Source: an optimization exercise on an open RTL-to-GDS flow (aim: small area). Production flows keep margins and buffers that such runs may drop. At most, simulation tests tie the RTL to the original design; equivalence was not proved. Not every run is shown, and edits may drop behaviour that the tests do not exercise. For run 4, only the layout was checked, not whether the RTL still works. Power is estimated from default activity; no workload was simulated.

$ cat design.v
module mac_st (clk, rst, accu_rst, a, w, config_aw, z);
	parameter HEADROOM = 4;
	input 		  clk, rst, accu_rst;
	input         [7:0] a ;            
	input         [7:0] w ;            
	input         [1:0] config_aw;
	output   reg  [15+HEADROOM:0] z;
	logic         [15+HEADROOM:0] z_tmp;
	logic         mode_8b, mode_4b, mode_2b;
	reg			  [15:0] mult;
	logic         [15:0] mult_tmp, p_88;
	logic         en8, en84;
    M88_top M88 (
    .a(a),
    .w(w),
    .mode_8b(mode_8b),.mode_4b(mode_4b), .mode_2b(mode_2b),
    .p(p_88)
    );
	always_comb begin
		case (config_aw)
			default: {mode_8b,mode_4b,mode_2b} = {1'b1, 1'b0, 1'b0};
			2'b01: {mode_8b,mode_4b,mode_2b} = {1'b0, 1'b1, 1'b0};
			2'b11: {mode_8b,mode_4b,mode_2b} = {1'b0, 1'b0, 1'b1};
		endcase
	end
	always_comb begin
		case (1'b1)
			default: mult_tmp = p_88;
			mode_4b: mult_tmp = {'0,p_88[12:4]};
			mode_2b: mult_tmp = {'0,p_88[11:6]};
		endcase
	end
	always_comb begin
		case (1'b1)
			default: z_tmp    = (accu_rst) ? '0 : $signed(z) + $signed({{HEADROOM{mult[15]}},mult});
			mode_4b: z_tmp    = (accu_rst) ? '0 : $signed(z[8+HEADROOM:0]) + $signed({{HEADROOM{mult[8]}},mult[8:0]});
			mode_2b: z_tmp    = (accu_rst) ? '0 : $signed(z[5+HEADROOM:0]) + $signed({{HEADROOM{mult[5]}},mult[5:0]});
		endcase
	end
	always_comb begin
		en8   = mode_8b;
		en84  = mode_8b|mode_4b;
	end
	always_ff @(posedge clk) begin
		if (rst) begin
			z    [5+HEADROOM:0]  <= 0;
			mult [5         :0]  <= 0;
		end
		else begin
			z    [5+HEADROOM:0]  <= z_tmp    [5+HEADROOM:0];
			mult [5         :0]  <= mult_tmp [5         :0];
		end
	end
	always_ff @(posedge clk) begin
		if (en8) begin
			if (rst) begin
				z    [15+HEADROOM: 9+HEADROOM]  <= 0;
				mult [15         : 9         ]  <= 0;
			end
			else begin
				z    [15+HEADROOM: 9+HEADROOM]  <= z_tmp    [15+HEADROOM: 9+HEADROOM];
				mult [15         : 9         ]  <= mult_tmp [15         : 9         ];
			end
		end
	end
	always_ff @(posedge clk) begin
		if (en84) begin
			if (rst) begin
				z    [8+HEADROOM:6+HEADROOM]  <= 0;
				mult [8         :6         ]  <= 0;
			end
			else begin
				z    [8+HEADROOM:6+HEADROOM]  <= z_tmp    [8+HEADROOM:6+HEADROOM];
				mult [8         :6         ]  <= mult_tmp [8         :6         ];
			end
		end
	end
endmodule  
module M_22_0 (xr1, xr2, yc1, yc2, sin11, sin12, sin21, cin11, cin12, sout21, sout22, sout12, cout21, cout22);
	input          xr1, xr2;                
	input          yc1, yc2;                
	input          sin11, sin12, sin21;     
	input          cin11, cin12;            
	output         sout21, sout22, sout12;  
	output         cout21, cout22;          
	logic          c11_21;                  
	logic          c12_22;                  
	logic          s11_22;                  
	M_adderUnit	M11 (
		.a         (xr1),
		.b         (yc1),
		.sin       (sin11),
		.cin       (cin11),
		.enable    (1'b1),
		.not_sel   (1'b1),
		.sout      (s11_22),
		.cout      (c11_21)
	);
	M_adderUnit	M12 (
		.a         (xr1),
		.b         (yc2),
		.sin       (sin12),
		.cin       (cin12),
		.enable    (1'b1),
		.not_sel   (1'b0),
		.sout      (sout12),
		.cout      (c12_22)
	);
	M_adderUnit	M21 (
		.a         (xr2),
		.b         (yc1),
		.sin       (sin21),
		.cin       (c11_21),
		.enable    (1'b1),
		.not_sel   (1'b1),
		.sout      (sout21),
		.cout      (cout21)
	);
	M_adderUnit	M22 (
		.a         (xr2),
		.b         (yc2),
		.sin       (s11_22),
		.cin       (c12_22),
		.enable    (1'b1),
		.not_sel   (1'b0),
		.sout      (sout22),
		.cout      (cout22)
	);
endmodule  
module M_22_16 (xr1, xr2, yc1, yc2, sin11, sin12, sin21, cin11, cin12, sout21, sout22, sout12, cout21, cout22, mode_2b);
	input          xr1, xr2;                
	input          yc1, yc2;                
	input          sin11, sin12, sin21;     
	input          cin11, cin12;            
	input          mode_2b;
	output         sout21, sout22, sout12;  
	output         cout21, cout22;          
	logic          c11_21;                  
	logic          c12_22;                  
	logic          s11_22;                  
	M_adderUnit	M11 (
		.a         (xr1),
		.b         (yc1),
		.sin       (sin11),
		.cin       (cin11),
		.enable    (~mode_2b),
		.not_sel   (1'b0),
		.sout      (s11_22),
		.cout      (c11_21)
	);
	M_adderUnit	M12 (
		.a         (xr1),
		.b         (yc2),
		.sin       (sin12),
		.cin       (cin12),
		.enable    (~mode_2b),
		.not_sel   (1'b0),
		.sout      (sout12),
		.cout      (c12_22)
	);
	M_adderUnit	M21 (
		.a         (xr2),
		.b         (yc1),
		.sin       (sin21),
		.cin       (c11_21),
		.enable    (~mode_2b),
		.not_sel   (1'b0),
		.sout      (sout21),
		.cout      (cout21)
	);
	M_adderUnit	M22 (
		.a         (xr2),
		.b         (yc2),
		.sin       (s11_22),
		.cin       (c12_22),
		.enable    (~mode_2b),
		.not_sel   (1'b0),
		.sout      (sout22),
		.cout      (cout22)
	);
endmodule  
module M_22_18 (xr1, xr2, yc1, yc2, sin11, sin12, sin21, cin11, cin12, sout21, sout22, sout12, cout21, cout22, mode_2b);
	input          xr1, xr2;                
	input          yc1, yc2;                
	input          sin11, sin12, sin21;     
	input          cin11, cin12;            
	input          mode_2b;
	output         sout21, sout22, sout12;  
	output         cout21, cout22;          
	logic          c11_21;                  
	logic          c12_22;                  
	logic          s11_22;                  
	M_adderUnit	M11 (
		.a         (xr1),
		.b         (yc1),
		.sin       (sin11),
		.cin       (cin11),
		.enable    (1'b1),
		.not_sel   (mode_2b),
		.sout      (s11_22),
		.cout      (c11_21)
	);
	M_adderUnit	M12 (
		.a         (xr1),
		.b         (yc2),
		.sin       (sin12),
		.cin       (cin12),
		.enable    (1'b1),
		.not_sel   (1'b0),
		.sout      (sout12),
		.cout      (c12_22)
	);
	M_adderUnit	M21 (
		.a         (xr2),
		.b         (yc1),
		.sin       (sin21),
		.cin       (c11_21),
		.enable    (1'b1),
		.not_sel   (mode_2b),
		.sout      (sout21),
		.cout      (cout21)
	);
	M_adderUnit	M22 (
		.a         (xr2),
		.b         (yc2),
		.sin       (s11_22),
		.cin       (c12_22),
		.enable    (1'b1),
		.not_sel   (1'b0),
		.sout      (sout22),
		.cout      (cout22)
	);
endmodule  
module M_22_2 (xr1, xr2, yc1, yc2, sin11, sin12, sin21, cin11, cin12, sout21, sout22, sout12, cout21, cout22, mode_2b);
	input          xr1, xr2;                
	input          yc1, yc2;                
	input          sin11, sin12, sin21;     
	input          cin11, cin12;            
	input          mode_2b;
	output         sout21, sout22, sout12;  
	output         cout21, cout22;          
	logic          c11_21;                  
	logic          c12_22;                  
	logic          s11_22;                  
	M_adderUnit	M11 (
		.a         (xr1),
		.b         (yc1),
		.sin       (sin11),
		.cin       (cin11),
		.enable    (~mode_2b),
		.not_sel   (1'b1),
		.sout      (s11_22),
		.cout      (c11_21)
	);
	M_adderUnit	M12 (
		.a         (xr1),
		.b         (yc2),
		.sin       (sin12),
		.cin       (cin12),
		.enable    (~mode_2b),
		.not_sel   (1'b0),
		.sout      (sout12),
		.cout      (c12_22)
	);
	M_adderUnit	M21 (
		.a         (xr2),
		.b         (yc1),
		.sin       (sin21),
		.cin       (c11_21),
		.enable    (~mode_2b),
		.not_sel   (1'b1),
		.sout      (sout21),
		.cout      (cout21)
	);
	M_adderUnit	M22 (
		.a         (xr2),
		.b         (yc2),
		.sin       (s11_22),
		.cin       (c12_22),
		.enable    (~mode_2b),
		.not_sel   (1'b0),
		.sout      (sout22),
		.cout      (cout22)
	);
endmodule  
module M_22_32 (xr1, xr2, yc1, yc2, sin11, sin12, sin21, cin11, cin12, sout21, sout22, sout12, cout21, cout22, mode_8b);
	input          xr1, xr2;                
	input          yc1, yc2;                
	input          sin11, sin12, sin21;     
	input          cin11, cin12;            
	input          mode_8b;
	output         sout21, sout22, sout12;  
	output         cout21, cout22;          
	logic          c11_21;                  
	logic          c12_22;                  
	logic          s11_22;                  
	M_adderUnit	M11 (
		.a         (xr1),
		.b         (yc1),
		.sin       (sin11),
		.cin       (cin11),
		.enable    (mode_8b),
		.not_sel   (1'b0),
		.sout      (s11_22),
		.cout      (c11_21)
	);
	M_adderUnit	M12 (
		.a         (xr1),
		.b         (yc2),
		.sin       (sin12),
		.cin       (cin12),
		.enable    (mode_8b),
		.not_sel   (1'b0),
		.sout      (sout12),
		.cout      (c12_22)
	);
	M_adderUnit	M21 (
		.a         (xr2),
		.b         (yc1),
		.sin       (sin21),
		.cin       (c11_21),
		.enable    (mode_8b),
		.not_sel   (1'b0),
		.sout      (sout21),
		.cout      (cout21)
	);
	M_adderUnit	M22 (
		.a         (xr2),
		.b         (yc2),
		.sin       (s11_22),
		.cin       (c12_22),
		.enable    (mode_8b),
		.not_sel   (1'b0),
		.sout      (sout22),
		.cout      (cout22)
	);
endmodule  
module M_22_36 (xr1, xr2, yc1, yc2, sin11, sin12, sin21, cin11, cin12, sout21, sout22, sout12, cout21, cout22, mode_8b);
	input          xr1, xr2;                
	input          yc1, yc2;                
	input          sin11, sin12, sin21;     
	input          cin11, cin12;            
	input          mode_8b;
	output         sout21, sout22, sout12;  
	output         cout21, cout22;          
	logic          c11_21;                  
	logic          c12_22;                  
	logic          s11_22;                  
	M_adderUnit	M11 (
		.a         (xr1),
		.b         (yc1),
		.sin       (sin11),
		.cin       (cin11),
		.enable    (1'b1),
		.not_sel   (~mode_8b),
		.sout      (s11_22),
		.cout      (c11_21)
	);
	M_adderUnit	M12 (
		.a         (xr1),
		.b         (yc2),
		.sin       (sin12),
		.cin       (cin12),
		.enable    (1'b1),
		.not_sel   (1'b0),
		.sout      (sout12),
		.cout      (c12_22)
	);
	M_adderUnit	M21 (
		.a         (xr2),
		.b         (yc1),
		.sin       (sin21),
		.cin       (c11_21),
		.enable    (1'b1),
		.not_sel   (~mode_8b),
		.sout      (sout21),
		.cout      (cout21)
	);
	M_adderUnit	M22 (
		.a         (xr2),
		.b         (yc2),
		.sin       (s11_22),
		.cin       (c12_22),
		.enable    (1'b1),
		.not_sel   (1'b0),
		.sout      (sout22),
		.cout      (cout22)
	);
endmodule  
module M_22_38 (xr1, xr2, yc1, yc2, sin11, sin12, sin21, cin11, cin12, sout21, sout22, sout12, cout21, cout22, mode_2b, mode_4b);
	input          xr1, xr2;                
	input          yc1, yc2;                
	input          sin11, sin12, sin21;     
	input          cin11, cin12;            
	input          mode_2b;
	input          mode_4b;
	output         sout21, sout22, sout12;  
	output         cout21, cout22;          
	logic          c11_21;                  
	logic          c12_22;                  
	logic          s11_22;                  
	M_adderUnit	M11 (
		.a         (xr1),
		.b         (yc1),
		.sin       (sin11),
		.cin       (cin11),
		.enable    (~mode_2b),
		.not_sel   (mode_4b),
		.sout      (s11_22),
		.cout      (c11_21)
	);
	M_adderUnit	M12 (
		.a         (xr1),
		.b         (yc2),
		.sin       (sin12),
		.cin       (cin12),
		.enable    (~mode_2b),
		.not_sel   (1'b0),
		.sout      (sout12),
		.cout      (c12_22)
	);
	M_adderUnit	M21 (
		.a         (xr2),
		.b         (yc1),
		.sin       (sin21),
		.cin       (c11_21),
		.enable    (~mode_2b),
		.not_sel   (mode_4b),
		.sout      (sout21),
		.cout      (cout21)
	);
	M_adderUnit	M22 (
		.a         (xr2),
		.b         (yc2),
		.sin       (s11_22),
		.cin       (c12_22),
		.enable    (~mode_2b),
		.not_sel   (1'b0),
		.sout      (sout22),
		.cout      (cout22)
	);
endmodule  
module M_22_4 (xr1, xr2, yc1, yc2, sin11, sin12, sin21, cin11, cin12, sout21, sout22, sout12, cout21, cout22, mode_8b);
	input          xr1, xr2;                
	input          yc1, yc2;                
	input          sin11, sin12, sin21;     
	input          cin11, cin12;            
	input          mode_8b;
	output         sout21, sout22, sout12;  
	output         cout21, cout22;          
	logic          c11_21;                  
	logic          c12_22;                  
	logic          s11_22;                  
	M_adderUnit	M11 (
		.a         (xr1),
		.b         (yc1),
		.sin       (sin11),
		.cin       (cin11),
		.enable    (mode_8b),
		.not_sel   (1'b1),
		.sout      (s11_22),
		.cout      (c11_21)
	);
	M_adderUnit	M12 (
		.a         (xr1),
		.b         (yc2),
		.sin       (sin12),
		.cin       (cin12),
		.enable    (mode_8b),
		.not_sel   (1'b0),
		.sout      (sout12),
		.cout      (c12_22)
	);
	M_adderUnit	M21 (
		.a         (xr2),
		.b         (yc1),
		.sin       (sin21),
		.cin       (c11_21),
		.enable    (mode_8b),
		.not_sel   (1'b1),
		.sout      (sout21),
		.cout      (cout21)
	);
	M_adderUnit	M22 (
		.a         (xr2),
		.b         (yc2),
		.sin       (s11_22),
		.cin       (c12_22),
		.enable    (mode_8b),
		.not_sel   (1'b0),
		.sout      (sout22),
		.cout      (cout22)
	);
endmodule  
module M_44_0 (xr1, xr2, xr3, xr4, 
               yc1, yc2, yc3, yc4,
               sin11, sin12, sin13, sin14, 
               sin21, sin31, sin41,
               cin11, cin12, cin13, cin14, 
               sout14, sout24, sout34, sout44,
               sout41, sout42, sout43, 
               cout41, cout42, cout43, cout44, 
               mode_2b);
	input          xr1, xr2, xr3, xr4;                
	input          yc1, yc2, yc3, yc4;                
	input          sin11, sin12, sin13, sin14;        
	input          sin21, sin31, sin41;               
	input          cin11, cin12, cin13, cin14;        
	input          mode_2b;
	output         sout14, sout24, sout34, sout44;    
	output         sout41, sout42, sout43;            
	output         cout41, cout42, cout43, cout44;    
	logic          c21_31, c22_32, c23_33, c24_34;            
	logic          s21_32, s22_33, s23_34, s12_23, s32_43;    
	M_22_0	M_22_0 (
		.xr1 (xr1),.xr2 (xr2),.yc1 (yc1),.yc2 (yc2),
		.sin11 (sin11),.sin12 (sin12),.sin21 (sin21),
		.cin11 (cin11),.cin12 (cin12),
		.sout21 (s21_32),.sout22 (s22_33),.sout12 (s12_23),
		.cout21 (c21_31),.cout22 (c22_32)
	);
	M_22_2	M_22_2 (
		.xr1 (xr3),.xr2 (xr4),.yc1 (yc1),.yc2 (yc2),
		.sin11 (sin31),.sin12 (s21_32),.sin21 (sin41),
		.cin11 (c21_31),.cin12 (c22_32),
		.mode_2b (mode_2b),
		.sout21 (sout41),.sout22 (sout42),.sout12 (s32_43),
		.cout21 (cout41),.cout22 (cout42)
	);
	M_22_16	M_22_16 (
		.xr1 (xr1),.xr2 (xr2),.yc1 (yc3),.yc2 (yc4),
		.sin11 (sin13),.sin12 (sin14),.sin21 (s12_23),
		.cin11 (cin13),.cin12 (cin14),
		.mode_2b (mode_2b),
		.sout21 (s23_34),.sout22 (sout24),.sout12 (sout14),
		.cout21 (c23_33),.cout22 (c24_34)
	);
	M_22_18	M_22_18 (
		.xr1 (xr3),.xr2 (xr4),.yc1 (yc3),.yc2 (yc4),
		.sin11 (s22_33),.sin12 (s23_34),.sin21 (s32_43),
		.cin11 (c23_33),.cin12 (c24_34),
		.mode_2b (mode_2b),
		.sout21 (sout43),.sout22 (sout44),.sout12 (sout34),
		.cout21 (cout43),.cout22 (cout44)
	);
endmodule  
module M_44_32 (xr1, xr2, xr3, xr4, 
                yc1, yc2, yc3, yc4,
                sin11, sin12, sin13, sin14, 
                sin21, sin31, sin41,
                cin11, cin12, cin13, cin14, 
                sout14, sout24, sout34, sout44,
                sout41, sout42, sout43, 
                cout41, cout42, cout43, cout44, 
                mode_8b);
	input          xr1, xr2, xr3, xr4;                
	input          yc1, yc2, yc3, yc4;                
	input          sin11, sin12, sin13, sin14;        
	input          sin21, sin31, sin41;               
	input          cin11, cin12, cin13, cin14;        
	input          mode_8b;
	output         sout14, sout24, sout34, sout44;    
	output         sout41, sout42, sout43;            
	output         cout41, cout42, cout43, cout44;    
	logic          c21_31, c22_32, c23_33, c24_34;            
	logic          s21_32, s22_33, s23_34, s12_23, s32_43;    
	M_22_32	M_22_32 (
		.xr1 (xr1),.xr2 (xr2),.yc1 (yc1),.yc2 (yc2),
		.sin11 (sin11),.sin12 (sin12),.sin21 (sin21),
		.cin11 (cin11),.cin12 (cin12),
		.mode_8b (mode_8b),
		.sout21 (s21_32),.sout22 (s22_33),.sout12 (s12_23),
		.cout21 (c21_31),.cout22 (c22_32)
	);
	M_22_32	M_22_34 (
		.xr1 (xr3),.xr2 (xr4),.yc1 (yc1),.yc2 (yc2),
		.sin11 (sin31),.sin12 (s21_32),.sin21 (sin41),
		.cin11 (c21_31),.cin12 (c22_32),
		.mode_8b (mode_8b),
		.sout21 (sout41),.sout22 (sout42),.sout12 (s32_43),
		.cout21 (cout41),.cout22 (cout42)
	);
	M_22_32	M_22_48 (
		.xr1 (xr1),.xr2 (xr2),.yc1 (yc3),.yc2 (yc4),
		.sin11 (sin13),.sin12 (sin14),.sin21 (s12_23),
		.cin11 (cin13),.cin12 (cin14),
		.mode_8b (mode_8b),
		.sout21 (s23_34),.sout22 (sout24),.sout12 (sout14),
		.cout21 (c23_33),.cout22 (c24_34)
	);
	M_22_32	M_22_50 (
		.xr1 (xr3),.xr2 (xr4),.yc1 (yc3),.yc2 (yc4),
		.sin11 (s22_33),.sin12 (s23_34),.sin21 (s32_43),
		.cin11 (c23_33),.cin12 (c24_34),
		.mode_8b (mode_8b),
		.sout21 (sout43),.sout22 (sout44),.sout12 (sout34),
		.cout21 (cout43),.cout22 (cout44)
	);
endmodule  
module M_44_36 (xr1, xr2, xr3, xr4, 
               yc1, yc2, yc3, yc4,
               sin11, sin12, sin13, sin14, 
               sin21, sin31, sin41,
               cin11, cin12, cin13, cin14, 
               sout14, sout24, sout34, sout44,
               sout41, sout42, sout43, 
               cout41, cout42, cout43, cout44, 
               mode_2b, mode_4b, mode_8b);
	input          xr1, xr2, xr3, xr4;                
	input          yc1, yc2, yc3, yc4;                
	input          sin11, sin12, sin13, sin14;        
	input          sin21, sin31, sin41;               
	input          cin11, cin12, cin13, cin14;        
	input          mode_2b;
	input          mode_4b;
	input          mode_8b;
	output         sout14, sout24, sout34, sout44;    
	output         sout41, sout42, sout43;            
	output         cout41, cout42, cout43, cout44;    
	logic          c21_31, c22_32, c23_33, c24_34;            
	logic          s21_32, s22_33, s23_34, s12_23, s32_43;    
	M_22_36	M_22_36 (
		.xr1 (xr1),.xr2 (xr2),.yc1 (yc1),.yc2 (yc2),
		.sin11 (sin11),.sin12 (sin12),.sin21 (sin21),
		.cin11 (cin11),.cin12 (cin12),
		.mode_8b(mode_8b),
		.sout21 (s21_32),.sout22 (s22_33),.sout12 (s12_23),
		.cout21 (c21_31),.cout22 (c22_32)
	);
	M_22_38	M_22_38 (
		.xr1 (xr3),.xr2 (xr4),.yc1 (yc1),.yc2 (yc2),
		.sin11 (sin31),.sin12 (s21_32),.sin21 (sin41),
		.cin11 (c21_31),.cin12 (c22_32),
		.mode_2b (mode_2b),
		.mode_4b (mode_4b),
		.sout21 (sout41),.sout22 (sout42),.sout12 (s32_43),
		.cout21 (cout41),.cout22 (cout42)
	);
	M_22_16	M_22_52 (
		.xr1 (xr1),.xr2 (xr2),.yc1 (yc3),.yc2 (yc4),
		.sin11 (sin13),.sin12 (sin14),.sin21 (s12_23),
		.cin11 (cin13),.cin12 (cin14),
		.mode_2b (mode_2b),
		.sout21 (s23_34),.sout22 (sout24),.sout12 (sout14),
		.cout21 (c23_33),.cout22 (c24_34)
	);
	M_22_18	M_22_54 (
		.xr1 (xr3),.xr2 (xr4),.yc1 (yc3),.yc2 (yc4),
		.sin11 (s22_33),.sin12 (s23_34),.sin21 (s32_43),
		.cin11 (c23_33),.cin12 (c24_34),
		.mode_2b (mode_2b),
		.sout21 (sout43),.sout22 (sout44),.sout12 (sout34),
		.cout21 (cout43),.cout22 (cout44)
	);
endmodule  
module M_44_4 (xr1, xr2, xr3, xr4, 
               yc1, yc2, yc3, yc4,
               sin11, sin12, sin13, sin14, 
               sin21, sin31, sin41,
               cin11, cin12, cin13, cin14, 
               sout14, sout24, sout34, sout44,
               sout41, sout42, sout43, 
               cout41, cout42, cout43, cout44, 
               mode_8b);
	input          xr1, xr2, xr3, xr4;                
	input          yc1, yc2, yc3, yc4;                
	input          sin11, sin12, sin13, sin14;        
	input          sin21, sin31, sin41;               
	input          cin11, cin12, cin13, cin14;        
	input          mode_8b;
	output         sout14, sout24, sout34, sout44;    
	output         sout41, sout42, sout43;            
	output         cout41, cout42, cout43, cout44;    
	logic          c21_31, c22_32, c23_33, c24_34;            
	logic          s21_32, s22_33, s23_34, s12_23, s32_43;    
	M_22_4	M_22_4 (
		.xr1 (xr1),.xr2 (xr2),.yc1 (yc1),.yc2 (yc2),
		.sin11 (sin11),.sin12 (sin12),.sin21 (sin21),
		.cin11 (cin11),.cin12 (cin12),
		.mode_8b (mode_8b),
		.sout21 (s21_32),.sout22 (s22_33),.sout12 (s12_23),
		.cout21 (c21_31),.cout22 (c22_32)
	);
	M_22_4	M_22_6 (
		.xr1 (xr3),.xr2 (xr4),.yc1 (yc1),.yc2 (yc2),
		.sin11 (sin31),.sin12 (s21_32),.sin21 (sin41),
		.cin11 (c21_31),.cin12 (c22_32),
		.mode_8b (mode_8b),
		.sout21 (sout41),.sout22 (sout42),.sout12 (s32_43),
		.cout21 (cout41),.cout22 (cout42)
	);
	M_22_32	M_22_20 (
		.xr1 (xr1),.xr2 (xr2),.yc1 (yc3),.yc2 (yc4),
		.sin11 (sin13),.sin12 (sin14),.sin21 (s12_23),
		.cin11 (cin13),.cin12 (cin14),
		.mode_8b (mode_8b),
		.sout21 (s23_34),.sout22 (sout24),.sout12 (sout14),
		.cout21 (c23_33),.cout22 (c24_34)
	);
	M_22_32	M_22_22 (
		.xr1 (xr3),.xr2 (xr4),.yc1 (yc3),.yc2 (yc4),
		.sin11 (s22_33),.sin12 (s23_34),.sin21 (s32_43),
		.cin11 (c23_33),.cin12 (c24_34),
		.mode_8b (mode_8b),
		.sout21 (sout43),.sout22 (sout44),.sout12 (sout34),
		.cout21 (cout43),.cout22 (cout44)
	);
endmodule  
module M_88_0 (xr1, xr2, xr3, xr4, xr5, xr6, xr7, xr8, 
               yc1, yc2, yc3, yc4, yc5, yc6, yc7, yc8,
               sin11, sin12, sin13, sin14, sin15, sin16, sin17, sin18, 
               sin21, sin31, sin41, sin51, sin61, sin71, sin81,
               cin11, cin12, cin13, cin14, cin15, cin16, cin17, cin18, 
               sout18, sout28, sout38, sout48, sout58, sout68, sout78, sout88,
               sout81, sout82, sout83, sout84, sout85, sout86, sout87, 
               cout81, cout82, cout83, cout84, cout85, cout86, cout87, cout88, 
               mode_2b, mode_4b, mode_8b);
	input          xr1, xr2, xr3, xr4, xr5, xr6, xr7, xr8;                        
	input          yc1, yc2, yc3, yc4, yc5, yc6, yc7, yc8;                        
	input          sin11, sin12, sin13, sin14, sin15, sin16, sin17, sin18;        
	input          sin21, sin31, sin41, sin51, sin61, sin71, sin81;               
	input          cin11, cin12, cin13, cin14, cin15, cin16, cin17, cin18;        
	input          mode_2b, mode_4b, mode_8b;
	output         sout18, sout28, sout38, sout48, sout58, sout68, sout78, sout88;    
	output         sout81, sout82, sout83, sout84, sout85, sout86, sout87;            
	output         cout81, cout82, cout83, cout84, cout85, cout86, cout87, cout88;    
	logic          c41_51, c42_52, c43_53, c44_54, c45_55, c46_56, c47_57, c48_58;                                          
	logic          s41_52, s42_53, s43_54, s44_55, s45_56, s46_57,s47_58, s14_25, s24_35,s34_45, s54_65, s64_75, s74_85;    
	M_44_0	M_44_0 (
		.xr1(xr1),.xr2(xr2), .xr3(xr3), .xr4(xr4),
		.yc1(yc1),.yc2(yc2), .yc3(yc3),.yc4(yc4),
		.sin11(sin11), .sin12(sin12), .sin13(sin13), .sin14(sin14),
		.sin21(sin21), .sin31(sin31), .sin41(sin41),
		.cin11(cin11), .cin12(cin12), .cin13(cin13), .cin14(cin14),
		.mode_2b(mode_2b),
		.sout14(s14_25), .sout24(s24_35), .sout34(s34_45), .sout44(s44_55),
		.sout41(s41_52), .sout42(s42_53), .sout43(s43_54),
		.cout41(c41_51), .cout42(c42_52), .cout43(c43_53), .cout44(c44_54)
	);
	M_44_4	M_44_4 (
		.xr1(xr5),.xr2(xr6), .xr3(xr7), .xr4(xr8),
		.yc1(yc1),.yc2(yc2), .yc3(yc3),.yc4(yc4),
		.sin11(sin51), .sin12(s41_52), .sin13(s42_53), .sin14(s43_54),
		.sin21(sin61), .sin31(sin71), .sin41(sin81),
		.cin11(c41_51), .cin12(c42_52), .cin13(c43_53), .cin14(c44_54),
		.mode_8b(mode_8b),
		.sout14(s54_65), .sout24(s64_75), .sout34(s74_85), .sout44(sout84),
		.sout41(sout81), .sout42(sout82), .sout43(sout83),
		.cout41(cout81), .cout42(cout82), .cout43(cout83), .cout44(cout84)
	);
	M_44_32	M_44_32 (
		.xr1(xr1),.xr2(xr2), .xr3(xr3), .xr4(xr4),
		.yc1(yc5),.yc2(yc6), .yc3(yc7),.yc4(yc8),
		.sin11(sin15), .sin12(sin16), .sin13(sin17), .sin14(sin18),
		.sin21(s14_25), .sin31(s24_35), .sin41(s34_45),
		.cin11(cin15), .cin12(cin16), .cin13(cin17), .cin14(cin18),
		.mode_8b(mode_8b),
		.sout14(sout18), .sout24(sout28), .sout34(sout38), .sout44(sout48),
		.sout41(s45_56), .sout42(s46_57), .sout43(s47_58),
		.cout41(c45_55), .cout42(c46_56), .cout43(c47_57), .cout44(c48_58)
	);
	M_44_36	M_44_36 (
		.xr1(xr5),.xr2(xr6), .xr3(xr7), .xr4(xr8),
		.yc1(yc5),.yc2(yc6), .yc3(yc7),.yc4(yc8),
		.sin11(s44_55), .sin12(s45_56), .sin13(s46_57), .sin14(s47_58),
		.sin21(s54_65), .sin31(s64_75), .sin41(s74_85),
		.cin11(c45_55), .cin12(c46_56), .cin13(c47_57), .cin14(c48_58),
		.mode_2b(mode_2b), .mode_4b(mode_4b), .mode_8b(mode_8b),
		.sout14(sout58), .sout24(sout68), .sout34(sout78), .sout44(sout88),
		.sout41(sout85), .sout42(sout86), .sout43(sout87),
		.cout41(cout85), .cout42(cout86), .cout43(cout87), .cout44(cout88)
	);
endmodule  
module M88_downAdder (s,c,mode_8b,p_high);
	input    [6:0] s;
	input    [7:0] c;
	input          mode_8b;
	output   [7:0] p_high;
	assign p_high = (mode_8b) ? {1'b1,s}+c : {1'b0,s}+c;
endmodule  
module M88_top (a, w, p, mode_8b, mode_4b, mode_2b);
	input    [7:0] a;       
	input    [7:0] w;       
	input          mode_8b;
	input          mode_4b;
	input          mode_2b;
	output  [15:0] p;      
	logic          sout81, sout82, sout83, sout84, sout85, sout86, sout87;            
	logic          cout81, cout82, cout83, cout84, cout85, cout86, cout87, cout88;    
	logic          sin11, sin21, sin31, sin51, sin61;                                 
	always_comb begin
		sin11 = mode_8b;
		sin21 = mode_4b;
		sin31 = mode_2b;
		sin51 = mode_2b;
		sin61 = mode_4b;
	end	
	M_88_0	M_88_0 (
		.xr1(a[0]), .xr2(a[1]), .xr3(a[2]), .xr4(a[3]), .xr5(a[4]), .xr6(a[5]), .xr7(a[6]), .xr8(a[7]), 
		.yc1(w[7]), .yc2(w[6]), .yc3(w[5]), .yc4(w[4]), .yc5(w[3]), .yc6(w[2]), .yc7(w[1]), .yc8(w[0]),
		.sin11(sin11), .sin12(1'b0), .sin13(1'b0), .sin14(1'b0), .sin15(1'b0), .sin16(1'b0), .sin17(1'b0), .sin18(1'b0),
		.sin21(sin21), .sin31(sin31), .sin41(1'b0), .sin51(sin51), .sin61(sin61), .sin71(1'b0), .sin81(1'b0),
        .cin11(1'b0), .cin12(1'b0), .cin13(1'b0), .cin14(1'b0), .cin15(1'b0), .cin16(1'b0), .cin17(1'b0), .cin18(1'b0),
		.mode_2b(mode_2b), .mode_4b(mode_4b), .mode_8b(mode_8b),
		.sout18(p[0]), .sout28(p[1]), .sout38(p[2]), .sout48(p[3]), .sout58(p[4]), .sout68(p[5]), .sout78(p[6]), .sout88(p[7]),
		.sout81(sout81), .sout82(sout82), .sout83(sout83), .sout84(sout84), .sout85(sout85), .sout86(sout86), .sout87(sout87), 
		.cout81(cout81), .cout82(cout82), .cout83(cout83), .cout84(cout84), .cout85(cout85), .cout86(cout86), .cout87(cout87), .cout88(cout88)
	);
	M88_downAdder	M88_downAdder (
		.s({sout81,sout82,sout83,sout84,sout85,sout86,sout87}),
		.c({cout81,cout82,cout83,cout84,cout85,cout86,cout87,cout88}),
		.mode_8b(mode_8b),
		.p_high(p[15:8])
	);
endmodule  
module M_adderUnit (a, b, sin, cin, enable, not_sel, sout, cout);
	input          a;
	input          b;
	input          sin;
	input          cin;
	input          enable;
	input          not_sel;
	output         sout;
	output         cout;
	logic ab;
	always_comb begin
		if (enable)
			ab = (not_sel) ? ~(a&b) : (a&b);
		else
			ab = 1'b0;
	end	
	assign {cout,sout} = sin + cin + ab;
endmodule  
module top_mac_st (clk, rst, accu_rst, a, w, config_aw, z);
	parameter HEADROOM = 4;
	input 		             clk;
	input 		             rst;
	input 		             accu_rst;
	input    [7:0]           a ;            
	input    [7:0]           w ;            
	input    [1:0]           config_aw;
	output   [15+HEADROOM:0] z;
	reg		 [7:0]           a_reg;
	reg		 [7:0]           w_reg;
	reg                      rst_reg;
	reg                      accu_rst_reg;
	mac_st #(
		.HEADROOM   (HEADROOM)
	)
	mac (
		.clk        (clk),
		.rst        (rst_reg),
		.accu_rst   (accu_rst_reg),
		.a          (a_reg),
		.w          (w_reg),
		.config_aw  (config_aw),
		.z          (z)
	);
	always_ff @(posedge clk) begin
		rst_reg       <= rst;
		accu_rst_reg  <= accu_rst;
	end
	always_ff @(posedge clk) begin
		if (rst == 1) begin
			w_reg <= 0;
			a_reg <= 0;
		end
		else begin
			w_reg <= w;
			a_reg <= a;
		end
	end
endmodule  
$ cat run.sh
#!/bin/bash
# synth_recipe.tcl (not shown) runs the flow's synth.tcl, then flattens the netlist and writes it again
# the make line also repeats each setting of config.mk as NAME=value (left out here)
make -C /OpenROAD-flow-scripts/flow DESIGN_CONFIG=/design/flow/config.mk WORK_HOME=/design/flow/orfs CLKGATE_MAP_FILE= SYNTH_SCRIPT=/design/flow/synth_recipe.tcl finish
$ cat config.mk
export PLATFORM = sky130hd
export DESIGN_NAME = top_mac_st
export DESIGN_NICKNAME = top_mac_st
export VERILOG_FILES = /design/flow/design.v
export SDC_FILE = /design/flow/constraint.sdc
export NUM_CORES = 4
export LEC_CHECK = 0
export CAP_MARGIN = 20
export CORE_MARGIN = 2
export CORE_UTILIZATION = 40
export SLEW_MARGIN = 20
$ cat constraint.sdc
create_clock -name core_clock -period 10.0 [get_ports {clk}]
set_input_delay 2.0000 -clock core_clock [delete_from_list [all_inputs] [get_ports {clk}]]
set_output_delay 2.0000 -clock core_clock [all_outputs]
set_load 0.01 [all_outputs]
### Met1 routing, run 1

The bar under the picture is 20 um long. Supply wires on this layer in grey.
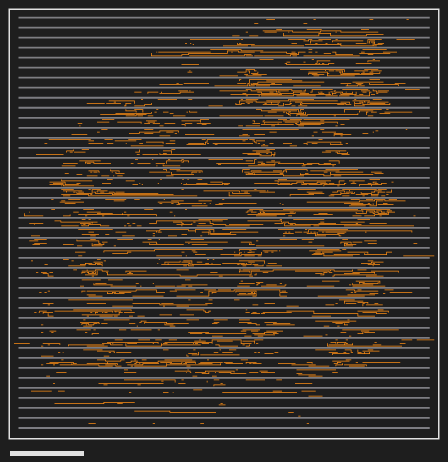
longest straight run	29.4 um
share of all routed wire	45%

### Signal wires on met2, run 1

The bar under the picture is 20 um long.
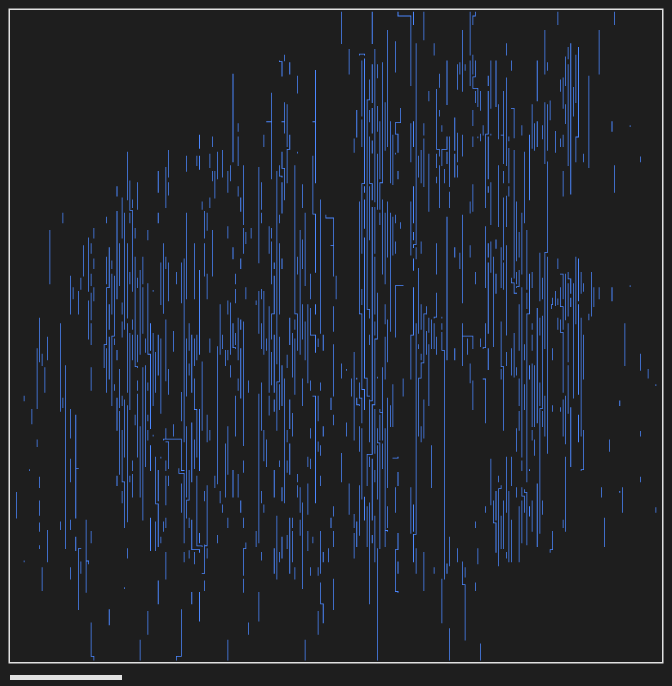
wire length on this layer	5060 um
longest straight run	40.8 um
share of all routed wire	50%
main direction	vertical

==> out/qor.csv, run 1 <==
metric,value,unit
whs_endpoint,mac.z[0],
fmax,117,MHz
clkLatencyLatePin,0.30,ns
fin_crit_sh,0.854,
place.gp.congestion,0.822,
avgSynthCellArea,9.35,um^2
start_util,0.405,
ctsLongestPathBuffers,2,
top_register,mac.z,
final_max_slew_viol_count,0,
arrival,8.59,ns
die_area,0.0135,mm^2
synth_seq_area_share,0.254,
synthMuxAreaShare,0.0139,
path_max_fanout,14,
grt_pass1_vias,3795,
synthAdderAreaFrac,0.295,
hp-class,reg -> reg,
ys_types,50,
clkSinkCount,54,
reg2reg_depth,20,
final_common_cell,inv_1,
grt_pass1_wl,17500,um
tightest_slew,0.797,ns
r2r_setup_slack,3.90,ns
antenna_found_initial,0,
vias,3694,
die_w,116,um
cts_setup_buffers,0,
die_h,116,um
diodes,0,
synthSimpleGateAreaFrac,0.173,
cts_resized,0,
row_count,41,
synth_compound_area_frac,0.142,
setup_tns,0,ns
fin_crit,8.54,ns
cts_buffers,5,
critPathCaptureType,flop,
whs_path_depth,2,
fill_cells,1233,
drt_wl_total,10200,um
drtIter0Drc,203,
rr_startpoint,w_reg[7],
crit_start,config_aw[0],
outcome,no timing/DRC/antenna violations,
crit_type,in -> reg,
reg.largest.list,"mac.z (20), mac.mult (16)",
slew_headroom,0.465,
hold_viol_final,0,
io_pins,41,
hold_buffers,0,
leakage,2.64,nW
netlist_instances,540,
hp-start,mac.mult[0],
drive_gt1_frac,0.0385,
dr.pass1.iters,4,
layout_common_cells,"60 x inv_1, 47 x ha_1, 45 x fa_1",
setup_viol,0,
area_growth,14.3,%
synth_warnings,4,
finalClockSkew,0.00909,ns
finalPower,0.840,mW
grt_max_degree,22,
synth_xor_area_frac,0.0625,
grt_overflow,0,
ys_ff_latch,54,
synth_edf_count,20,
synth_ff_type,dfxtp_1,
place_hpwl,8390,um
largest_register_ffs,20,
required,10.05,ns
maxCapViolCount,0,
fin_nets,684,
groute.usage.overall,0.164,
synth_top_family_by_area,adder cells,
core,0.0125,mm^2
drc,0,
synth.cell_area,0.00505,mm^2
post_drt_wl_per_cell,13.6,um
clkSlewWorstSetupHoldPaths,0.06,ns
start_kind,input pin,
htreeDepth,2,
cts-root-buf,clkbuf_16,
vdd.ir_drop.worst,0.0605,mV
io_buffers,40,
### Metal 4, run 1

Supply wires on this layer in grey.
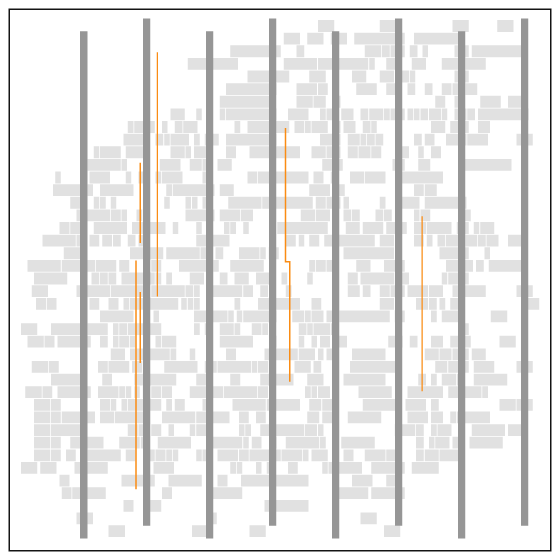
wire length on this layer	226 um
share of all routed wire	2.2%

## run 1: synthesized netlist by cell type, drive strengths merged (2+ instances only)
master | n | area (um^2)
nand4 | 3 | 25.0
nor3 | 5 | 25.0
or2 | 5 | 31.3
or3 | 2 | 12.5
o21a | 5 | 37.5
mux2i | 7 | 70.1
a211oi | 6 | 45.0
fa | 45 | 901
a41oi | 2 | 17.5
nand2b | 2 | 12.5
edfxtp | 20 | 601
and3 | 13 | 86.3
o31ai | 3 | 22.5
and2 | 25 | 156
o21ai | 12 | 60.1
nor2b | 32 | 200
nand3 | 8 | 40.0
inv | 60 | 225
o22ai | 5 | 31.3
xnor2 | 25 | 219
a21o | 17 | 128
a31oi | 5 | 46.3
a21oi | 32 | 171
o21bai | 5 | 37.5
nand2 | 30 | 113
xor2 | 11 | 96.3
ha | 47 | 588
nor2 | 41 | 154
a22oi | 2 | 15.0
dfxtp | 34 | 681
buf | 7 | 30.0
clkbuf | 12 | 45.0
## run 1: cell type report
type                       instances  area (um^2)  area share
clock buffer                       7          154      0.0267
clock inverter                     1         6.26     0.00108
inverter                          61          229      0.0397
multi-input combinational        406         3460       0.600
sequential                        54         1280       0.222
tap                              172          215      0.0373
timing repair buffer              43          423      0.0733
## run 1: metal layers
layer  part of all wire  track usage  up-vias
li1                   -            -     1870
met1               0.45        0.198     1756
met2               0.50        0.294       54
met3              0.027       0.0322       14
met4              0.022       0.0556        0
met5                  0            0        -
## run 1: power breakdown
group          switching [mW]  internal (mW)
Combinational           0.206          0.173
Clock                  0.0787          0.108
Sequential             0.0209          0.253
## run 1: logic make-up after synthesis
| family | count (synthesis) |
|---|---|
| adders and majority gates | 92 |
| xor gates and xnor gates | 36 |
| buffers and inverters | 80 |
| DFF | 54 |
| muxes | 7 |
| and+or+nand+nor | 168 |
| AOI/OAI and AO/OA | 103 |
## run 1: stage by stage
stage / hold slack (ns) / utilization / instances / setup WS, ns / cell area, um^2
2_1_floorplan: 0.516 / - / 540 / 1.82 / 5050
3_3_place_gp: 0.528 / 0.450 / 736 / 1.35 / 5610
3_5_place_dp: 0.543 / 0.450 / 736 / 1.13 / 5610
4_1_cts: 0.565 / 0.463 / 744 / 1.44 / 5770
5_1_grt: 0.578 / 0.463 / 744 / 1.18 / 5770
6_report: 0.551 / 0.463 / 744 / 1.46 / 5770
## run 1: worst max-delay path, cell delays in order
cell and delay [ns]:
clkdlybuf4s50_1 0.79, nand2b_1 0.26, inv_1 0.27, fa_1 0.47, fa_1 0.53, fa_1 0.55, inv_1 0.06, fa_1 0.53
inv_1 0.06, fa_1 0.52, inv_1 0.05, fa_1 0.44, fa_1 0.54, inv_1 0.05, ha_1 0.27, a21o_1 0.18
a21oi_1 0.23, nor2b_1 0.08, o21a_1 0.18, o41a_1 0.32, xor2_1 0.14, nor2_1 0.06
## run 1: how the worst max path moves through the flow
stage              endpoint  slack (ns)
2_1_floorplan  mac.mult[15]        1.82
3_3_place_gp   mac.mult[15]        1.35
3_5_place_dp   mac.mult[15]        1.13
4_1_cts        mac.mult[15]        1.44
5_1_grt        mac.mult[15]        1.18
6_report       mac.mult[15]        1.46
--- run 2 (changed files replaced; the others as in run 1) ---
==> design.v <==
module mac_st (a, w, c0, c1, acc, sum);
  input  [7:0]  a;
  input  [7:0]  w;
  input         c0, c1;     
  input  [19:0] acc;
  output [19:0] sum;
  wire m2 = c0 & c1;       
  wire m8 = ~c0;           
  wire m4 = c0 & ~c1;      
  wire nm2 = ~m2;
  wire [7:0] anm2 = a & {8{nm2}};   
  wire [7:0] am8  = a & {8{m8}};    
  wire pp_0_0;
  wire pp_0_1;
  wire pp_0_2;
  wire pp_0_3;
  wire pp_0_4;
  wire pp_0_5;
  wire pp_0_6;
  wire pp_0_7;
  wire pp_1_0;
  wire pp_1_1;
  wire pp_1_2;
  wire pp_1_3;
  wire pp_1_4;
  wire pp_1_5;
  wire pp_1_6;
  wire pp_1_7;
  wire pp_2_0;
  wire pp_2_1;
  wire pp_2_2;
  wire pp_2_3;
  wire pp_2_4;
  wire pp_2_5;
  wire pp_2_6;
  wire pp_2_7;
  wire pp_3_0;
  wire pp_3_1;
  wire pp_3_2;
  wire pp_3_3;
  wire pp_3_4;
  wire pp_3_5;
  wire pp_3_6;
  wire pp_3_7;
  wire pp_4_0;
  wire pp_4_1;
  wire pp_4_2;
  wire pp_4_3;
  wire pp_4_4;
  wire pp_4_5;
  wire pp_4_6;
  wire pp_4_7;
  wire pp_5_0;
  wire pp_5_1;
  wire pp_5_2;
  wire pp_5_3;
  wire pp_5_4;
  wire pp_5_5;
  wire pp_5_6;
  wire pp_5_7;
  wire pp_6_0;
  wire pp_6_1;
  wire pp_6_2;
  wire pp_6_3;
  wire pp_6_4;
  wire pp_6_5;
  wire pp_6_6;
  wire pp_6_7;
  wire pp_7_0;
  wire pp_7_1;
  wire pp_7_2;
  wire pp_7_3;
  wire pp_7_4;
  wire pp_7_5;
  wire pp_7_6;
  wire pp_7_7;
  wire t_s1;
  wire t_c1;
  wire t_s2;
  wire t_c2;
  wire t_s3;
  wire t_c3;
  wire t_s4;
  wire t_c4;
  wire t_s5;
  wire t_c5;
  wire t_s6;
  wire t_c6;
  wire t_s7;
  wire t_c7;
  wire t_s8;
  wire t_c8;
  wire t_s9;
  wire t_c9;
  wire t_s10;
  wire t_c10;
  wire t_s11;
  wire t_c11;
  wire t_s12;
  wire t_c12;
  wire t_s13;
  wire t_c13;
  wire t_s14;
  wire t_c14;
  wire t_s15;
  wire t_c15;
  wire t_s16;
  wire t_c16;
  wire t_s17;
  wire t_c17;
  wire t_s18;
  wire t_c18;
  wire t_s19;
  wire t_c19;
  wire t_s20;
  wire t_c20;
  wire t_s21;
  wire t_c21;
  wire t_s22;
  wire t_c22;
  wire t_s23;
  wire t_c23;
  wire t_s24;
  wire t_c24;
  wire t_s25;
  wire t_c25;
  wire t_s26;
  wire t_c26;
  wire t_s27;
  wire t_c27;
  wire t_s28;
  wire t_c28;
  wire t_s29;
  wire t_c29;
  wire t_s30;
  wire t_c30;
  wire t_s31;
  wire t_c31;
  wire t_s32;
  wire t_c32;
  wire t_s33;
  wire t_c33;
  wire t_s34;
  wire t_c34;
  wire t_s35;
  wire t_c35;
  wire t_s36;
  wire t_c36;
  wire t_s37;
  wire t_c37;
  wire t_s38;
  wire t_c38;
  wire t_s39;
  wire t_c39;
  wire t_s40;
  wire t_c40;
  wire t_s41;
  wire t_c41;
  wire t_s42;
  wire t_c42;
  wire t_s43;
  wire t_c43;
  wire t_s44;
  wire t_c44;
  wire t_s45;
  wire t_c45;
  wire t_s46;
  wire t_c46;
  wire t_s47;
  wire t_c47;
  wire t_s48;
  wire t_c48;
  wire t_s49;
  wire t_c49;
  wire t_s50;
  wire t_c50;
  wire t_s51;
  wire t_c51;
  wire t_s52;
  wire t_c52;
  wire t_s53;
  wire t_c53;
  wire t_s54;
  wire t_c54;
  wire t_s55;
  wire t_c55;
  wire t_s56;
  wire t_c56;
  wire t_s57;
  wire t_c57;
  wire t_s58;
  wire t_c58;
  wire t_s59;
  wire t_c59;
  wire t_s60;
  wire t_c60;
  wire t_s61;
  wire t_c61;
  wire t_s62;
  wire t_c62;
  wire t_s63;
  wire t_c63;
  wire t_s64;
  wire t_c64;
  wire t_s65;
  wire t_c65;
  wire t_s66;
  wire t_c66;
  wire t_s67;
  wire t_c67;
  wire t_s68;
  wire t_c68;
  wire t_s69;
  wire t_c69;
  wire t_s70;
  wire t_c70;
  wire t_s71;
  wire t_c71;
  wire t_s72;
  wire t_c72;
  wire t_s73;
  wire t_c73;
  wire t_s74;
  wire t_c74;
  wire t_s75;
  wire t_c75;
  wire t_s76;
  wire t_c76;
  wire t_s77;
  wire t_c77;
  wire t_s78;
  wire t_c78;
  wire t_s79;
  wire t_c79;
  wire t_s80;
  wire t_c80;
  wire t_s81;
  wire t_c81;
  wire t_s82;
  wire t_c82;
  wire t_s83;
  wire t_c83;
  wire t_s84;
  wire t_c84;
  wire t_s85;
  wire t_c85;
  wire t_s86;
  wire t_c86;
  wire t_s87;
  wire t_c87;
  wire t_s88;
  wire t_c88;
  wire t_s89;
  wire t_c89;
  assign pp_0_0 = am8[0] & w[0];
  assign pp_0_1 = am8[0] & w[1];
  assign pp_0_2 = am8[0] & w[2];
  assign pp_0_3 = am8[0] & w[3];
  assign pp_0_4 = anm2[0] & w[4];
  assign pp_0_5 = anm2[0] & w[5];
  assign pp_0_6 = a[0] & w[6];
  assign pp_0_7 = ~(a[0] & w[7]);
  assign pp_1_0 = am8[1] & w[0];
  assign pp_1_1 = am8[1] & w[1];
  assign pp_1_2 = am8[1] & w[2];
  assign pp_1_3 = am8[1] & w[3];
  assign pp_1_4 = anm2[1] & w[4];
  assign pp_1_5 = anm2[1] & w[5];
  assign pp_1_6 = a[1] & w[6];
  assign pp_1_7 = ~(a[1] & w[7]);
  assign pp_2_0 = am8[2] & w[0];
  assign pp_2_1 = am8[2] & w[1];
  assign pp_2_2 = am8[2] & w[2];
  assign pp_2_3 = am8[2] & w[3];
  assign pp_2_4 = a[2] & w[4];
  assign pp_2_5 = (a[2] & w[5]) ^ m2;
  assign pp_2_6 = anm2[2] & w[6];
  assign pp_2_7 = ~(anm2[2] & w[7]);
  assign pp_3_0 = am8[3] & w[0];
  assign pp_3_1 = am8[3] & w[1];
  assign pp_3_2 = am8[3] & w[2];
  assign pp_3_3 = am8[3] & w[3];
  assign pp_3_4 = a[3] & w[4];
  assign pp_3_5 = (a[3] & w[5]) ^ m2;
  assign pp_3_6 = anm2[3] & w[6];
  assign pp_3_7 = ~(anm2[3] & w[7]);
  assign pp_4_0 = anm2[4] & w[0];
  assign pp_4_1 = anm2[4] & w[1];
  assign pp_4_2 = a[4] & w[2];
  assign pp_4_3 = (a[4] & w[3]) ^ c0;
  assign pp_4_4 = am8[4] & w[4];
  assign pp_4_5 = am8[4] & w[5];
  assign pp_4_6 = am8[4] & w[6];
  assign pp_4_7 = ~(am8[4] & w[7]);
  assign pp_5_0 = anm2[5] & w[0];
  assign pp_5_1 = anm2[5] & w[1];
  assign pp_5_2 = a[5] & w[2];
  assign pp_5_3 = (a[5] & w[3]) ^ c0;
  assign pp_5_4 = am8[5] & w[4];
  assign pp_5_5 = am8[5] & w[5];
  assign pp_5_6 = am8[5] & w[6];
  assign pp_5_7 = ~(am8[5] & w[7]);
  assign pp_6_0 = a[6] & w[0];
  assign pp_6_1 = (a[6] & w[1]) ^ m2;
  assign pp_6_2 = anm2[6] & w[2];
  assign pp_6_3 = (anm2[6] & w[3]) ^ c0;
  assign pp_6_4 = am8[6] & w[4];
  assign pp_6_5 = am8[6] & w[5];
  assign pp_6_6 = am8[6] & w[6];
  assign pp_6_7 = ~(am8[6] & w[7]);
  assign pp_7_0 = a[7] & w[0];
  assign pp_7_1 = (a[7] & w[1]) ^ m2;
  assign pp_7_2 = anm2[7] & w[2];
  assign pp_7_3 = (anm2[7] & w[3]) ^ c0;
  assign pp_7_4 = am8[7] & w[4];
  assign pp_7_5 = am8[7] & w[5];
  assign pp_7_6 = am8[7] & w[6];
  assign pp_7_7 = ~(am8[7] & w[7]);
  assign t_s1 = pp_0_7 ^ pp_1_6;
  assign t_c1 = pp_0_7 & pp_1_6;
  assign t_s2 = pp_1_7 ^ pp_2_6;
  assign t_c2 = pp_1_7 & pp_2_6;
  assign t_s3 = pp_0_5 ^ pp_1_4;
  assign t_c3 = pp_0_5 & pp_1_4;
  assign t_s4 = pp_0_6 ^ pp_1_5 ^ pp_2_4;
  assign t_c4 = (pp_0_6 & pp_1_5) | (pp_0_6 & pp_2_4) | (pp_1_5 & pp_2_4);
  assign t_s5 = pp_3_3 ^ pp_4_2;
  assign t_c5 = pp_3_3 & pp_4_2;
  assign t_s6 = t_s1 ^ pp_2_5 ^ pp_3_4;
  assign t_c6 = (t_s1 & pp_2_5) | (t_s1 & pp_3_4) | (pp_2_5 & pp_3_4);
  assign t_s7 = pp_4_3 ^ pp_5_2 ^ pp_6_1;
  assign t_c7 = (pp_4_3 & pp_5_2) | (pp_4_3 & pp_6_1) | (pp_5_2 & pp_6_1);
  assign t_s8 = pp_7_0 ^ acc[7];
  assign t_c8 = pp_7_0 & acc[7];
  assign t_s9 = t_c1 ^ t_s2 ^ pp_3_5;
  assign t_c9 = (t_c1 & t_s2) | (t_c1 & pp_3_5) | (t_s2 & pp_3_5);
  assign t_s10 = pp_4_4 ^ pp_5_3 ^ pp_6_2;
  assign t_c10 = (pp_4_4 & pp_5_3) | (pp_4_4 & pp_6_2) | (pp_5_3 & pp_6_2);
  assign t_s11 = pp_7_1 ^ acc[8] ^ m4;
  assign t_c11 = (pp_7_1 & acc[8]) | (pp_7_1 & m4) | (acc[8] & m4);
  assign t_s12 = t_c2 ^ pp_2_7 ^ pp_3_6;
  assign t_c12 = (t_c2 & pp_2_7) | (t_c2 & pp_3_6) | (pp_2_7 & pp_3_6);
  assign t_s13 = pp_4_5 ^ pp_5_4 ^ pp_6_3;
  assign t_c13 = (pp_4_5 & pp_5_4) | (pp_4_5 & pp_6_3) | (pp_5_4 & pp_6_3);
  assign t_s14 = pp_7_2 ^ acc[9] ^ m2;
  assign t_c14 = (pp_7_2 & acc[9]) | (pp_7_2 & m2) | (acc[9] & m2);
  assign t_s15 = pp_3_7 ^ pp_4_6 ^ pp_5_5;
  assign t_c15 = (pp_3_7 & pp_4_6) | (pp_3_7 & pp_5_5) | (pp_4_6 & pp_5_5);
  assign t_s16 = pp_6_4 ^ pp_7_3 ^ acc[10];
  assign t_c16 = (pp_6_4 & pp_7_3) | (pp_6_4 & acc[10]) | (pp_7_3 & acc[10]);
  assign t_s17 = pp_4_7 ^ pp_5_6 ^ pp_6_5;
  assign t_c17 = (pp_4_7 & pp_5_6) | (pp_4_7 & pp_6_5) | (pp_5_6 & pp_6_5);
  assign t_s18 = pp_0_3 ^ pp_1_2;
  assign t_c18 = pp_0_3 & pp_1_2;
  assign t_s19 = pp_0_4 ^ pp_1_3 ^ pp_2_2;
  assign t_c19 = (pp_0_4 & pp_1_3) | (pp_0_4 & pp_2_2) | (pp_1_3 & pp_2_2);
  assign t_s20 = pp_3_1 ^ pp_4_0;
  assign t_c20 = pp_3_1 & pp_4_0;
  assign t_s21 = t_s3 ^ pp_2_3 ^ pp_3_2;
  assign t_c21 = (t_s3 & pp_2_3) | (t_s3 & pp_3_2) | (pp_2_3 & pp_3_2);
  assign t_s22 = pp_4_1 ^ pp_5_0 ^ acc[5];
  assign t_c22 = (pp_4_1 & pp_5_0) | (pp_4_1 & acc[5]) | (pp_5_0 & acc[5]);
  assign t_s23 = t_c3 ^ t_s4 ^ t_s5;
  assign t_c23 = (t_c3 & t_s4) | (t_c3 & t_s5) | (t_s4 & t_s5);
  assign t_s24 = pp_5_1 ^ pp_6_0 ^ acc[6];
  assign t_c24 = (pp_5_1 & pp_6_0) | (pp_5_1 & acc[6]) | (pp_6_0 & acc[6]);
  assign t_s25 = t_c4 ^ t_c5 ^ t_s6;
  assign t_c25 = (t_c4 & t_c5) | (t_c4 & t_s6) | (t_c5 & t_s6);
  assign t_s26 = t_s7 ^ t_s8 ^ m8;
  assign t_c26 = (t_s7 & t_s8) | (t_s7 & m8) | (t_s8 & m8);
  assign t_s27 = t_c6 ^ t_c7 ^ t_c8;
  assign t_c27 = (t_c6 & t_c7) | (t_c6 & t_c8) | (t_c7 & t_c8);
  assign t_s28 = t_s9 ^ t_s10 ^ t_s11;
  assign t_c28 = (t_s9 & t_s10) | (t_s9 & t_s11) | (t_s10 & t_s11);
  assign t_s29 = t_c9 ^ t_c10 ^ t_c11;
  assign t_c29 = (t_c9 & t_c10) | (t_c9 & t_c11) | (t_c10 & t_c11);
  assign t_s30 = t_s12 ^ t_s13 ^ t_s14;
  assign t_c30 = (t_s12 & t_s13) | (t_s12 & t_s14) | (t_s13 & t_s14);
  assign t_s31 = t_c12 ^ t_c13 ^ t_c14;
  assign t_c31 = (t_c12 & t_c13) | (t_c12 & t_c14) | (t_c13 & t_c14);
  assign t_s32 = t_s15 ^ t_s16 ^ m2;
  assign t_c32 = (t_s15 & t_s16) | (t_s15 & m2) | (t_s16 & m2);
  assign t_s33 = t_c15 ^ t_c16 ^ t_s17;
  assign t_c33 = (t_c15 & t_c16) | (t_c15 & t_s17) | (t_c16 & t_s17);
  assign t_s34 = pp_7_4 ^ acc[11] ^ m4;
  assign t_c34 = (pp_7_4 & acc[11]) | (pp_7_4 & m4) | (acc[11] & m4);
  assign t_s35 = t_c17 ^ pp_5_7 ^ pp_6_6;
  assign t_c35 = (t_c17 & pp_5_7) | (t_c17 & pp_6_6) | (pp_5_7 & pp_6_6);
  assign t_s36 = pp_7_5 ^ acc[12] ^ c0;
  assign t_c36 = (pp_7_5 & acc[12]) | (pp_7_5 & c0) | (acc[12] & c0);
  assign t_s37 = pp_6_7 ^ pp_7_6 ^ acc[13];
  assign t_c37 = (pp_6_7 & pp_7_6) | (pp_6_7 & acc[13]) | (pp_7_6 & acc[13]);
  assign t_s38 = pp_0_2 ^ pp_1_1;
  assign t_c38 = pp_0_2 & pp_1_1;
  assign t_s39 = t_s18 ^ pp_2_1 ^ pp_3_0;
  assign t_c39 = (t_s18 & pp_2_1) | (t_s18 & pp_3_0) | (pp_2_1 & pp_3_0);
  assign t_s40 = t_c18 ^ t_s19 ^ t_s20;
  assign t_c40 = (t_c18 & t_s19) | (t_c18 & t_s20) | (t_s19 & t_s20);
  assign t_s41 = t_c19 ^ t_c20 ^ t_s21;
  assign t_c41 = (t_c19 & t_c20) | (t_c19 & t_s21) | (t_c20 & t_s21);
  assign t_s42 = t_c21 ^ t_c22 ^ t_s23;
  assign t_c42 = (t_c21 & t_c22) | (t_c21 & t_s23) | (t_c22 & t_s23);
  assign t_s43 = t_c23 ^ t_c24 ^ t_s25;
  assign t_c43 = (t_c23 & t_c24) | (t_c23 & t_s25) | (t_c24 & t_s25);
  assign t_s44 = t_c25 ^ t_c26 ^ t_s27;
  assign t_c44 = (t_c25 & t_c26) | (t_c25 & t_s27) | (t_c26 & t_s27);
  assign t_s45 = t_c27 ^ t_c28 ^ t_s29;
  assign t_c45 = (t_c27 & t_c28) | (t_c27 & t_s29) | (t_c28 & t_s29);
  assign t_s46 = t_c29 ^ t_c30 ^ t_s31;
  assign t_c46 = (t_c29 & t_c30) | (t_c29 & t_s31) | (t_c30 & t_s31);
  assign t_s47 = t_c31 ^ t_c32 ^ t_s33;
  assign t_c47 = (t_c31 & t_c32) | (t_c31 & t_s33) | (t_c32 & t_s33);
  assign t_s48 = t_c33 ^ t_c34 ^ t_s35;
  assign t_c48 = (t_c33 & t_c34) | (t_c33 & t_s35) | (t_c34 & t_s35);
  assign t_s49 = t_c35 ^ t_c36 ^ t_s37;
  assign t_c49 = (t_c35 & t_c36) | (t_c35 & t_s37) | (t_c36 & t_s37);
  assign t_s50 = t_c37 ^ pp_7_7 ^ acc[14];
  assign t_c50 = (t_c37 & pp_7_7) | (t_c37 & acc[14]) | (pp_7_7 & acc[14]);
  assign t_s51 = pp_0_1 ^ pp_1_0;
  assign t_c51 = pp_0_1 & pp_1_0;
  assign t_s52 = t_s38 ^ pp_2_0 ^ acc[2];
  assign t_c52 = (t_s38 & pp_2_0) | (t_s38 & acc[2]) | (pp_2_0 & acc[2]);
  assign t_s53 = t_c38 ^ t_s39 ^ acc[3];
  assign t_c53 = (t_c38 & t_s39) | (t_c38 & acc[3]) | (t_s39 & acc[3]);
  assign t_s54 = t_c39 ^ t_s40 ^ acc[4];
  assign t_c54 = (t_c39 & t_s40) | (t_c39 & acc[4]) | (t_s40 & acc[4]);
  assign t_s55 = t_c40 ^ t_s41 ^ t_s22;
  assign t_c55 = (t_c40 & t_s41) | (t_c40 & t_s22) | (t_s41 & t_s22);
  assign t_s56 = t_c41 ^ t_s42 ^ t_s24;
  assign t_c56 = (t_c41 & t_s42) | (t_c41 & t_s24) | (t_s42 & t_s24);
  assign t_s57 = t_c42 ^ t_s43 ^ t_s26;
  assign t_c57 = (t_c42 & t_s43) | (t_c42 & t_s26) | (t_s43 & t_s26);
  assign t_s58 = t_c43 ^ t_s44 ^ t_s28;
  assign t_c58 = (t_c43 & t_s44) | (t_c43 & t_s28) | (t_s44 & t_s28);
  assign t_s59 = t_c44 ^ t_s45 ^ t_s30;
  assign t_c59 = (t_c44 & t_s45) | (t_c44 & t_s30) | (t_s45 & t_s30);
  assign t_s60 = t_c45 ^ t_s46 ^ t_s32;
  assign t_c60 = (t_c45 & t_s46) | (t_c45 & t_s32) | (t_s46 & t_s32);
  assign t_s61 = t_c46 ^ t_s47 ^ t_s34;
  assign t_c61 = (t_c46 & t_s47) | (t_c46 & t_s34) | (t_s47 & t_s34);
  assign t_s62 = t_c47 ^ t_s48 ^ t_s36;
  assign t_c62 = (t_c47 & t_s48) | (t_c47 & t_s36) | (t_s48 & t_s36);
  assign t_s63 = t_c48 ^ t_s49 ^ c0;
  assign t_c63 = (t_c48 & t_s49) | (t_c48 & c0) | (t_s49 & c0);
  assign t_s64 = t_c49 ^ t_s50 ^ c0;
  assign t_c64 = (t_c49 & t_s50) | (t_c49 & c0) | (t_s50 & c0);
  assign t_s65 = t_c50 ^ acc[15] ^ m8;
  assign t_c65 = (t_c50 & acc[15]) | (t_c50 & m8) | (acc[15] & m8);
  assign t_s66 = acc[16] ^ 1'b1;
  assign t_c66 = acc[16] & 1'b1;
  assign t_s67 = acc[17] ^ 1'b1;
  assign t_c67 = acc[17] & 1'b1;
  assign t_s68 = acc[18] ^ 1'b1;
  assign t_c68 = acc[18] & 1'b1;
  assign t_s69 = acc[19] ^ 1'b1;
  assign t_c69 = acc[19] & 1'b1;
  assign t_s70 = pp_0_0 ^ acc[0];
  assign t_c70 = pp_0_0 & acc[0];
  assign t_s71 = t_s51 ^ acc[1] ^ t_c70;
  assign t_c71 = (t_s51 & acc[1]) | (t_s51 & t_c70) | (acc[1] & t_c70);
  assign t_s72 = t_c51 ^ t_s52 ^ t_c71;
  assign t_c72 = (t_c51 & t_s52) | (t_c51 & t_c71) | (t_s52 & t_c71);
  assign t_s73 = t_c52 ^ t_s53 ^ t_c72;
  assign t_c73 = (t_c52 & t_s53) | (t_c52 & t_c72) | (t_s53 & t_c72);
  assign t_s74 = t_c53 ^ t_s54 ^ t_c73;
  assign t_c74 = (t_c53 & t_s54) | (t_c53 & t_c73) | (t_s54 & t_c73);
  assign t_s75 = t_c54 ^ t_s55 ^ t_c74;
  assign t_c75 = (t_c54 & t_s55) | (t_c54 & t_c74) | (t_s55 & t_c74);
  assign t_s76 = t_c55 ^ t_s56 ^ t_c75;
  assign t_c76 = (t_c55 & t_s56) | (t_c55 & t_c75) | (t_s56 & t_c75);
  assign t_s77 = t_c56 ^ t_s57 ^ t_c76;
  assign t_c77 = (t_c56 & t_s57) | (t_c56 & t_c76) | (t_s57 & t_c76);
  assign t_s78 = t_c57 ^ t_s58 ^ t_c77;
  assign t_c78 = (t_c57 & t_s58) | (t_c57 & t_c77) | (t_s58 & t_c77);
  assign t_s79 = t_c58 ^ t_s59 ^ t_c78;
  assign t_c79 = (t_c58 & t_s59) | (t_c58 & t_c78) | (t_s59 & t_c78);
  assign t_s80 = t_c59 ^ t_s60 ^ t_c79;
  assign t_c80 = (t_c59 & t_s60) | (t_c59 & t_c79) | (t_s60 & t_c79);
  assign t_s81 = t_c60 ^ t_s61 ^ t_c80;
  assign t_c81 = (t_c60 & t_s61) | (t_c60 & t_c80) | (t_s61 & t_c80);
  assign t_s82 = t_c61 ^ t_s62 ^ t_c81;
  assign t_c82 = (t_c61 & t_s62) | (t_c61 & t_c81) | (t_s62 & t_c81);
  assign t_s83 = t_c62 ^ t_s63 ^ t_c82;
  assign t_c83 = (t_c62 & t_s63) | (t_c62 & t_c82) | (t_s63 & t_c82);
  assign t_s84 = t_c63 ^ t_s64 ^ t_c83;
  assign t_c84 = (t_c63 & t_s64) | (t_c63 & t_c83) | (t_s64 & t_c83);
  assign t_s85 = t_c64 ^ t_s65 ^ t_c84;
  assign t_c85 = (t_c64 & t_s65) | (t_c64 & t_c84) | (t_s65 & t_c84);
  assign t_s86 = t_c65 ^ t_s66 ^ t_c85;
  assign t_c86 = (t_c65 & t_s66) | (t_c65 & t_c85) | (t_s66 & t_c85);
  assign t_s87 = t_c66 ^ t_s67 ^ t_c86;
  assign t_c87 = (t_c66 & t_s67) | (t_c66 & t_c86) | (t_s67 & t_c86);
  assign t_s88 = t_c67 ^ t_s68 ^ t_c87;
  assign t_c88 = (t_c67 & t_s68) | (t_c67 & t_c87) | (t_s68 & t_c87);
  assign t_s89 = t_c68 ^ t_s69 ^ t_c88;
  assign t_c89 = (t_c68 & t_s69) | (t_c68 & t_c88) | (t_s69 & t_c88);
  assign sum = {t_s89, t_s88, t_s87, t_s86, t_s85, t_s84, t_s83, t_s82, t_s81, t_s80, t_s79, t_s78, t_s77, t_s76, t_s75, t_s74, t_s73, t_s72, t_s71, t_s70};
endmodule
module top_mac_st (clk, rst, accu_rst, a, w, config_aw, z);
	parameter HEADROOM = 4;
	input                    clk;
	input                    rst;
	input                    accu_rst;
	input    [7:0]           a;         
	input    [7:0]           w;         
	input    [1:0]           config_aw;
	output   [15+HEADROOM:0] z;
	reg      [7:0]           a1, w1, a2, w2;
	reg                      clr1;
	reg      [15+HEADROOM:0] acc;
	wire     [15+HEADROOM:0] sum;
	mac_st mac (
		.a   (a2),
		.w   (w2),
		.c0  (config_aw[0]),
		.c1  (config_aw[1]),
		.acc (acc),
		.sum (sum)
	);
	always_ff @(posedge clk) begin
		a1   <= rst ? 8'd0 : a;       
		w1   <= w;
		clr1 <= rst | accu_rst;
		a2   <= a1;
		w2   <= w1;
		acc  <= clr1 ? '0 : sum;
	end
	genvar k;
	generate
		for (k = 0; k < 20; k = k + 1) begin : g_z
			if (k < 10)
				assign z[k] = config_aw[0] ? (config_aw[1] ? acc[k+6] : acc[k+4]) : acc[k];
			else if (k < 13)
				assign z[k] = config_aw[0] ? acc[k+4] : acc[k];
			else
				assign z[k] = acc[k];
		end
	endgenerate
endmodule  
### Signal wires on met2, run 2

The bar under the picture is 20 um long.
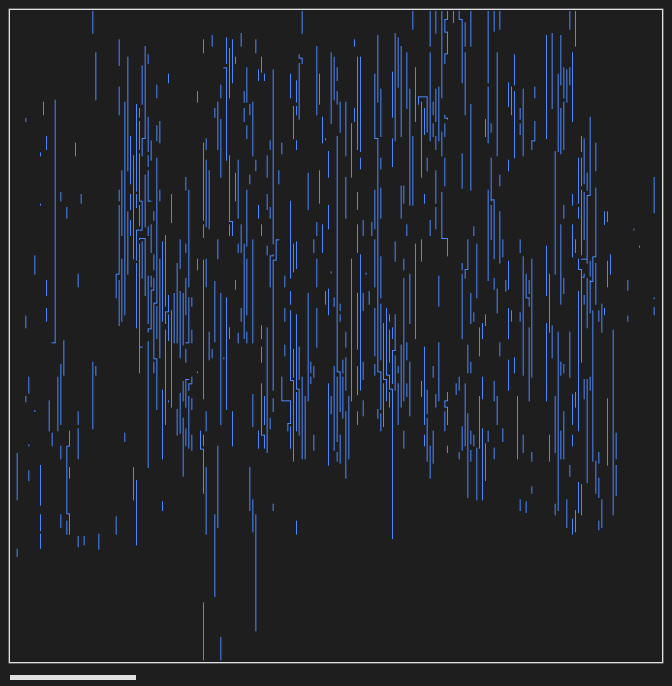
longest straight run	38.4 um
nets with wire on the layer	420
wire length on this layer	3460 um

### Met1 routing, run 2

The bar under the picture is 20 um long. Supply wires on this layer in grey.
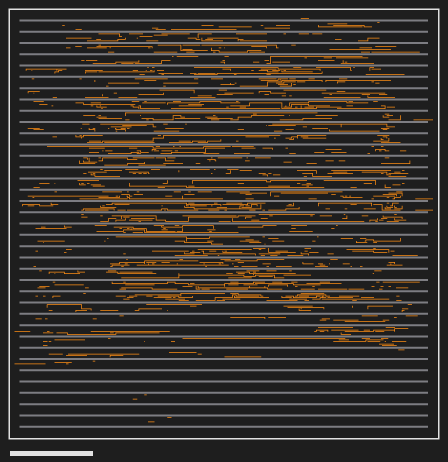
nets with wire on the layer	467
main direction	horizontal
longest straight run	46.2 um

==> out/qor.csv, run 2 <==
metric,value,unit,change
outcome,no timing/DRC/antenna violations,,
p_clk_frac,0.157,,-0.066
drive_gt1_frac,0.0630,,+0.0245
top_register,acc,,
area_growth,16.1,%,
crit_start,config_aw[1],,
antenna_found_initial,0,,unchanged
reg2reg_depth,25,,+25%
slew_headroom,0.483,,+0.0177
ys_top_cells_by_count,"76 x inv_1, 74 x fa_1, 53 x dfxtp_1, 30 x nor2b_1",,
io_pins,41,,unchanged
grt_pass1_wl,13000,um,-25%
htreeDepth,2,,unchanged
power.internal,0.522,mW,-2.4%
cp_num_cells,23,,+4.5%
worst_slack,0.302,ns,-1.16 ns
layout_common_cells,"76 x inv_1, 68 x fa_1, 53 x dfxtp_1",,
synth_area_leaders,"fa_1 38%, dfxtp_1 27%, inv_1 7.3%, nor2b_1 4.8%, and2_1 4.1%",,
synth_warnings,1,,-3
final_max_slew_viol_count,0,,unchanged
drt_wl_total,7310,um,-28%
ys_types,24,,-52%
r2r_setup_slack,2.06,ns,-1.84 ns
die_area,0.0106,mm^2,-21%
avgSynthCellArea,10.5,um^2,+12%
cpMaxStageDelayCell,fa_1,,
yosysTopAreaCellShare,0.377,,+0.198
grt_pass1_vias,2689,,-29%
core,0.00964,mm^2,-23%
grt_overflow,0,,unchanged
clkLatencyLatePin,0.32,ns,+0.02 ns
cts_setup_buffers,0,,unchanged
clkSlewWorstSetupHoldPaths,0.11,ns,+0.05 ns
drtIter0Drc,56,,-72%
ctsLongestPathBuffers,2,,unchanged
synth_ff_type,dfxtp_1,,
groute.usage.overall,0.162,,-0.00201
clkSinkCount,53,,-1.9%
required,10.26,ns,+0.21 ns
start_kind,input pin,,
start_util,0.408,,+0.00307
critPathBufInv,2,,-4
fin_nets,517,,-24%
ys_ff_latch,53,,-1.9%
p_seq_frac,0.321,,-0.006
tightest_slew,0.774,ns,-0.0227 ns
drc,0,,unchanged
row_count,36,,-12%
finalPower,0.833,mW,-0.93%
path_max_fanout,5,,-9
synth.cell_area,0.00393,mm^2,-22%
synth_edf_count,0,,-100%
whs_path_depth,0,,-2
largest_register_ffs,20,,unchanged
final_common_cell,inv_1,,
leakage,2.07,nW,-22%
fin_crit,9.70,ns,+1.16 ns
hp-class,reg -> reg,,
### Placement by cell class, run 2

Fill, decap, tap and diode cells in grey.
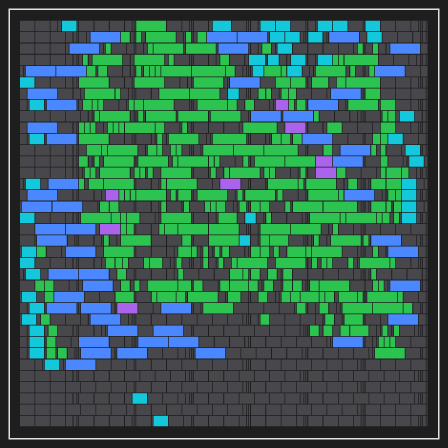
class	colour	cells
other buffers and delay cells	cyan	46
clock drivers and dummy loads	purple	8
flops	blue	53
all other logic	green	306

run 2: cell count changes in the layout (fill, tap and decap cells not counted), moves of 6 or more:
cell / change
a211oi_1: -6
a21o_1: -17
a21oi_1: -21
clkbuf_16: -6
dfxtp_1: +19
edfxtp_1: -20
fa_1: +23
fa_2: +6
ha_1: -37
inv_1: +16
nor2_1: -25
o21ai_0: -10
xnor2_1: -22
xor2_1: -8
run 2: per-stage QoR:
stage          TNS, ns  instance area [um^2]  utilization  std cells
6_report             0                  4570        0.474        546
5_1_grt              0                  4570        0.474        546
4_1_cts              0                  4550        0.472        546
3_5_place_dp    -0.889                  4440        0.461        538
3_3_place_gp    -0.728                  4440        0.461        538
2_1_floorplan        0                  3930            -        374
run 2: cell type report:
class | instances | area (um^2)
Fill cell | 924 | 5070
Multi-Input combinational cell | 230 | 2500
Sequential cell | 53 | 1060
Timing Repair Buffer | 46 | 452
Inverter | 76 | 285
Tap cell | 133 | 166
Clock buffer | 5 | 68.8
Clock inverter | 3 | 28.8
run 2: power groups by stage:
stage          Combinational (mW)  Clock [mW]  Sequential (mW)
6_report                    0.435       0.130            0.267
5_1_grt                     0.512       0.144            0.272
4_1_cts                     0.435       0.137            0.267
3_5_place_dp                0.432           0            0.272
3_3_place_gp                0.417           0            0.272
2_1_floorplan               0.326           0            0.258
run 2: worst reg2reg max path, stage by stage (launching register included):
cell and delay (ns):
dfxtp_1 0.46, nor2b_2 0.23, and2_1 0.15, ha_1 0.25, fa_1 0.56, fa_1 0.41, inv_1 0.09, fa_1 0.19
fa_1 0.16, inv_1 0.05, fa_2 0.33, fa_1 0.39, fa_1 0.39, fa_2 0.35, fa_2 0.34, fa_2 0.35
fa_1 0.44, fa_1 0.39, fa_1 0.39, fa_1 0.40, fa_2 0.38, fa_1 0.40, inv_1 0.09, fa_2 0.22
fa_1 0.39, nor2_1 0.10
run 2: worst min-delay path by stage:
stage	from	to	slack [ns]
final	w1[4]	w2[4]	0.32
after global routing	w1[4]	w2[4]	0.33
after CTS	w1[4]	w2[4]	0.33
after detailed placement	a1[5]	a2[5]	0.31
after global placement	w1[7]	w2[7]	0.31
after floorplan	a1[0]	a2[0]	0.31
run 2: what timing repair did:
action                     in CTS  in global routing
resized for setup               4                  7
setup endpoints to repair       2                  3
cloned                          0                  0
pin swaps                       0                  1
run 2: layer usage:
layer,vias up,track usage,share of wire
met5,-,0,0
met4,0,0.0526,0.017
met3,10,0.0325,0.032
met2,43,0.260,0.47
met1,1194,0.223,0.48
li1,1160,-,-
run 2: cells by family after synthesis:
family          after synthesis  share of synthesized area
compound gates               11                     0.0140
xor+xnor                      7                     0.0191
fa+ha+maj                    84                      0.409
buf+inv                      91                     0.0989
flops                        53                      0.270
mux                          14                     0.0363
simple gates                114                      0.153
--- run 3 (changed files replaced; the others as in run 2) ---
==> design.v <==
module mac_fa (x, y, z, s, c);
	input  x, y, z;
	output s, c;
	assign s = x ^ y ^ z;
	assign c = (x & y) | (x & z) | (y & z);
endmodule
module mac_ha (x, y, s, c);
	input  x, y;
	output s, c;
	assign s = x ^ y;
	assign c = x & y;
endmodule
module top_mac_st (clk, rst, accu_rst, a, w, config_aw, z);
	parameter HEADROOM = 4;
	input                    clk;
	input                    rst;
	input                    accu_rst;
	input    [7:0]           a;         
	input    [7:0]           w;         
	input    [1:0]           config_aw;
	output   [15+HEADROOM:0] z;
	reg      [7:0]           a1, w1, a2, w2;
	reg                      clr1;
	reg      [19:0]          acc;
	wire     [19:0]          sum;
	wire c0 = config_aw[0];
	wire c1 = config_aw[1];
	wire m2 = c0 & c1;          
	wire m8 = ~c0;              
	wire nm2 = ~m2;
	wire [7:0] anm2 = a2 & {8{nm2}};    
	wire [7:0] am8  = a2 & {8{m8}};     
	wire pp_0_0_1;
	wire pp_0_1_2;
	wire pp_0_2_3;
	wire pp_0_3_4;
	wire pp_0_4_5;
	wire pp_0_5_6;
	wire pp_0_6_7;
	wire pp_0_7_8;
	wire pp_1_0_9;
	wire pp_1_1_10;
	wire pp_1_2_11;
	wire pp_1_3_12;
	wire pp_1_4_13;
	wire pp_1_5_14;
	wire pp_1_6_15;
	wire pp_1_7_16;
	wire pp_2_0_17;
	wire pp_2_1_18;
	wire pp_2_2_19;
	wire pp_2_3_20;
	wire pp_2_4_21;
	wire pp_2_5_22;
	wire pp_2_6_23;
	wire pp_2_7_24;
	wire pp_3_0_25;
	wire pp_3_1_26;
	wire pp_3_2_27;
	wire pp_3_3_28;
	wire pp_3_4_29;
	wire pp_3_5_30;
	wire pp_3_6_31;
	wire pp_3_7_32;
	wire pp_4_0_33;
	wire pp_4_1_34;
	wire pp_4_2_35;
	wire pp_4_3_36;
	wire pp_4_4_37;
	wire pp_4_5_38;
	wire pp_4_6_39;
	wire pp_4_7_40;
	wire pp_5_0_41;
	wire pp_5_1_42;
	wire pp_5_2_43;
	wire pp_5_3_44;
	wire pp_5_4_45;
	wire pp_5_5_46;
	wire pp_5_6_47;
	wire pp_5_7_48;
	wire pp_6_0_49;
	wire pp_6_1_50;
	wire pp_6_2_51;
	wire pp_6_3_52;
	wire pp_6_4_53;
	wire pp_6_5_54;
	wire pp_6_6_55;
	wire pp_6_7_56;
	wire pp_7_0_57;
	wire pp_7_1_58;
	wire pp_7_2_59;
	wire pp_7_3_60;
	wire pp_7_4_61;
	wire pp_7_5_62;
	wire pp_7_6_63;
	wire pp_7_7_64;
	wire hs65;
	wire hc66;
	wire fs67;
	wire fc68;
	wire hs69;
	wire hc70;
	wire fs71;
	wire fc72;
	wire fs73;
	wire fc74;
	wire hs75;
	wire hc76;
	wire fs77;
	wire fc78;
	wire fs79;
	wire fc80;
	wire fs81;
	wire fc82;
	wire hs83;
	wire hc84;
	wire fs85;
	wire fc86;
	wire fs87;
	wire fc88;
	wire fs89;
	wire fc90;
	wire fs91;
	wire fc92;
	wire hs93;
	wire hc94;
	wire fs95;
	wire fc96;
	wire fs97;
	wire fc98;
	wire fs99;
	wire fc100;
	wire fs101;
	wire fc102;
	wire fs103;
	wire fc104;
	wire hs105;
	wire hc106;
	wire fs107;
	wire fc108;
	wire fs109;
	wire fc110;
	wire fs111;
	wire fc112;
	wire fs113;
	wire fc114;
	wire fs115;
	wire fc116;
	wire fs117;
	wire fc118;
	wire hs119;
	wire hc120;
	wire fs121;
	wire fc122;
	wire fs123;
	wire fc124;
	wire fs125;
	wire fc126;
	wire fs127;
	wire fc128;
	wire fs129;
	wire fc130;
	wire fs131;
	wire fc132;
	wire fs133;
	wire fc134;
	wire fs135;
	wire fc136;
	wire fs137;
	wire fc138;
	wire fs139;
	wire fc140;
	wire fs141;
	wire fc142;
	wire fs143;
	wire fc144;
	wire fs145;
	wire fc146;
	wire fs147;
	wire fc148;
	wire fs149;
	wire fc150;
	wire hs151;
	wire hc152;
	wire fs153;
	wire fc154;
	wire fs155;
	wire fc156;
	wire fs157;
	wire fc158;
	wire fs159;
	wire fc160;
	wire fs161;
	wire fc162;
	wire fs163;
	wire fc164;
	wire fs165;
	wire fc166;
	wire fs167;
	wire fc168;
	wire fs169;
	wire fc170;
	wire fs171;
	wire fc172;
	wire fs173;
	wire fc174;
	wire fs175;
	wire fc176;
	wire fs177;
	wire fc178;
	wire fs179;
	wire fc180;
	wire fs181;
	wire fc182;
	wire fs183;
	wire fc184;
	wire fs185;
	wire fc186;
	wire fs187;
	wire fc188;
	wire fs189;
	wire fc190;
	wire fs191;
	wire fc192;
	wire fs193;
	wire fc194;
	wire fs195;
	wire fc196;
	wire fs197;
	wire fc198;
	wire fs199;
	wire fc200;
	wire fs201;
	wire fc202;
	wire fs203;
	wire fc204;
	wire fs205;
	wire fc206;
	wire fs207;
	wire fc208;
	wire is209;
	wire fs210;
	wire fc211;
	wire is212;
	wire fs213;
	wire fc214;
	wire is215;
	wire fs216;
	wire fc217;
	wire is218;
	wire xs219;
	assign pp_0_0_1 = (am8[0] & w2[0]);
	assign pp_0_1_2 = (am8[0] & w2[1]);
	assign pp_0_2_3 = (am8[0] & w2[2]);
	assign pp_0_3_4 = (am8[0] & w2[3]);
	assign pp_0_4_5 = (anm2[0] & w2[4]);
	assign pp_0_5_6 = (anm2[0] & w2[5]);
	assign pp_0_6_7 = (a2[0] & w2[6]);
	assign pp_0_7_8 = ~(a2[0] & w2[7]);
	assign pp_1_0_9 = (am8[1] & w2[0]);
	assign pp_1_1_10 = (am8[1] & w2[1]);
	assign pp_1_2_11 = (am8[1] & w2[2]);
	assign pp_1_3_12 = (am8[1] & w2[3]);
	assign pp_1_4_13 = (anm2[1] & w2[4]);
	assign pp_1_5_14 = (anm2[1] & w2[5]);
	assign pp_1_6_15 = (a2[1] & w2[6]);
	assign pp_1_7_16 = ~(a2[1] & w2[7]);
	assign pp_2_0_17 = (am8[2] & w2[0]);
	assign pp_2_1_18 = (am8[2] & w2[1]);
	assign pp_2_2_19 = (am8[2] & w2[2]);
	assign pp_2_3_20 = (am8[2] & w2[3]);
	assign pp_2_4_21 = (a2[2] & w2[4]);
	assign pp_2_5_22 = ((a2[2] & w2[5]) ^ m2);
	assign pp_2_6_23 = ((anm2[2] & w2[6]) | m2);
	assign pp_2_7_24 = ~(anm2[2] & w2[7]);
	assign pp_3_0_25 = (am8[3] & w2[0]);
	assign pp_3_1_26 = (am8[3] & w2[1]);
	assign pp_3_2_27 = (am8[3] & w2[2]);
	assign pp_3_3_28 = (am8[3] & w2[3]);
	assign pp_3_4_29 = (a2[3] & w2[4]);
	assign pp_3_5_30 = ((a2[3] & w2[5]) ^ m2);
	assign pp_3_6_31 = (anm2[3] & w2[6]);
	assign pp_3_7_32 = ~(anm2[3] & w2[7]);
	assign pp_4_0_33 = (anm2[4] & w2[0]);
	assign pp_4_1_34 = (anm2[4] & w2[1]);
	assign pp_4_2_35 = (a2[4] & w2[2]);
	assign pp_4_3_36 = ((a2[4] & w2[3]) ^ c0);
	assign pp_4_4_37 = ((am8[4] & w2[4]) | c0);
	assign pp_4_5_38 = (am8[4] & w2[5]);
	assign pp_4_6_39 = ((am8[4] & w2[6]) | m2);
	assign pp_4_7_40 = ~((am8[4] & w2[7]) | c0);
	assign pp_5_0_41 = (anm2[5] & w2[0]);
	assign pp_5_1_42 = (anm2[5] & w2[1]);
	assign pp_5_2_43 = (a2[5] & w2[2]);
	assign pp_5_3_44 = ((a2[5] & w2[3]) ^ c0);
	assign pp_5_4_45 = (am8[5] & w2[4]);
	assign pp_5_5_46 = (am8[5] & w2[5]);
	assign pp_5_6_47 = (am8[5] & w2[6]);
	assign pp_5_7_48 = ~((am8[5] & w2[7]) | m2);
	assign pp_6_0_49 = (a2[6] & w2[0]);
	assign pp_6_1_50 = ((a2[6] & w2[1]) ^ m2);
	assign pp_6_2_51 = (anm2[6] & w2[2]);
	assign pp_6_3_52 = ((anm2[6] & w2[3]) ^ c0);
	assign pp_6_4_53 = (am8[6] & w2[4]);
	assign pp_6_5_54 = (am8[6] & w2[5]);
	assign pp_6_6_55 = (am8[6] & w2[6]);
	assign pp_6_7_56 = ~(am8[6] & w2[7]);
	assign pp_7_0_57 = (a2[7] & w2[0]);
	assign pp_7_1_58 = ((a2[7] & w2[1]) ^ m2);
	assign pp_7_2_59 = (anm2[7] & w2[2]);
	assign pp_7_3_60 = ((anm2[7] & w2[3]) ^ c0);
	assign pp_7_4_61 = ((am8[7] & w2[4]) | m2);
	assign pp_7_5_62 = (am8[7] & w2[5]);
	assign pp_7_6_63 = (am8[7] & w2[6]);
	assign pp_7_7_64 = ~(am8[7] & w2[7]);
	mac_ha u_hs65 (.x(acc[0]), .y(pp_0_0_1), .s(hs65), .c(hc66));
	mac_fa u_fs67 (.x(acc[1]), .y(pp_0_1_2), .z(pp_1_0_9), .s(fs67), .c(fc68));
	mac_ha u_hs69 (.x(hc66), .y(fs67), .s(hs69), .c(hc70));
	mac_fa u_fs71 (.x(acc[2]), .y(pp_0_2_3), .z(pp_1_1_10), .s(fs71), .c(fc72));
	mac_fa u_fs73 (.x(pp_2_0_17), .y(fc68), .z(fs71), .s(fs73), .c(fc74));
	mac_ha u_hs75 (.x(hc70), .y(fs73), .s(hs75), .c(hc76));
	mac_fa u_fs77 (.x(acc[3]), .y(pp_0_3_4), .z(pp_1_2_11), .s(fs77), .c(fc78));
	mac_fa u_fs79 (.x(pp_2_1_18), .y(pp_3_0_25), .z(fc72), .s(fs79), .c(fc80));
	mac_fa u_fs81 (.x(fs77), .y(fc74), .z(fs79), .s(fs81), .c(fc82));
	mac_ha u_hs83 (.x(hc76), .y(fs81), .s(hs83), .c(hc84));
	mac_fa u_fs85 (.x(acc[4]), .y(pp_0_4_5), .z(pp_1_3_12), .s(fs85), .c(fc86));
	mac_fa u_fs87 (.x(pp_2_2_19), .y(pp_3_1_26), .z(pp_4_0_33), .s(fs87), .c(fc88));
	mac_fa u_fs89 (.x(fc78), .y(fs85), .z(fs87), .s(fs89), .c(fc90));
	mac_fa u_fs91 (.x(fc80), .y(fs89), .z(fc82), .s(fs91), .c(fc92));
	mac_ha u_hs93 (.x(hc84), .y(fs91), .s(hs93), .c(hc94));
	mac_fa u_fs95 (.x(acc[5]), .y(pp_0_5_6), .z(pp_1_4_13), .s(fs95), .c(fc96));
	mac_fa u_fs97 (.x(pp_2_3_20), .y(pp_3_2_27), .z(pp_4_1_34), .s(fs97), .c(fc98));
	mac_fa u_fs99 (.x(pp_5_0_41), .y(fc86), .z(fc88), .s(fs99), .c(fc100));
	mac_fa u_fs101 (.x(fs95), .y(fs97), .z(fc90), .s(fs101), .c(fc102));
	mac_fa u_fs103 (.x(fs99), .y(fs101), .z(fc92), .s(fs103), .c(fc104));
	mac_ha u_hs105 (.x(hc94), .y(fs103), .s(hs105), .c(hc106));
	mac_fa u_fs107 (.x(acc[6]), .y(pp_0_6_7), .z(pp_1_5_14), .s(fs107), .c(fc108));
	mac_fa u_fs109 (.x(pp_2_4_21), .y(pp_3_3_28), .z(pp_4_2_35), .s(fs109), .c(fc110));
	mac_fa u_fs111 (.x(pp_5_1_42), .y(pp_6_0_49), .z(fc96), .s(fs111), .c(fc112));
	mac_fa u_fs113 (.x(fc98), .y(fs107), .z(fs109), .s(fs113), .c(fc114));
	mac_fa u_fs115 (.x(fc100), .y(fs111), .z(fs113), .s(fs115), .c(fc116));
	mac_fa u_fs117 (.x(fc102), .y(fs115), .z(fc104), .s(fs117), .c(fc118));
	mac_ha u_hs119 (.x(hc106), .y(fs117), .s(hs119), .c(hc120));
	mac_fa u_fs121 (.x(m8), .y(acc[7]), .z(pp_0_7_8), .s(fs121), .c(fc122));
	mac_fa u_fs123 (.x(pp_1_6_15), .y(pp_2_5_22), .z(pp_3_4_29), .s(fs123), .c(fc124));
	mac_fa u_fs125 (.x(pp_4_3_36), .y(pp_5_2_43), .z(pp_6_1_50), .s(fs125), .c(fc126));
	mac_fa u_fs127 (.x(pp_7_0_57), .y(fc108), .z(fc110), .s(fs127), .c(fc128));
	mac_fa u_fs129 (.x(fs121), .y(fs123), .z(fs125), .s(fs129), .c(fc130));
	mac_fa u_fs131 (.x(fc112), .y(fc114), .z(fs127), .s(fs131), .c(fc132));
	mac_fa u_fs133 (.x(fs129), .y(fc116), .z(fs131), .s(fs133), .c(fc134));
	mac_fa u_fs135 (.x(fs133), .y(fc118), .z(hc120), .s(fs135), .c(fc136));
	mac_fa u_fs137 (.x(acc[8]), .y(pp_1_7_16), .z(pp_2_6_23), .s(fs137), .c(fc138));
	mac_fa u_fs139 (.x(pp_3_5_30), .y(pp_4_4_37), .z(pp_5_3_44), .s(fs139), .c(fc140));
	mac_fa u_fs141 (.x(pp_6_2_51), .y(pp_7_1_58), .z(fc122), .s(fs141), .c(fc142));
	mac_fa u_fs143 (.x(fc124), .y(fc126), .z(fs137), .s(fs143), .c(fc144));
	mac_fa u_fs145 (.x(fs139), .y(fc128), .z(fc130), .s(fs145), .c(fc146));
	mac_fa u_fs147 (.x(fs141), .y(fs143), .z(fc132), .s(fs147), .c(fc148));
	mac_fa u_fs149 (.x(fs145), .y(fc134), .z(fs147), .s(fs149), .c(fc150));
	mac_ha u_hs151 (.x(fs149), .y(fc136), .s(hs151), .c(hc152));
	mac_fa u_fs153 (.x(acc[9]), .y(pp_2_7_24), .z(pp_3_6_31), .s(fs153), .c(fc154));
	mac_fa u_fs155 (.x(pp_4_5_38), .y(pp_5_4_45), .z(pp_6_3_52), .s(fs155), .c(fc156));
	mac_fa u_fs157 (.x(pp_7_2_59), .y(fc138), .z(fc140), .s(fs157), .c(fc158));
	mac_fa u_fs159 (.x(fs153), .y(fs155), .z(fc142), .s(fs159), .c(fc160));
	mac_fa u_fs161 (.x(fc144), .y(fs157), .z(fc146), .s(fs161), .c(fc162));
	mac_fa u_fs163 (.x(fs159), .y(fc148), .z(fs161), .s(fs163), .c(fc164));
	mac_fa u_fs165 (.x(fc150), .y(fs163), .z(hc152), .s(fs165), .c(fc166));
	mac_fa u_fs167 (.x(acc[10]), .y(pp_3_7_32), .z(pp_4_6_39), .s(fs167), .c(fc168));
	mac_fa u_fs169 (.x(pp_5_5_46), .y(pp_6_4_53), .z(pp_7_3_60), .s(fs169), .c(fc170));
	mac_fa u_fs171 (.x(fc154), .y(fc156), .z(fs167), .s(fs171), .c(fc172));
	mac_fa u_fs173 (.x(fs169), .y(fc158), .z(fs171), .s(fs173), .c(fc174));
	mac_fa u_fs175 (.x(fc160), .y(fs173), .z(fc162), .s(fs175), .c(fc176));
	mac_fa u_fs177 (.x(fc164), .y(fs175), .z(fc166), .s(fs177), .c(fc178));
	mac_fa u_fs179 (.x(acc[11]), .y(pp_4_7_40), .z(pp_5_6_47), .s(fs179), .c(fc180));
	mac_fa u_fs181 (.x(pp_6_5_54), .y(pp_7_4_61), .z(fc168), .s(fs181), .c(fc182));
	mac_fa u_fs183 (.x(fc170), .y(fs179), .z(fc172), .s(fs183), .c(fc184));
	mac_fa u_fs185 (.x(fs181), .y(fc174), .z(fs183), .s(fs185), .c(fc186));
	mac_fa u_fs187 (.x(fs185), .y(fc176), .z(fc178), .s(fs187), .c(fc188));
	mac_fa u_fs189 (.x(acc[12]), .y(pp_5_7_48), .z(pp_6_6_55), .s(fs189), .c(fc190));
	mac_fa u_fs191 (.x(pp_7_5_62), .y(fc180), .z(fs189), .s(fs191), .c(fc192));
	mac_fa u_fs193 (.x(fc182), .y(fs191), .z(fc184), .s(fs193), .c(fc194));
	mac_fa u_fs195 (.x(fc186), .y(fs193), .z(fc188), .s(fs195), .c(fc196));
	mac_fa u_fs197 (.x(acc[13]), .y(pp_6_7_56), .z(pp_7_6_63), .s(fs197), .c(fc198));
	mac_fa u_fs199 (.x(fc190), .y(fs197), .z(fc192), .s(fs199), .c(fc200));
	mac_fa u_fs201 (.x(fs199), .y(fc194), .z(fc196), .s(fs201), .c(fc202));
	mac_fa u_fs203 (.x(acc[14]), .y(pp_7_7_64), .z(fc198), .s(fs203), .c(fc204));
	mac_fa u_fs205 (.x(fs203), .y(fc200), .z(fc202), .s(fs205), .c(fc206));
	mac_fa u_fs207 (.x(acc[15]), .y(fc204), .z(fc206), .s(fs207), .c(fc208));
	assign is209 = ~fs207;
	mac_fa u_fs210 (.x(acc[16]), .y(fc208), .z(fs207), .s(fs210), .c(fc211));
	assign is212 = ~fs210;
	mac_fa u_fs213 (.x(acc[17]), .y(fc211), .z(fs210), .s(fs213), .c(fc214));
	assign is215 = ~fs213;
	mac_fa u_fs216 (.x(acc[18]), .y(fc214), .z(fs213), .s(fs216), .c(fc217));
	assign is218 = ~fs216;
	assign xs219 = ~(acc[19] ^ fc217 ^ fs216);
	assign sum = {xs219, is218, is215, is212, is209, fs205, fs201, fs195, fs187, fs177, fs165, hs151, fs135, hs119, hs105, hs93, hs83, hs75, hs69, hs65};
	always_ff @(posedge clk) begin
		a1   <= rst ? 8'd0 : a;       
		w1   <= w;
		clr1 <= rst | accu_rst;
		a2   <= a1;
		w2   <= w1;
		acc  <= clr1 ? '0 : sum;
	end
	genvar k;
	generate
		for (k = 0; k < 20; k = k + 1) begin : g_z
			if (k < 10)
				assign z[k] = (c0 ? (c1 ? acc[k+6] : acc[k+4]) : acc[k]);
			else if (k < 13)
				assign z[k] = (c0 ? acc[k+4] : acc[k]);
			else
				assign z[k] = acc[k];
		end
	endgenerate
endmodule  
==> config.mk <==
export PLATFORM = sky130hd
export DESIGN_NAME = top_mac_st
export DESIGN_NICKNAME = top_mac_st
export VERILOG_FILES = /design/flow/design.v
export SDC_FILE = /design/flow/constraint.sdc
export NUM_CORES = 4
export LEC_CHECK = 0
export CAP_MARGIN = 20
export CORE_MARGIN = 2
export CORE_UTILIZATION = 40
export SLEW_MARGIN = 20
export SYNTH_HIERARCHICAL = 1
### Finished layout with every layer on, run 3

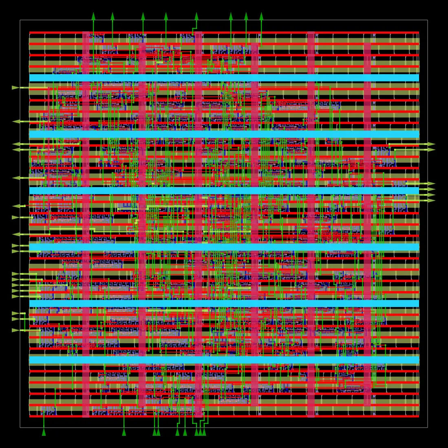
fin area: 0.00421 mm^2
row cnt: 34
io pins: 41

### Signal wires on met3, run 3

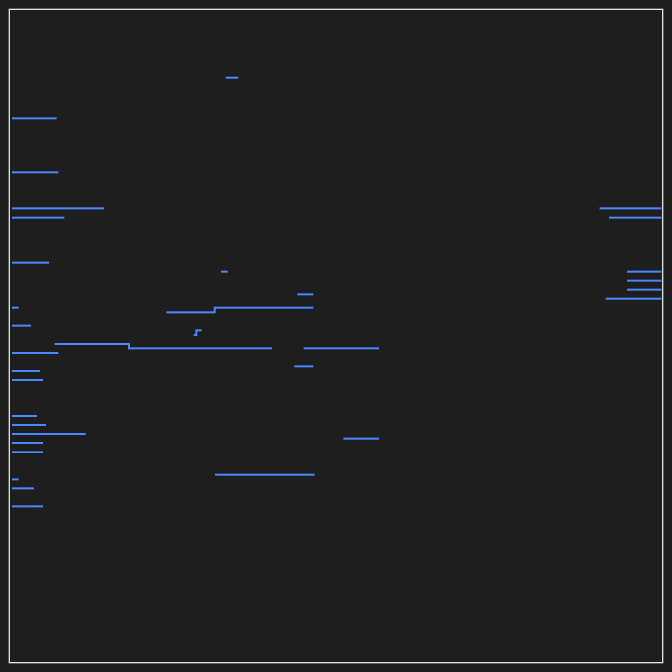
wire length on this layer	228 um
longest straight run	21.4 um

==> out/qor.csv, run 3 <==
metric,value,unit,change
synth_ff_type,dfxtp_1,,
p_per_area,216,mW/mm^2,
setup_viol,0,,
largest_register_ffs,20,,unchanged
antenna_found_initial,0,,unchanged
clkSinkCount,53,,unchanged
synth_warnings,7,,+6
groute.usage.overall,0.155,,-0.00715
area_growth,18.6,%,
slew_headroom,0.550,,+0.0674
path_cells,"buf_4, nor2b_4, and2_4, fa_1, fa_2, fa_2, fa_2, fa_2, fa_1, ha_2, fa_2, ha_2, fa_2, fa_2, fa_2, fa_2, fa_2, fa_2, fa_2, fa_1, fa_1, fa_2, nor2b_1, mux2_4",,
htreeDepth,2,,unchanged
core,0.00868,mm^2,-10%
clkSlewWorstSetupHoldPaths,0.10,ns,about the same
hold_viol_final,0,,
final_common_cell,dfxtp_1,,
dr.pass1.iters,4,,
cts-root-buf,clkbuf_8,,
outcome,no timing/DRC/antenna violations,,
maxCapViolCount,0,,
fill_cells,809,,-12%
hp-class,reg -> reg,,
synth_edf_count,0,,unchanged
grt_pass1_wl,11800,um,-9.5%
tightest_slew,0.673,ns,-0.101 ns
synth_seq_area_share,0.299,,
rsz0062_at_grt,yes,,
final_antenna_net_count,0,,
grt_pass1_vias,2404,,-11%
crit_type,in -> reg,,
layout_common_cells,"53 x dfxtp_1, 52 x fa_1, 38 x clkdlybuf4s50_1",,
cpMaxStageDelayCell,fa_2,,
final_util,0.486,,+0.0118
routed_via_density,4.87,,
netlist_instances,293,,
r2r_setup_slack,1.49,ns,-0.57 ns
hold_buffers,0,,
ctsLongestPathBuffers,2,,unchanged
synth_top_cell_by_area,fa_1,,
die_area,0.00965,mm^2,-9.3%
placed_cell_area,0.00408,mm^2,-8.0%
yosysTopAreaCellShare,0.377,,+0.000755
setup_tns,0,ns,unchanged
critPathCaptureType,flop,,
slowest_delay,0.56,ns,
drtIter0Drc,90,,+61%
synth_area_leaders,"fa_1 38%, dfxtp_1 30%, and2_1 5.8%, nor2b_1 3.9%, ha_1 2.8%",,
yosysMostFrequentCell,fa_1,,
cts_buffers,5,,
grt_overflow,0,,unchanged
grt_max_degree,24,,
fin_crit,9.84,ns,+0.139 ns
place_hpwl,5540,um,
ys_types,25,,+4.2%
drt_wl_total,6840,um,-6.4%
vias,2148,,
avgSynthCellArea,12.1,um^2,+15%
drive_gt1_frac,0.135,,+0.0722
post_drt_wl_per_cell,15.5,um,
die_h,98.3,um,
io_buffers,40,,
crit_top_cell,fa_2,,
ys_top_cells_by_count,"67 x fa_1, 53 x dfxtp_1, 33 x and2_1, 22 x nor2b_1",,
drc,0,,unchanged
ys_ff_latch,53,,unchanged
multiInputGateArea,0.00245,mm^2,-2.3%
path_max_fanout,5,,unchanged
register_area,0.00106,mm^2,unchanged
start_util,0.409,,+0.00149
clkLatencyLatePin,0.31,ns,about the same
vdd.ir_drop.worst,0.242,mV,
synth.cell_area,0.00355,mm^2,-9.6%
start_kind,input pin,,
fin_crit_sh,0.984,,
diodes,0,,
top_register,acc,,
fin_nets,428,,-17%
fmax,102,MHz,
final_max_slew_viol_count,0,,unchanged
finalClockSkew,0.00222,ns,
cts_tree,yes,,
ys_async_sr_fraction,0,,
arrival,10.05,ns,
required,10.21,ns,-0.05 ns
die_w,98.3,um,
place.gp.congestion,0.840,,
leakage,1.85,nW,-11%
### Placement by cell class, run 3

Fill, decap, tap and diode cells in grey.
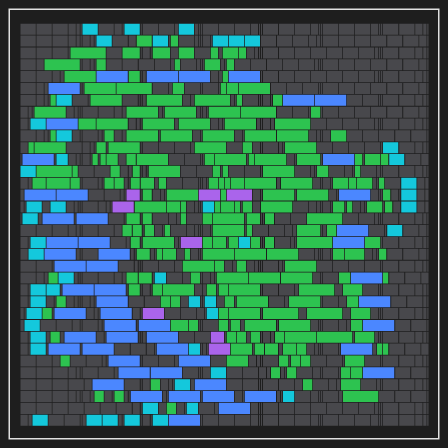
class	colour	cells
clock drivers and dummy loads	purple	8
other buffers and delay cells	cyan	49
flops	blue	53
all other logic	green	223

-- run 3: cell count changes in the layout (fill, tap and decap cells not counted), moves of 5 or more --
cell	before	now
inv_1	76	1
and2_1	26	31
buf_4	5	10
nor2b_1	28	20
and2b_1	0	10
fa_2	6	15
nand2_1	25	14
fa_1	68	52
-- run 3: cells by family after synthesis --
kind of cell / after synthesis / synth area share
adders and majority gates: 75 / 0.406
and+or+nand+nor: 110 / 0.177
buffers and inverters: 18 / 0.0327
xor gates and xnor gates: 7 / 0.0173
muxes: 14 / 0.0408
AOI/OAI and AO/OA: 16 / 0.0275
DFF: 53 / 0.299
-- run 3: cell type report --
cell class	count	area share
multi-input cells	222	0.581
flip-flops and latches	53	0.252
repair buffers	49	0.110
well taps	108	0.0321
clock buffers	5	0.0163
clock inverters	3	0.00802
inverters	1	0.000891
-- run 3: critical path: cells and delay by family --
family	cells	cell delay (ns)
buffers and inverters	1	0.15
adders and majority gates	19	7.18
and+or+nand+nor	3	0.42
muxes	1	0.28
-- run 3: final timing paths --
kind                      from       to  cells past startpoint
setup / recovery  config_aw[0]  acc[19]                     24
setup reg to reg         w2[1]  acc[19]                     23
hold reg to reg          a1[4]    a2[4]                      0
hold / removal           a1[4]    a2[4]                      0
-- run 3: where the power goes --
part | total, mW | switching [mW] | internal, mW | leakage, nW
Combinational | 0.510 | 0.221 | 0.289 | 1.36
Clock | 0.130 | 0.0776 | 0.0523 | 0.0511
Sequential | 0.270 | 0.0311 | 0.238 | 0.441
-- run 3: metal layers --
metal,GRT usage,up-vias,share of wire
li1,-,1001,-
met1,0.203,1102,0.46
met4,0.0432,0,0.013
met3,0.0272,8,0.033
met2,0.268,37,0.50
met5,0,-,0
-- run 3: through the flow --
stage	hold slack [ns]	power [mW]	instances	setup WS, ns
after floorplan	0.310	0.651	293	0.000163
after global placement	0.312	0.755	432	-0.724
after detailed placement	0.312	0.764	432	-0.806
after CTS	0.338	0.901	440	0.00682
after global routing	0.340	1.02	441	-0.0575
final	0.336	0.910	441	0.163
-- run 3: what timing repair did --
action	4_1_cts	5_1_grt
setup buffers	0	1
resized for setup	11	3
endpoints found under the setup margin	2	1
hold endpoints to repair	0	0
pin swaps	3	2
-- run 3: Yosys stat by module, one instance, submodules excluded --
module	cells	cell area, um^2	flip-flops and latches	copies in the design
mac_fa	1	20.0	0	67
top_mac_st	218	2110	53	1
mac_ha	1	12.5	0	8
==> run 4, diff against run 3 <==
--- a/design.v
+++ b/design.v
@@ -22,8 +22,9 @@
 	reg      [7:0]           a1, w1, a2, w2;
 	reg                      clr1;
+	reg      [1:0]           cfg;       
 	reg      [19:0]          acc;
 	wire     [19:0]          sum;
-	wire c0 = config_aw[0];
-	wire c1 = config_aw[1];
+	wire c0 = cfg[0];
+	wire c1 = cfg[1];
 	wire m2 = c0 & c1;          
 	wire m8 = ~c0;              
@@ -399,4 +400,5 @@
 		w1   <= w;
 		clr1 <= rst | accu_rst;
+		cfg  <= config_aw;
 		a2   <= a1;
 		w2   <= w1;
==> flow/run.sh (new file) <==
#!/bin/bash
# Own layout flow: the standard ORFS flow (standard.sh, unchanged synthesis) with
# layout-only changes:
#  - buffers that synthesis inserted are removed at floorplan (REMOVE_ABC_BUFFERS);
#  - port buffers are the smallest buffer (buf_1) instead of clkdlybuf4s50_1;
#  - the clock tree uses clkbuf_8 and no dummy loads.
set -euo pipefail
export REMOVE_ABC_BUFFERS=1
export BUFFER_PORTS_ARGS="-buffer_cell sky130_fd_sc_hd__buf_1"
export CTS_ARGS="-sink_clustering_enable -repair_clock_nets -buf_list sky130_fd_sc_hd__clkbuf_8 -root_buf sky130_fd_sc_hd__clkbuf_8 -dont_use_dummy_load"
bash standard.sh > standard.log 2>&1
==> standard.sh (new file) <==
#!/bin/bash
# synth_recipe.tcl (not shown) runs the flow's synth.tcl, then flattens the netlist and writes it again
# the make line also repeats each setting of config.mk as NAME=value (left out here)
make -C /OpenROAD-flow-scripts/flow DESIGN_CONFIG=/design/flow/config.mk WORK_HOME=/design/flow/orfs CLKGATE_MAP_FILE= SYNTH_SCRIPT=/design/flow/synth_recipe.tcl "${@:-finish}"
removed: run.sh
### Signal wires on met2, run 4

The bar under the picture is 20 um long.
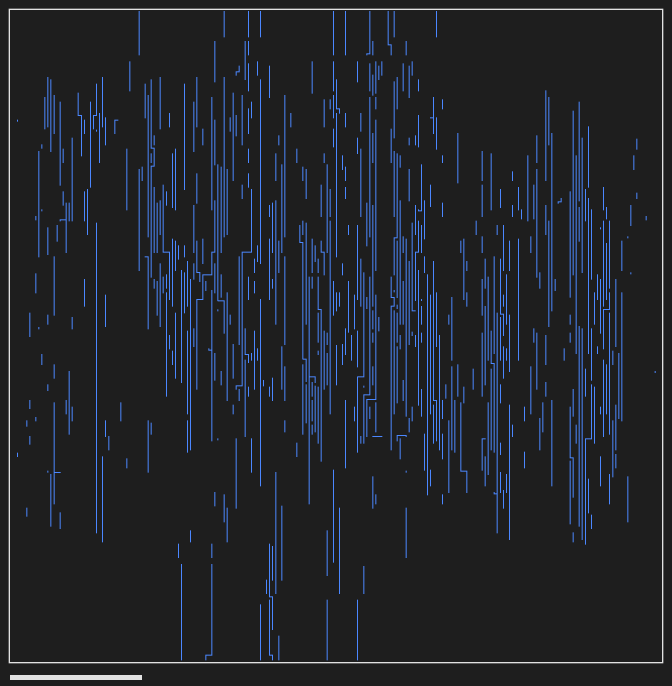
nets with wire on the layer	373
wire length on this layer	3530 um
share of all routed wire	53%
main direction	vertical

### Placement by cell class, run 4

Fill, decap, tap and diode cells in grey.
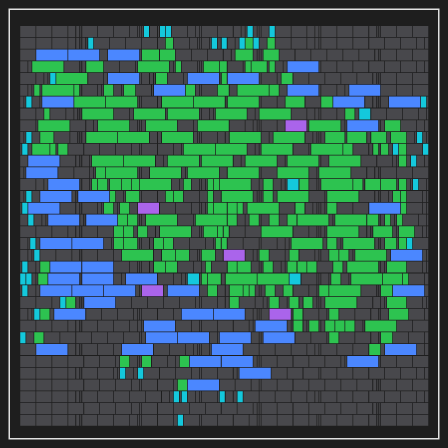
class	colour	cells
cells driving clock nets	purple	5
flops	blue	55
all other logic	green	223
other buffers and delay cells	cyan	44

==> out/qor.csv, run 4 <==
metric,value,unit,change
final_common_cell,fa_1,,
crit_top_cell,fa_1,,
die_h,98.8,um,+0.54%
dr.pass1.iters,6,,+2
maxCapViolCount,0,,unchanged
r2r_setup_slack,0.57,ns,-0.92 ns
die_area,0.00976,mm^2,+1.1%
area_growth,7.56,%,
ys_top_cells_by_count,"67 x fa_1, 55 x dfxtp_1, 33 x and2_1, 22 x nor2b_1",,
ys_ff_latch,55,,+3.8%
cts-root-buf,clkbuf_8,,
ys_async_sr_fraction,0,,unchanged
tightest_slew,0.677,ns,+0.00408 ns
cts_setup_buffers,0,,unchanged
die_w,98.8,um,+0.54%
synth_warnings,7,,unchanged
top_register,acc,,
drive_gt1_frac,0.0459,,-0.0893
critPathCaptureType,flop,,
finalPower,0.808,mW,-11%
path_cells,"nor2b_1, and2_1, fa_1, fa_1, fa_1, fa_1, fa_1, fa_1, ha_1, fa_1, ha_1, fa_1, fa_1, fa_1, fa_1, fa_1, fa_1, fa_1, fa_1, fa_1, fa_1, xor2_1, mux2_2",,
avgSynthCellArea,12.2,um^2,+0.44%
grt_max_degree,24,,unchanged
grt_pass1_wl,11800,um,+0.24%
clkLatencyLatePin,0.32,ns,about the same
hp-class,reg -> reg,,
place.gp.congestion,0.823,,-2.1%
diodes,0,,unchanged
synth_area_leaders,"fa_1 37%, dfxtp_1 31%, and2_1 5.7%, nor2b_1 3.8%, ha_1 2.8%",,
start_kind,flop,,
vdd.ir_drop.worst,0.179,mV,-26%
io_pins,41,,unchanged
p_per_area,209,mW/mm^2,-3.1%
setup_viol,0,,unchanged
ctsLongestPathBuffers,2,,unchanged
synth_top_cell_by_area,fa_1,,
crit_type,reg -> reg,,
slew_headroom,0.548,,-0.00273
finalClockSkew,0.0341,ns,+0.0319 ns
yosysMostFrequentCell,fa_1,,
clkSlewWorstSetupHoldPaths,0.09,ns,about the same
core,0.00872,mm^2,+0.49%
synth_ff_type,dfxtp_1,,
routed_via_density,4.88,,+0.20%
htreeDepth,2,,unchanged
clkSinkCount,55,,+3.8%
hold_viol_final,0,,unchanged
path_max_fanout,5,,unchanged
post_drt_wl_per_cell,15.4,um,-0.59%
cpMaxStageDelayCell,fa_1,,
drtIter0Drc,50,,-44%
synth.cell_area,0.00359,mm^2,+1.1%
row_count,34,,unchanged
hold_buffers,0,,unchanged
leakage,1.73,nW,-6.4%
largest_register_ffs,20,,unchanged
cts_tree,yes,,
netlist_instances,295,,+0.68%
fmax,106,MHz,+4.3%
place_hpwl,5440,um,-1.8%
final_antenna_net_count,0,,unchanged
rsz0062_at_grt,no,,
critPathBufInv,0,,-1
fin_crit,9.43,ns,-0.403 ns
cts_resized,0,,-11
slowest_delay,0.58,ns,+0.02 ns
yosysTopAreaCellShare,0.373,,-0.00421
final_max_slew_viol_count,0,,unchanged
critical_path.top_delay_family,adder cells,,
grt_pass1_vias,2432,,+1.2%
io_buffers,40,,unchanged
drc,0,,unchanged
fin_crit_sh,0.943,,-0.0403
groute.usage.overall,0.160,,+0.00446
outcome,no timing/DRC/antenna violations,,
grt_overflow,0,,unchanged
start_util,0.412,,+0.00259
synth_edf_count,0,,unchanged
fin_nets,425,,-0.70%
arrival,9.64,ns,-0.41 ns
synth_seq_area_share,0.306,,+0.00782
ys_types,25,,unchanged
layout_common_cells,"67 x fa_1, 55 x dfxtp_1, 40 x buf_1",,
antenna_found_initial,0,,unchanged
setup_tns,0,ns,unchanged
vias,2123,,-1.2%
cts_buffers,5,,unchanged
required,10.21,ns,about the same
### Finished layout with every layer on, run 4

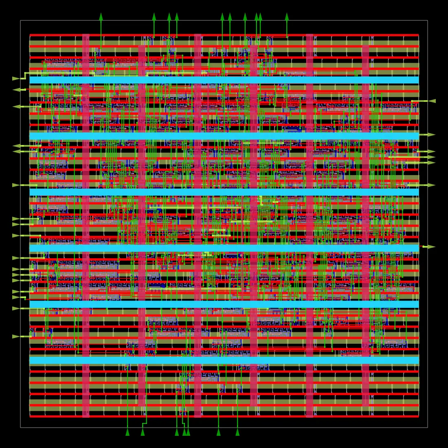
Core Util, Final: 0.443
drt total wl: 6710 um
final cell count without fillers: 435

[run 4: worst reg2reg max path, stage by stage, from the launching register on]
cell and delay, ns:
dfxtp_1 0.38, nor2b_1 0.25, and2_1 0.19, fa_1 0.41, fa_1 0.43, fa_1 0.45, fa_1 0.44, fa_1 0.42
fa_1 0.46, ha_1 0.22, fa_1 0.40, ha_1 0.23, fa_1 0.42, fa_1 0.42, fa_1 0.43, fa_1 0.43
fa_1 0.42, fa_1 0.42, fa_1 0.51, fa_1 0.58, fa_1 0.47, fa_1 0.42, xor2_1 0.17, mux2_2 0.34
[run 4: final timing paths]
kind	endpoint	depth (start not counted)	from
max reg2reg	acc[19]	23	w2[2]
min	w2[2]	0	w1[2]
max	acc[19]	23	w2[2]
min reg2reg	w2[2]	0	w1[2]
[run 4: cells by family after synthesis]
group	count (synthesis)	share of synthesized area
AO/OA/AOI/OAI	16	0.0272
XOR/XNOR	7	0.0171
adder cells (fa/ha/maj)	75	0.401
buffers and inverters	18	0.0324
flip-flops	55	0.306
multiplexers	14	0.0404
AND/OR/NAND/NOR	110	0.175
[run 4: Yosys stat by module, one instance, submodules excluded]
module	cells	area, um^2	times used	flip-flops and latches
mac_ha	1	12.5	8	0
mac_fa	1	20.0	67	0
top_mac_st	220	2150	1	55
[run 4: layout make-up]
| class | count | area [um^2] |
|---|---|---|
| clock buffers | 5 | 68.8 |
| fillers | 846 | 4860 |
| inverters | 1 | 3.75 |
| multi-input cells | 222 | 2380 |
| flip-flops and latches | 55 | 1100 |
| well taps | 108 | 135 |
| repair buffers | 44 | 180 |
[run 4: routing by layer]
layer / routed length (um) / share of wire / GRT usage / vias to the layer above
met3: 216 / 0.032 / 0.0348 / 7
met4: 78 / 0.012 / 0.0379 / 0
met2: 3530 / 0.53 / 0.287 / 43
met1: 2890 / 0.43 / 0.196 / 1074
met5: 0 / 0 / 0 / -
li1: - / - / - / 999
[run 4: metrics by stage]
stage	area, um^2	hold WS, ns	setup WS (ns)	instances
6_report	3860	0.332	0.566	435
5_1_grt	3860	0.342	0.0478	435
4_1_cts	3860	0.333	0.478	435
3_5_place_dp	3800	0.312	0.481	430
3_3_place_gp	3800	0.310	0.578	430
2_1_floorplan	3480	0.310	0.129	278
[run 4: power breakdown]
group | internal (mW) | leakage, nW | switching (mW)
clock network | 0.0454 | 0.0359 | 0.0658
registers | 0.246 | 0.457 | 0.0304
logic | 0.216 | 1.24 | 0.205
==> run 5, diff against run 4 <==
--- a/design.v
+++ b/design.v
@@ -21,5 +21,6 @@
 	output   [15+HEADROOM:0] z;
 	reg      [7:0]           a1, w1, a2, w2;
-	reg                      clr1;
+	reg                      clr1;      
+	reg                      rst1;      
 	reg      [1:0]           cfg;       
 	reg      [19:0]          acc;
@@ -397,7 +398,8 @@
 	assign sum = {xs219, is218, is215, is212, is209, fs205, fs201, fs195, fs187, fs177, fs165, hs151, fs135, hs119, hs105, hs93, hs83, hs75, hs69, hs65};
 	always_ff @(posedge clk) begin
-		a1   <= rst ? 8'd0 : a;       
+		a1   <= a;
 		w1   <= w;
-		clr1 <= rst | accu_rst;
+		rst1 <= rst;
+		clr1 <= rst | accu_rst | rst1;
 		cfg  <= config_aw;
 		a2   <= a1;
==> flow/run.sh (replaced) <==
#!/bin/bash
# Own layout flow: the standard ORFS flow (standard.sh, unchanged synthesis) with
# layout-only changes:
#  - buffers that synthesis inserted are removed at floorplan (REMOVE_ABC_BUFFERS);
#  - port buffers are the smallest buffer (buf_1) instead of clkdlybuf4s50_1;
#  - the clock tree uses clkbuf_8, clusters of up to 30 sinks and no dummy loads.
set -euo pipefail
export REMOVE_ABC_BUFFERS=1
export BUFFER_PORTS_ARGS="-buffer_cell sky130_fd_sc_hd__buf_1"
export CTS_ARGS="-sink_clustering_enable -repair_clock_nets -buf_list sky130_fd_sc_hd__clkbuf_8 -root_buf sky130_fd_sc_hd__clkbuf_8 -dont_use_dummy_load -sink_clustering_size 30"
bash standard.sh > standard.log 2>&1
### Met1 routing, run 5

The bar under the picture is 20 um long. Supply wires on this layer in grey.
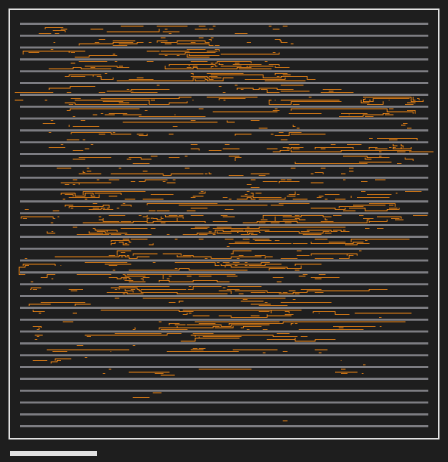
main direction	horizontal
share of all routed wire	42%

### Signal wires on met2, run 5

The bar under the picture is 20 um long.
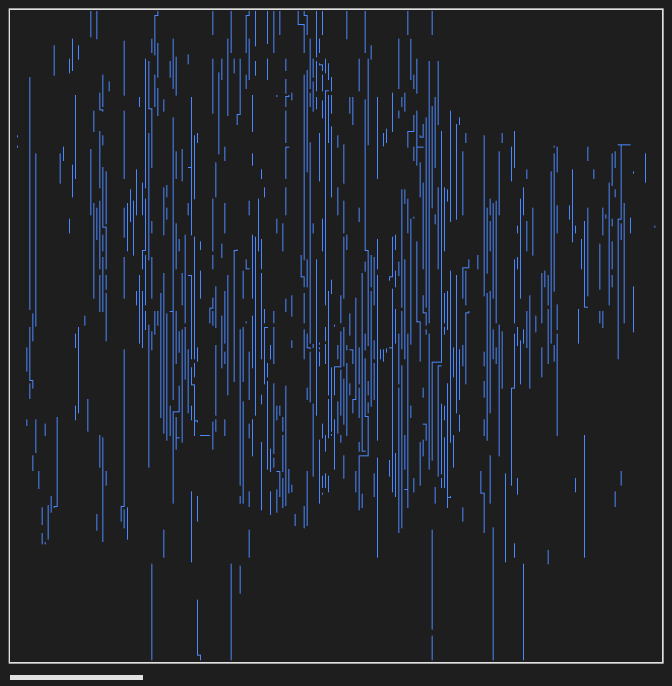
nets with wire on the layer	378
share of all routed wire	52%
main direction	vertical
longest straight run	42.5 um

==> out/qor.csv, run 5 <==
metric,value,unit,change
ys_async_sr_fraction,0,,unchanged
grt_pass1_wl,12200,um,+3.1%
met3_usage,0.0322,,-0.00254
critPathBufInv,1,,+1
synth_area_leaders,"fa_1 38%, dfxtp_1 31%, and2_1 5.8%, ha_1 2.8%, mux2i_1 2.8%",,
ctsLongestPathBuffers,2,,unchanged
clkSinkCount,56,,+1.8%
start_util,0.411,,-0.00144
cts-root-buf,clkbuf_8,,
groute.usage.overall,0.163,,+0.00293
register_area,0.00112,mm^2,+1.8%
use_met2,0.285,,-0.00275
required,10.19,ns,-0.02 ns
fin_crit_sh,0.942,,-0.00128
io_pins,41,,unchanged
reg2reg_depth,23,,unchanged
drtIter0Drc,78,,+56%
critPathCaptureType,flop,,
grt_pass1_vias,2465,,+1.4%
fin_crit,9.42,ns,-0.0128 ns
clkLatencyLatePin,0.32,ns,about the same
fmax,106,MHz,+0.14%
yosysTopAreaCellShare,0.376,,+0.00315
maxCapViolCount,0,,unchanged
synth.cell_area,0.00356,mm^2,-0.84%
combinationalPowerShare,0.565,,+0.044
layout_common_cells,"67 x fa_1, 56 x dfxtp_1, 40 x buf_1",,
antenna_found_initial,0,,unchanged
place_hpwl,5560,um,+2.2%
row_count,34,,unchanged
synth_seq_area_share,0.315,,+0.00820
cts_buffers,5,,unchanged
power.switching,0.356,mW,+18%
slowest_delay,0.58,ns,about the same
ys_top_cells_by_count,"67 x fa_1, 56 x dfxtp_1, 33 x and2_1, 14 x nand2_1, 14 x nor2_1",,
cts_setup_buffers,0,,unchanged
place.gp.congestion,0.865,,+5.2%
tightest_slew,0.577,ns,-0.100 ns
htreeDepth,2,,unchanged
diodes,0,,unchanged
path_max_fanout,16,,+11
netlist_instances,289,,-2.0%
synth_edf_count,0,,unchanged
hold_buffers,0,,unchanged
path_cells,"buf_4, nand2_2, and3_1, fa_1, fa_1, fa_1, fa_1, fa_1, ha_1, fa_1, ha_1, fa_1, fa_1, fa_1, fa_1, fa_1, fa_1, fa_1, fa_1, fa_1, fa_1, xor2_1, mux2_2",,
fill_cells,851,,+0.59%
setup_viol,0,,unchanged
crit_top_cell,fa_1,,
avgSynthCellArea,12.3,um^2,+1.2%
r2r_setup_slack,0.58,ns,about the same
outcome,no timing/DRC/antenna violations,,
slew_headroom,0.615,,+0.0669
synth_top_cell_by_area,fa_1,,
p_seq_frac,0.311,,-0.031
vias,2123,,unchanged
netSwitchingFraction,0.393,,+0.0209
grt_max_degree,21,,-13%
p_per_area,235,mW/mm^2,+13%
io_buffers,40,,unchanged
synth_warnings,7,,unchanged
power.internal,0.549,mW,+8.2%
core,0.00868,mm^2,-0.49%
grt_overflow,0,,unchanged
rr_startpoint,cfg[0],,
ys_types,26,,+4.0%
finalClockSkew,0.0256,ns,-0.00847 ns
top_usage_layer,met2,,
start_kind,flop,,
multiInputGateArea,0.00233,mm^2,-2.1%
area_growth,7.87,%,
whs_endpoint,w2[7],,
fin_nets,420,,-1.2%
drt_wl_total,6870,um,+2.3%
hp-class,reg -> reg,,
hp-start,w1[7],,
vdd.ir_drop.worst,0.190,mV,+6.0%
drc,0,,unchanged
crit_type,reg -> reg,,
ys_ff_latch,56,,+1.8%
post_drt_wl_per_cell,16.0,um,+3.5%
cts_tree,yes,,
synth_ff_type,dfxtp_1,,
yosysMostFrequentCell,fa_1,,
cpMaxStageDelayCell,fa_1,,
setup_tns,0,ns,unchanged
critical_path.top_delay_family,adder cells,,
final_common_cell,fa_1,,
p_clk_frac,0.124,,-0.013
final_max_slew_viol_count,0,,unchanged
rsz0062_at_grt,no,,
grt_use_met1,0.209,,+0.0135
whs_path_depth,0,,unchanged
hold_viol_final,0,,unchanged
drive_gt1_frac,0.0497,,+0.00382
routed_via_density,4.94,,+1.2%
leakage,1.71,nW,-0.97%
final_antenna_net_count,0,,unchanged
dr.pass1.iters,5,,-1
largest_register_ffs,20,,unchanged
rr_endpoint,acc[19],,
top_register,acc,,
placed_cell_area,0.00377,mm^2,-0.63%
clkSlewWorstSetupHoldPaths,0.11,ns,+0.02 ns
arrival,9.62,ns,-0.02 ns
### Finished layout with every layer on, run 5

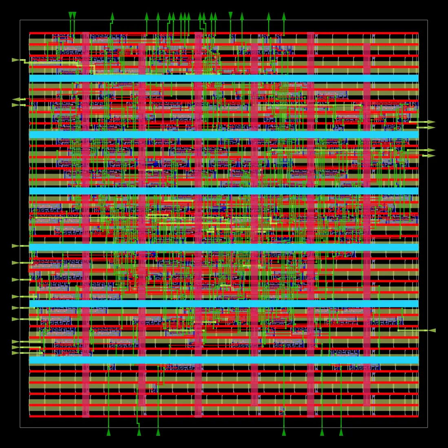
Core Util, Final: 0.443
Die Area: 0.00968 mm^2
fin area: 0.00384 mm^2
Die X: 98.4 um

[run 5: changes by cell type in the layout (fill, tap and decap cells not counted), sizes merged, moves of 2 or more]
cell    change
a21oi       +2
a22o        -2
a31oi       +2
and2b       +2
nand3b      -2
nor2b       -9
[run 5: metal layers]
metal	routed length, um	part of all wire
met1	2910	0.42
met2	3590	0.52
met3	280	0.041
met4	86	0.013
met5	0	0
[run 5: area by class of cell]
class / count / area share
sequential: 56 / 0.292
clock buffer: 5 / 0.0179
tap: 108 / 0.0352
inverter: 1 / 0.000977
multi-input combinational: 215 / 0.605
timing repair buffer: 45 / 0.0488
[run 5: worst max-delay path by stage]
stage               slack (ns)  cells past startpoint  startpoint       to
floorplan                 0.12                     23      cfg[0]  acc[19]
global placement          0.63                     23       w2[1]  acc[19]
detailed placement        0.47                     23       w2[1]  acc[19]
CTS                       0.48                     23       w2[1]  acc[19]
global route              0.05                     23      cfg[0]  acc[19]
finish                    0.58                     23      cfg[0]  acc[19]
[run 5: Yosys stat by module, one instance, submodules excluded]
module / cells inside / copies in the design
top_mac_st: 214 / 1
mac_ha: 1 / 8
mac_fa: 1 / 67
[run 5: power groups by stage]
stage | Sequential [mW] | Clock, mW | Combinational, mW
floorplan | 0.279 | 0 | 0.408
global placement | 0.287 | 0 | 0.505
detailed placement | 0.288 | 0 | 0.532
CTS | 0.283 | 0.119 | 0.532
global route | 0.287 | 0.126 | 0.633
finish | 0.282 | 0.112 | 0.512
[run 5: what timing repair did]
item,in CTS,in global routing
setup endpoints to repair,0,1
gates resized for setup,0,1
endpoints found under the hold margin,0,0
[run 5: metrics by stage]
| stage | util | hold slack [ns] | worst slack [ns] | instances | power [mW] |
|---|---|---|---|---|---|
| after global routing | 0.443 | 0.309 | 0.0494 | 430 | 1.05 |
| after detailed placement | 0.435 | 0.314 | 0.469 | 425 | 0.820 |
| after floorplan | - | 0.310 | 0.116 | 272 | 0.687 |
| after CTS | 0.443 | 0.312 | 0.480 | 430 | 0.933 |
| after global placement | 0.435 | 0.310 | 0.626 | 425 | 0.792 |
| final | 0.443 | 0.314 | 0.579 | 430 | 0.905 |
[run 5: kinds of logic after synthesis]
| family | Yosys count | synth area share |
|---|---|---|
| fa+ha+maj | 75 | 0.404 |
| compound gates | 18 | 0.0288 |
| xor+xnor | 7 | 0.0172 |
| buf+inv | 18 | 0.0330 |
| mux | 14 | 0.0407 |
| simple gates | 101 | 0.161 |
| flops | 56 | 0.315 |
==> run 6, diff against run 5 <==
==> flow/run.sh (replaced) <==
#!/bin/bash
# Own layout flow: the standard ORFS flow (standard.sh, unchanged synthesis) with
# layout-only changes:
#  - buffers that synthesis inserted are removed at floorplan (REMOVE_ABC_BUFFERS);
#  - port buffers are the smallest buffer (buf_1) instead of clkdlybuf4s50_1;
#  - the clock tree uses clkbuf_4 leaves, a clkbuf_8 root and no dummy loads.
set -euo pipefail
export REMOVE_ABC_BUFFERS=1
export BUFFER_PORTS_ARGS="-buffer_cell sky130_fd_sc_hd__buf_1"
export CTS_ARGS="-sink_clustering_enable -repair_clock_nets -buf_list sky130_fd_sc_hd__clkbuf_4 -root_buf sky130_fd_sc_hd__clkbuf_8 -dont_use_dummy_load"
bash standard.sh > standard.log 2>&1
### Placement by cell class, run 6

Fill, decap, tap and diode cells in grey.
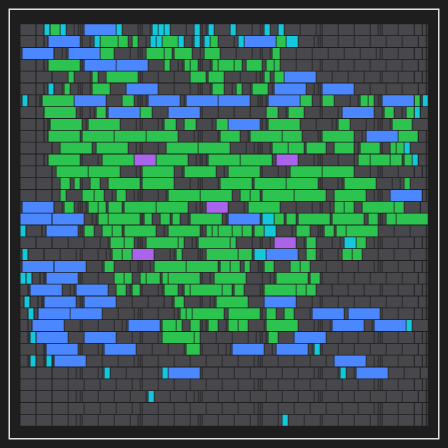
class	colour	cells
cells driving clock nets	purple	5
other buffers and delay cells	cyan	45
flops	blue	56
all other logic	green	216

==> out/qor.csv, run 6 <==
metric,value,unit,change
path_cells,"buf_4, nand2_2, and3_1, fa_1, fa_1, fa_1, fa_1, fa_1, ha_1, fa_1, ha_1, fa_1, fa_1, fa_1, fa_1, fa_1, fa_1, fa_1, fa_1, fa_1, fa_1, xor2_1, mux2_2",,
post_drt_wl_per_cell,16.0,um,unchanged
rr_endpoint,acc[19],,
grt_pass1_vias,2465,,unchanged
cts_tree,yes,,
reg2reg_depth,23,,unchanged
crit_type,reg -> reg,,
fmax,106,MHz,unchanged
start_kind,flop,,
dr.pass1.iters,5,,unchanged
grt_pass1_wl,12200,um,unchanged
final_max_slew_viol_count,0,,unchanged
vdd.ir_drop.worst,0.190,mV,unchanged
rsz0062_at_grt,no,,
p_clk_frac,0.124,,about the same
cp_num_cells,23,,unchanged
critical_path.top_delay_family,adder cells,,
synth_ff_type,dfxtp_1,,
place_hpwl,5560,um,unchanged
clkLatencyLatePin,0.32,ns,about the same
cpMaxStageDelayCell,fa_1,,
core,0.00868,mm^2,unchanged
combinationalPowerShare,0.565,,about the same
synth.cell_area,0.00356,mm^2,unchanged
slew_headroom,0.615,,unchanged
routed_via_density,4.94,,unchanged
drtIter0Drc,78,,unchanged
cp-endpoint,acc[19],,
grt_overflow,0,,unchanged
crit_top_cell,fa_1,,
critPathCaptureType,flop,,
slowest_delay,0.58,ns,about the same
r2r_setup_slack,0.58,ns,about the same
largest_register_ffs,20,,unchanged
drc,0,,unchanged
outcome,no timing/DRC/antenna violations,,
synth_seq_area_share,0.315,,unchanged
power.internal,0.549,mW,unchanged
grt_max_degree,21,,unchanged
synth_top_cell_by_area,fa_1,,
placed_cell_area,0.00377,mm^2,unchanged
avgSynthCellArea,12.3,um^2,unchanged
final_antenna_net_count,0,,unchanged
clkSlewWorstSetupHoldPaths,0.11,ns,about the same
arrival,9.62,ns,about the same
path_max_fanout,16,,unchanged
final_util,0.443,,unchanged
ys_async_sr_fraction,0,,unchanged
io_pins,41,,unchanged
finalClockSkew,0.0256,ns,unchanged
io_buffers,40,,unchanged
leakage,1.71,nW,unchanged
### Signal wires on met3, run 6

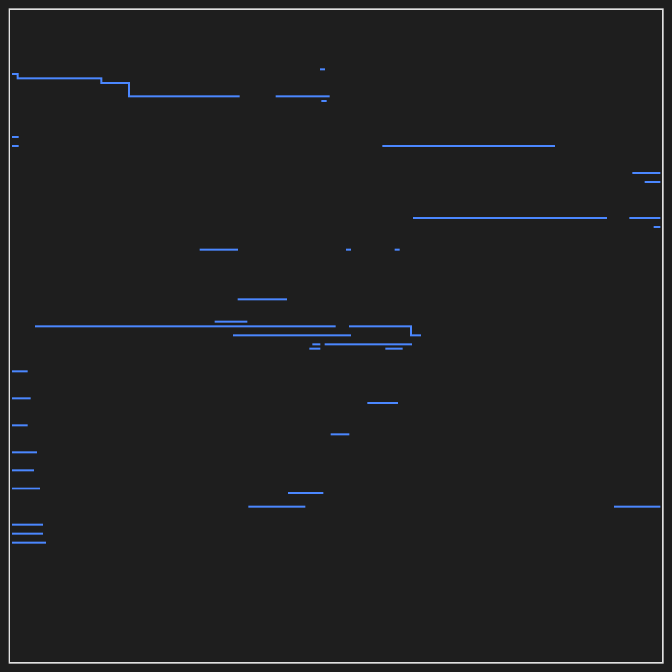
main direction	horizontal
nets with wire on the layer	31
wire length on this layer	280 um

## run 6: cell counts after synthesis
No cell type changed its count.
## run 6: metrics by stage
step,setup WS (ns),total power [mW]
6_report,0.579,0.905
2_1_floorplan,0.116,0.687
3_3_place_gp,0.626,0.792
5_1_grt,0.0494,1.05
3_5_place_dp,0.469,0.820
4_1_cts,0.480,0.933
## run 6: power groups by stage
stage	logic, mW	clock network [mW]	registers, mW
4_1_cts	0.532	0.119	0.283
3_3_place_gp	0.505	0	0.287
6_report	0.512	0.112	0.282
2_1_floorplan	0.408	0	0.279
5_1_grt	0.633	0.126	0.287
3_5_place_dp	0.532	0	0.288
## run 6: timing repair
action                     in CTS  in global routing
buffers inserted                0                  0
hold buffers                    0                  0
setup endpoints to repair       0                  1
resized for setup               0                  1
## run 6: area by class of cell
| type | instances | area, um^2 |
|---|---|---|
| tap | 108 | 135 |
| clock buffer | 5 | 68.8 |
| sequential | 56 | 1120 |
| timing repair buffer | 45 | 188 |
| multi-input combinational | 215 | 2330 |
| fill | 851 | 4830 |
| inverter | 1 | 3.75 |
## run 6: worst reg2reg max path, cell delays in order (launching register included)
cell and delay [ns]:
dfxtp_1 0.45, buf_4 0.27, nand2_2 0.11, and3_1 0.21, fa_1 0.52, fa_1 0.47
fa_1 0.50, fa_1 0.46, fa_1 0.47, ha_1 0.23, fa_1 0.39, ha_1 0.22
fa_1 0.41, fa_1 0.42, fa_1 0.42, fa_1 0.42, fa_1 0.43, fa_1 0.43
fa_1 0.51, fa_1 0.58, fa_1 0.48, fa_1 0.42, xor2_1 0.17, mux2_2 0.34
## run 6: kinds of logic (layout without fill, tap and decap cells)
kind of cell / count (synthesis) / in the layout / share of synthesized area
AOI/OAI and AO/OA: 18 / 18 / 0.0288
muxes: 14 / 14 / 0.0407
and+or+nand+nor: 101 / 101 / 0.161
xor gates and xnor gates: 7 / 7 / 0.0172
DFF: 56 / 56 / 0.315
adders and majority gates: 75 / 75 / 0.404
buffers and inverters: 18 / 51 / 0.0330
## run 6: worst min-delay path by stage
stage / slack, ns / depth (start not counted) / start / endpoint
finish: 0.31 / 0 / w1[7] / w2[7]
CTS: 0.31 / 0 / w1[7] / w2[7]
global route: 0.31 / 0 / w1[7] / w2[7]
floorplan: 0.31 / 0 / a1[0] / a2[0]
detailed placement: 0.31 / 0 / a1[7] / a2[7]
global placement: 0.31 / 0 / a1[7] / a2[7]
## run 6: Yosys stat by module (local to each module, per instance)
module / flops+latches / cells inside / area, um^2 / times used
top_mac_st: 56 / 214 / 2120 / 1
mac_fa: 0 / 1 / 20.0 / 67
mac_ha: 0 / 1 / 12.5 / 8
## run 6: layer usage
metal,track usage,vias to the layer above,part of all wire
met5,0,-,0
met4,0.0379,0,0.013
met3,0.0322,8,0.041
met2,0.285,51,0.52
met1,0.209,1081,0.42
li1,-,983,-

## separate check: timing with driven ports
In the flow no input, the clock included, has a driving cell. The finished layouts below were timed again as built, in two steps.
Step 1 (the two cells are an assumption about what drives the block):
set clk [get_ports {clk}]
set_driving_cell -lib_cell sky130_fd_sc_hd__clkbuf_16 $clk
set_driving_cell -lib_cell sky130_fd_sc_hd__buf_2 [delete_from_list [all_inputs] $clk]
Step 2 adds t to the input delays and takes it off the output delays; t is the mean of the earliest and latest rising clock arrival at the registers after step 1. Input paths then give back, and output paths get back, about the clock's delay inside the block.
a / b / c = ideal / step 1 / step 2; a / b = the first two.
| run | shift t [ns] | setup slack, ns | worst data-port slew with drivers (ns) |
|---|---|---|---|
| run 1 | 0.336 | 1.461 / 1.478 / 1.143 | 0.03 |
| run 2 | 0.345 | 0.302 / 0.309 / -0.036 | 0.03 |
| run 3 | 0.338 | 0.163 / 0.169 / -0.169 | 0.03 |
| run 4 | 0.337 | 0.566 / 0.566 / 0.566 | 0.03 |
| run 5 | 0.333 | 0.578 / 0.578 / 0.578 | 0.03 |
| run 6 | 0.333 | 0.578 / 0.578 / 0.578 | 0.03 |
Met with ideal ports but missed after step 2: setup timing in run 2 and run 3. For run 2, which loses most, drivers alone change the setup slack by +0.007 ns; drivers and shift together by -0.338 ns.
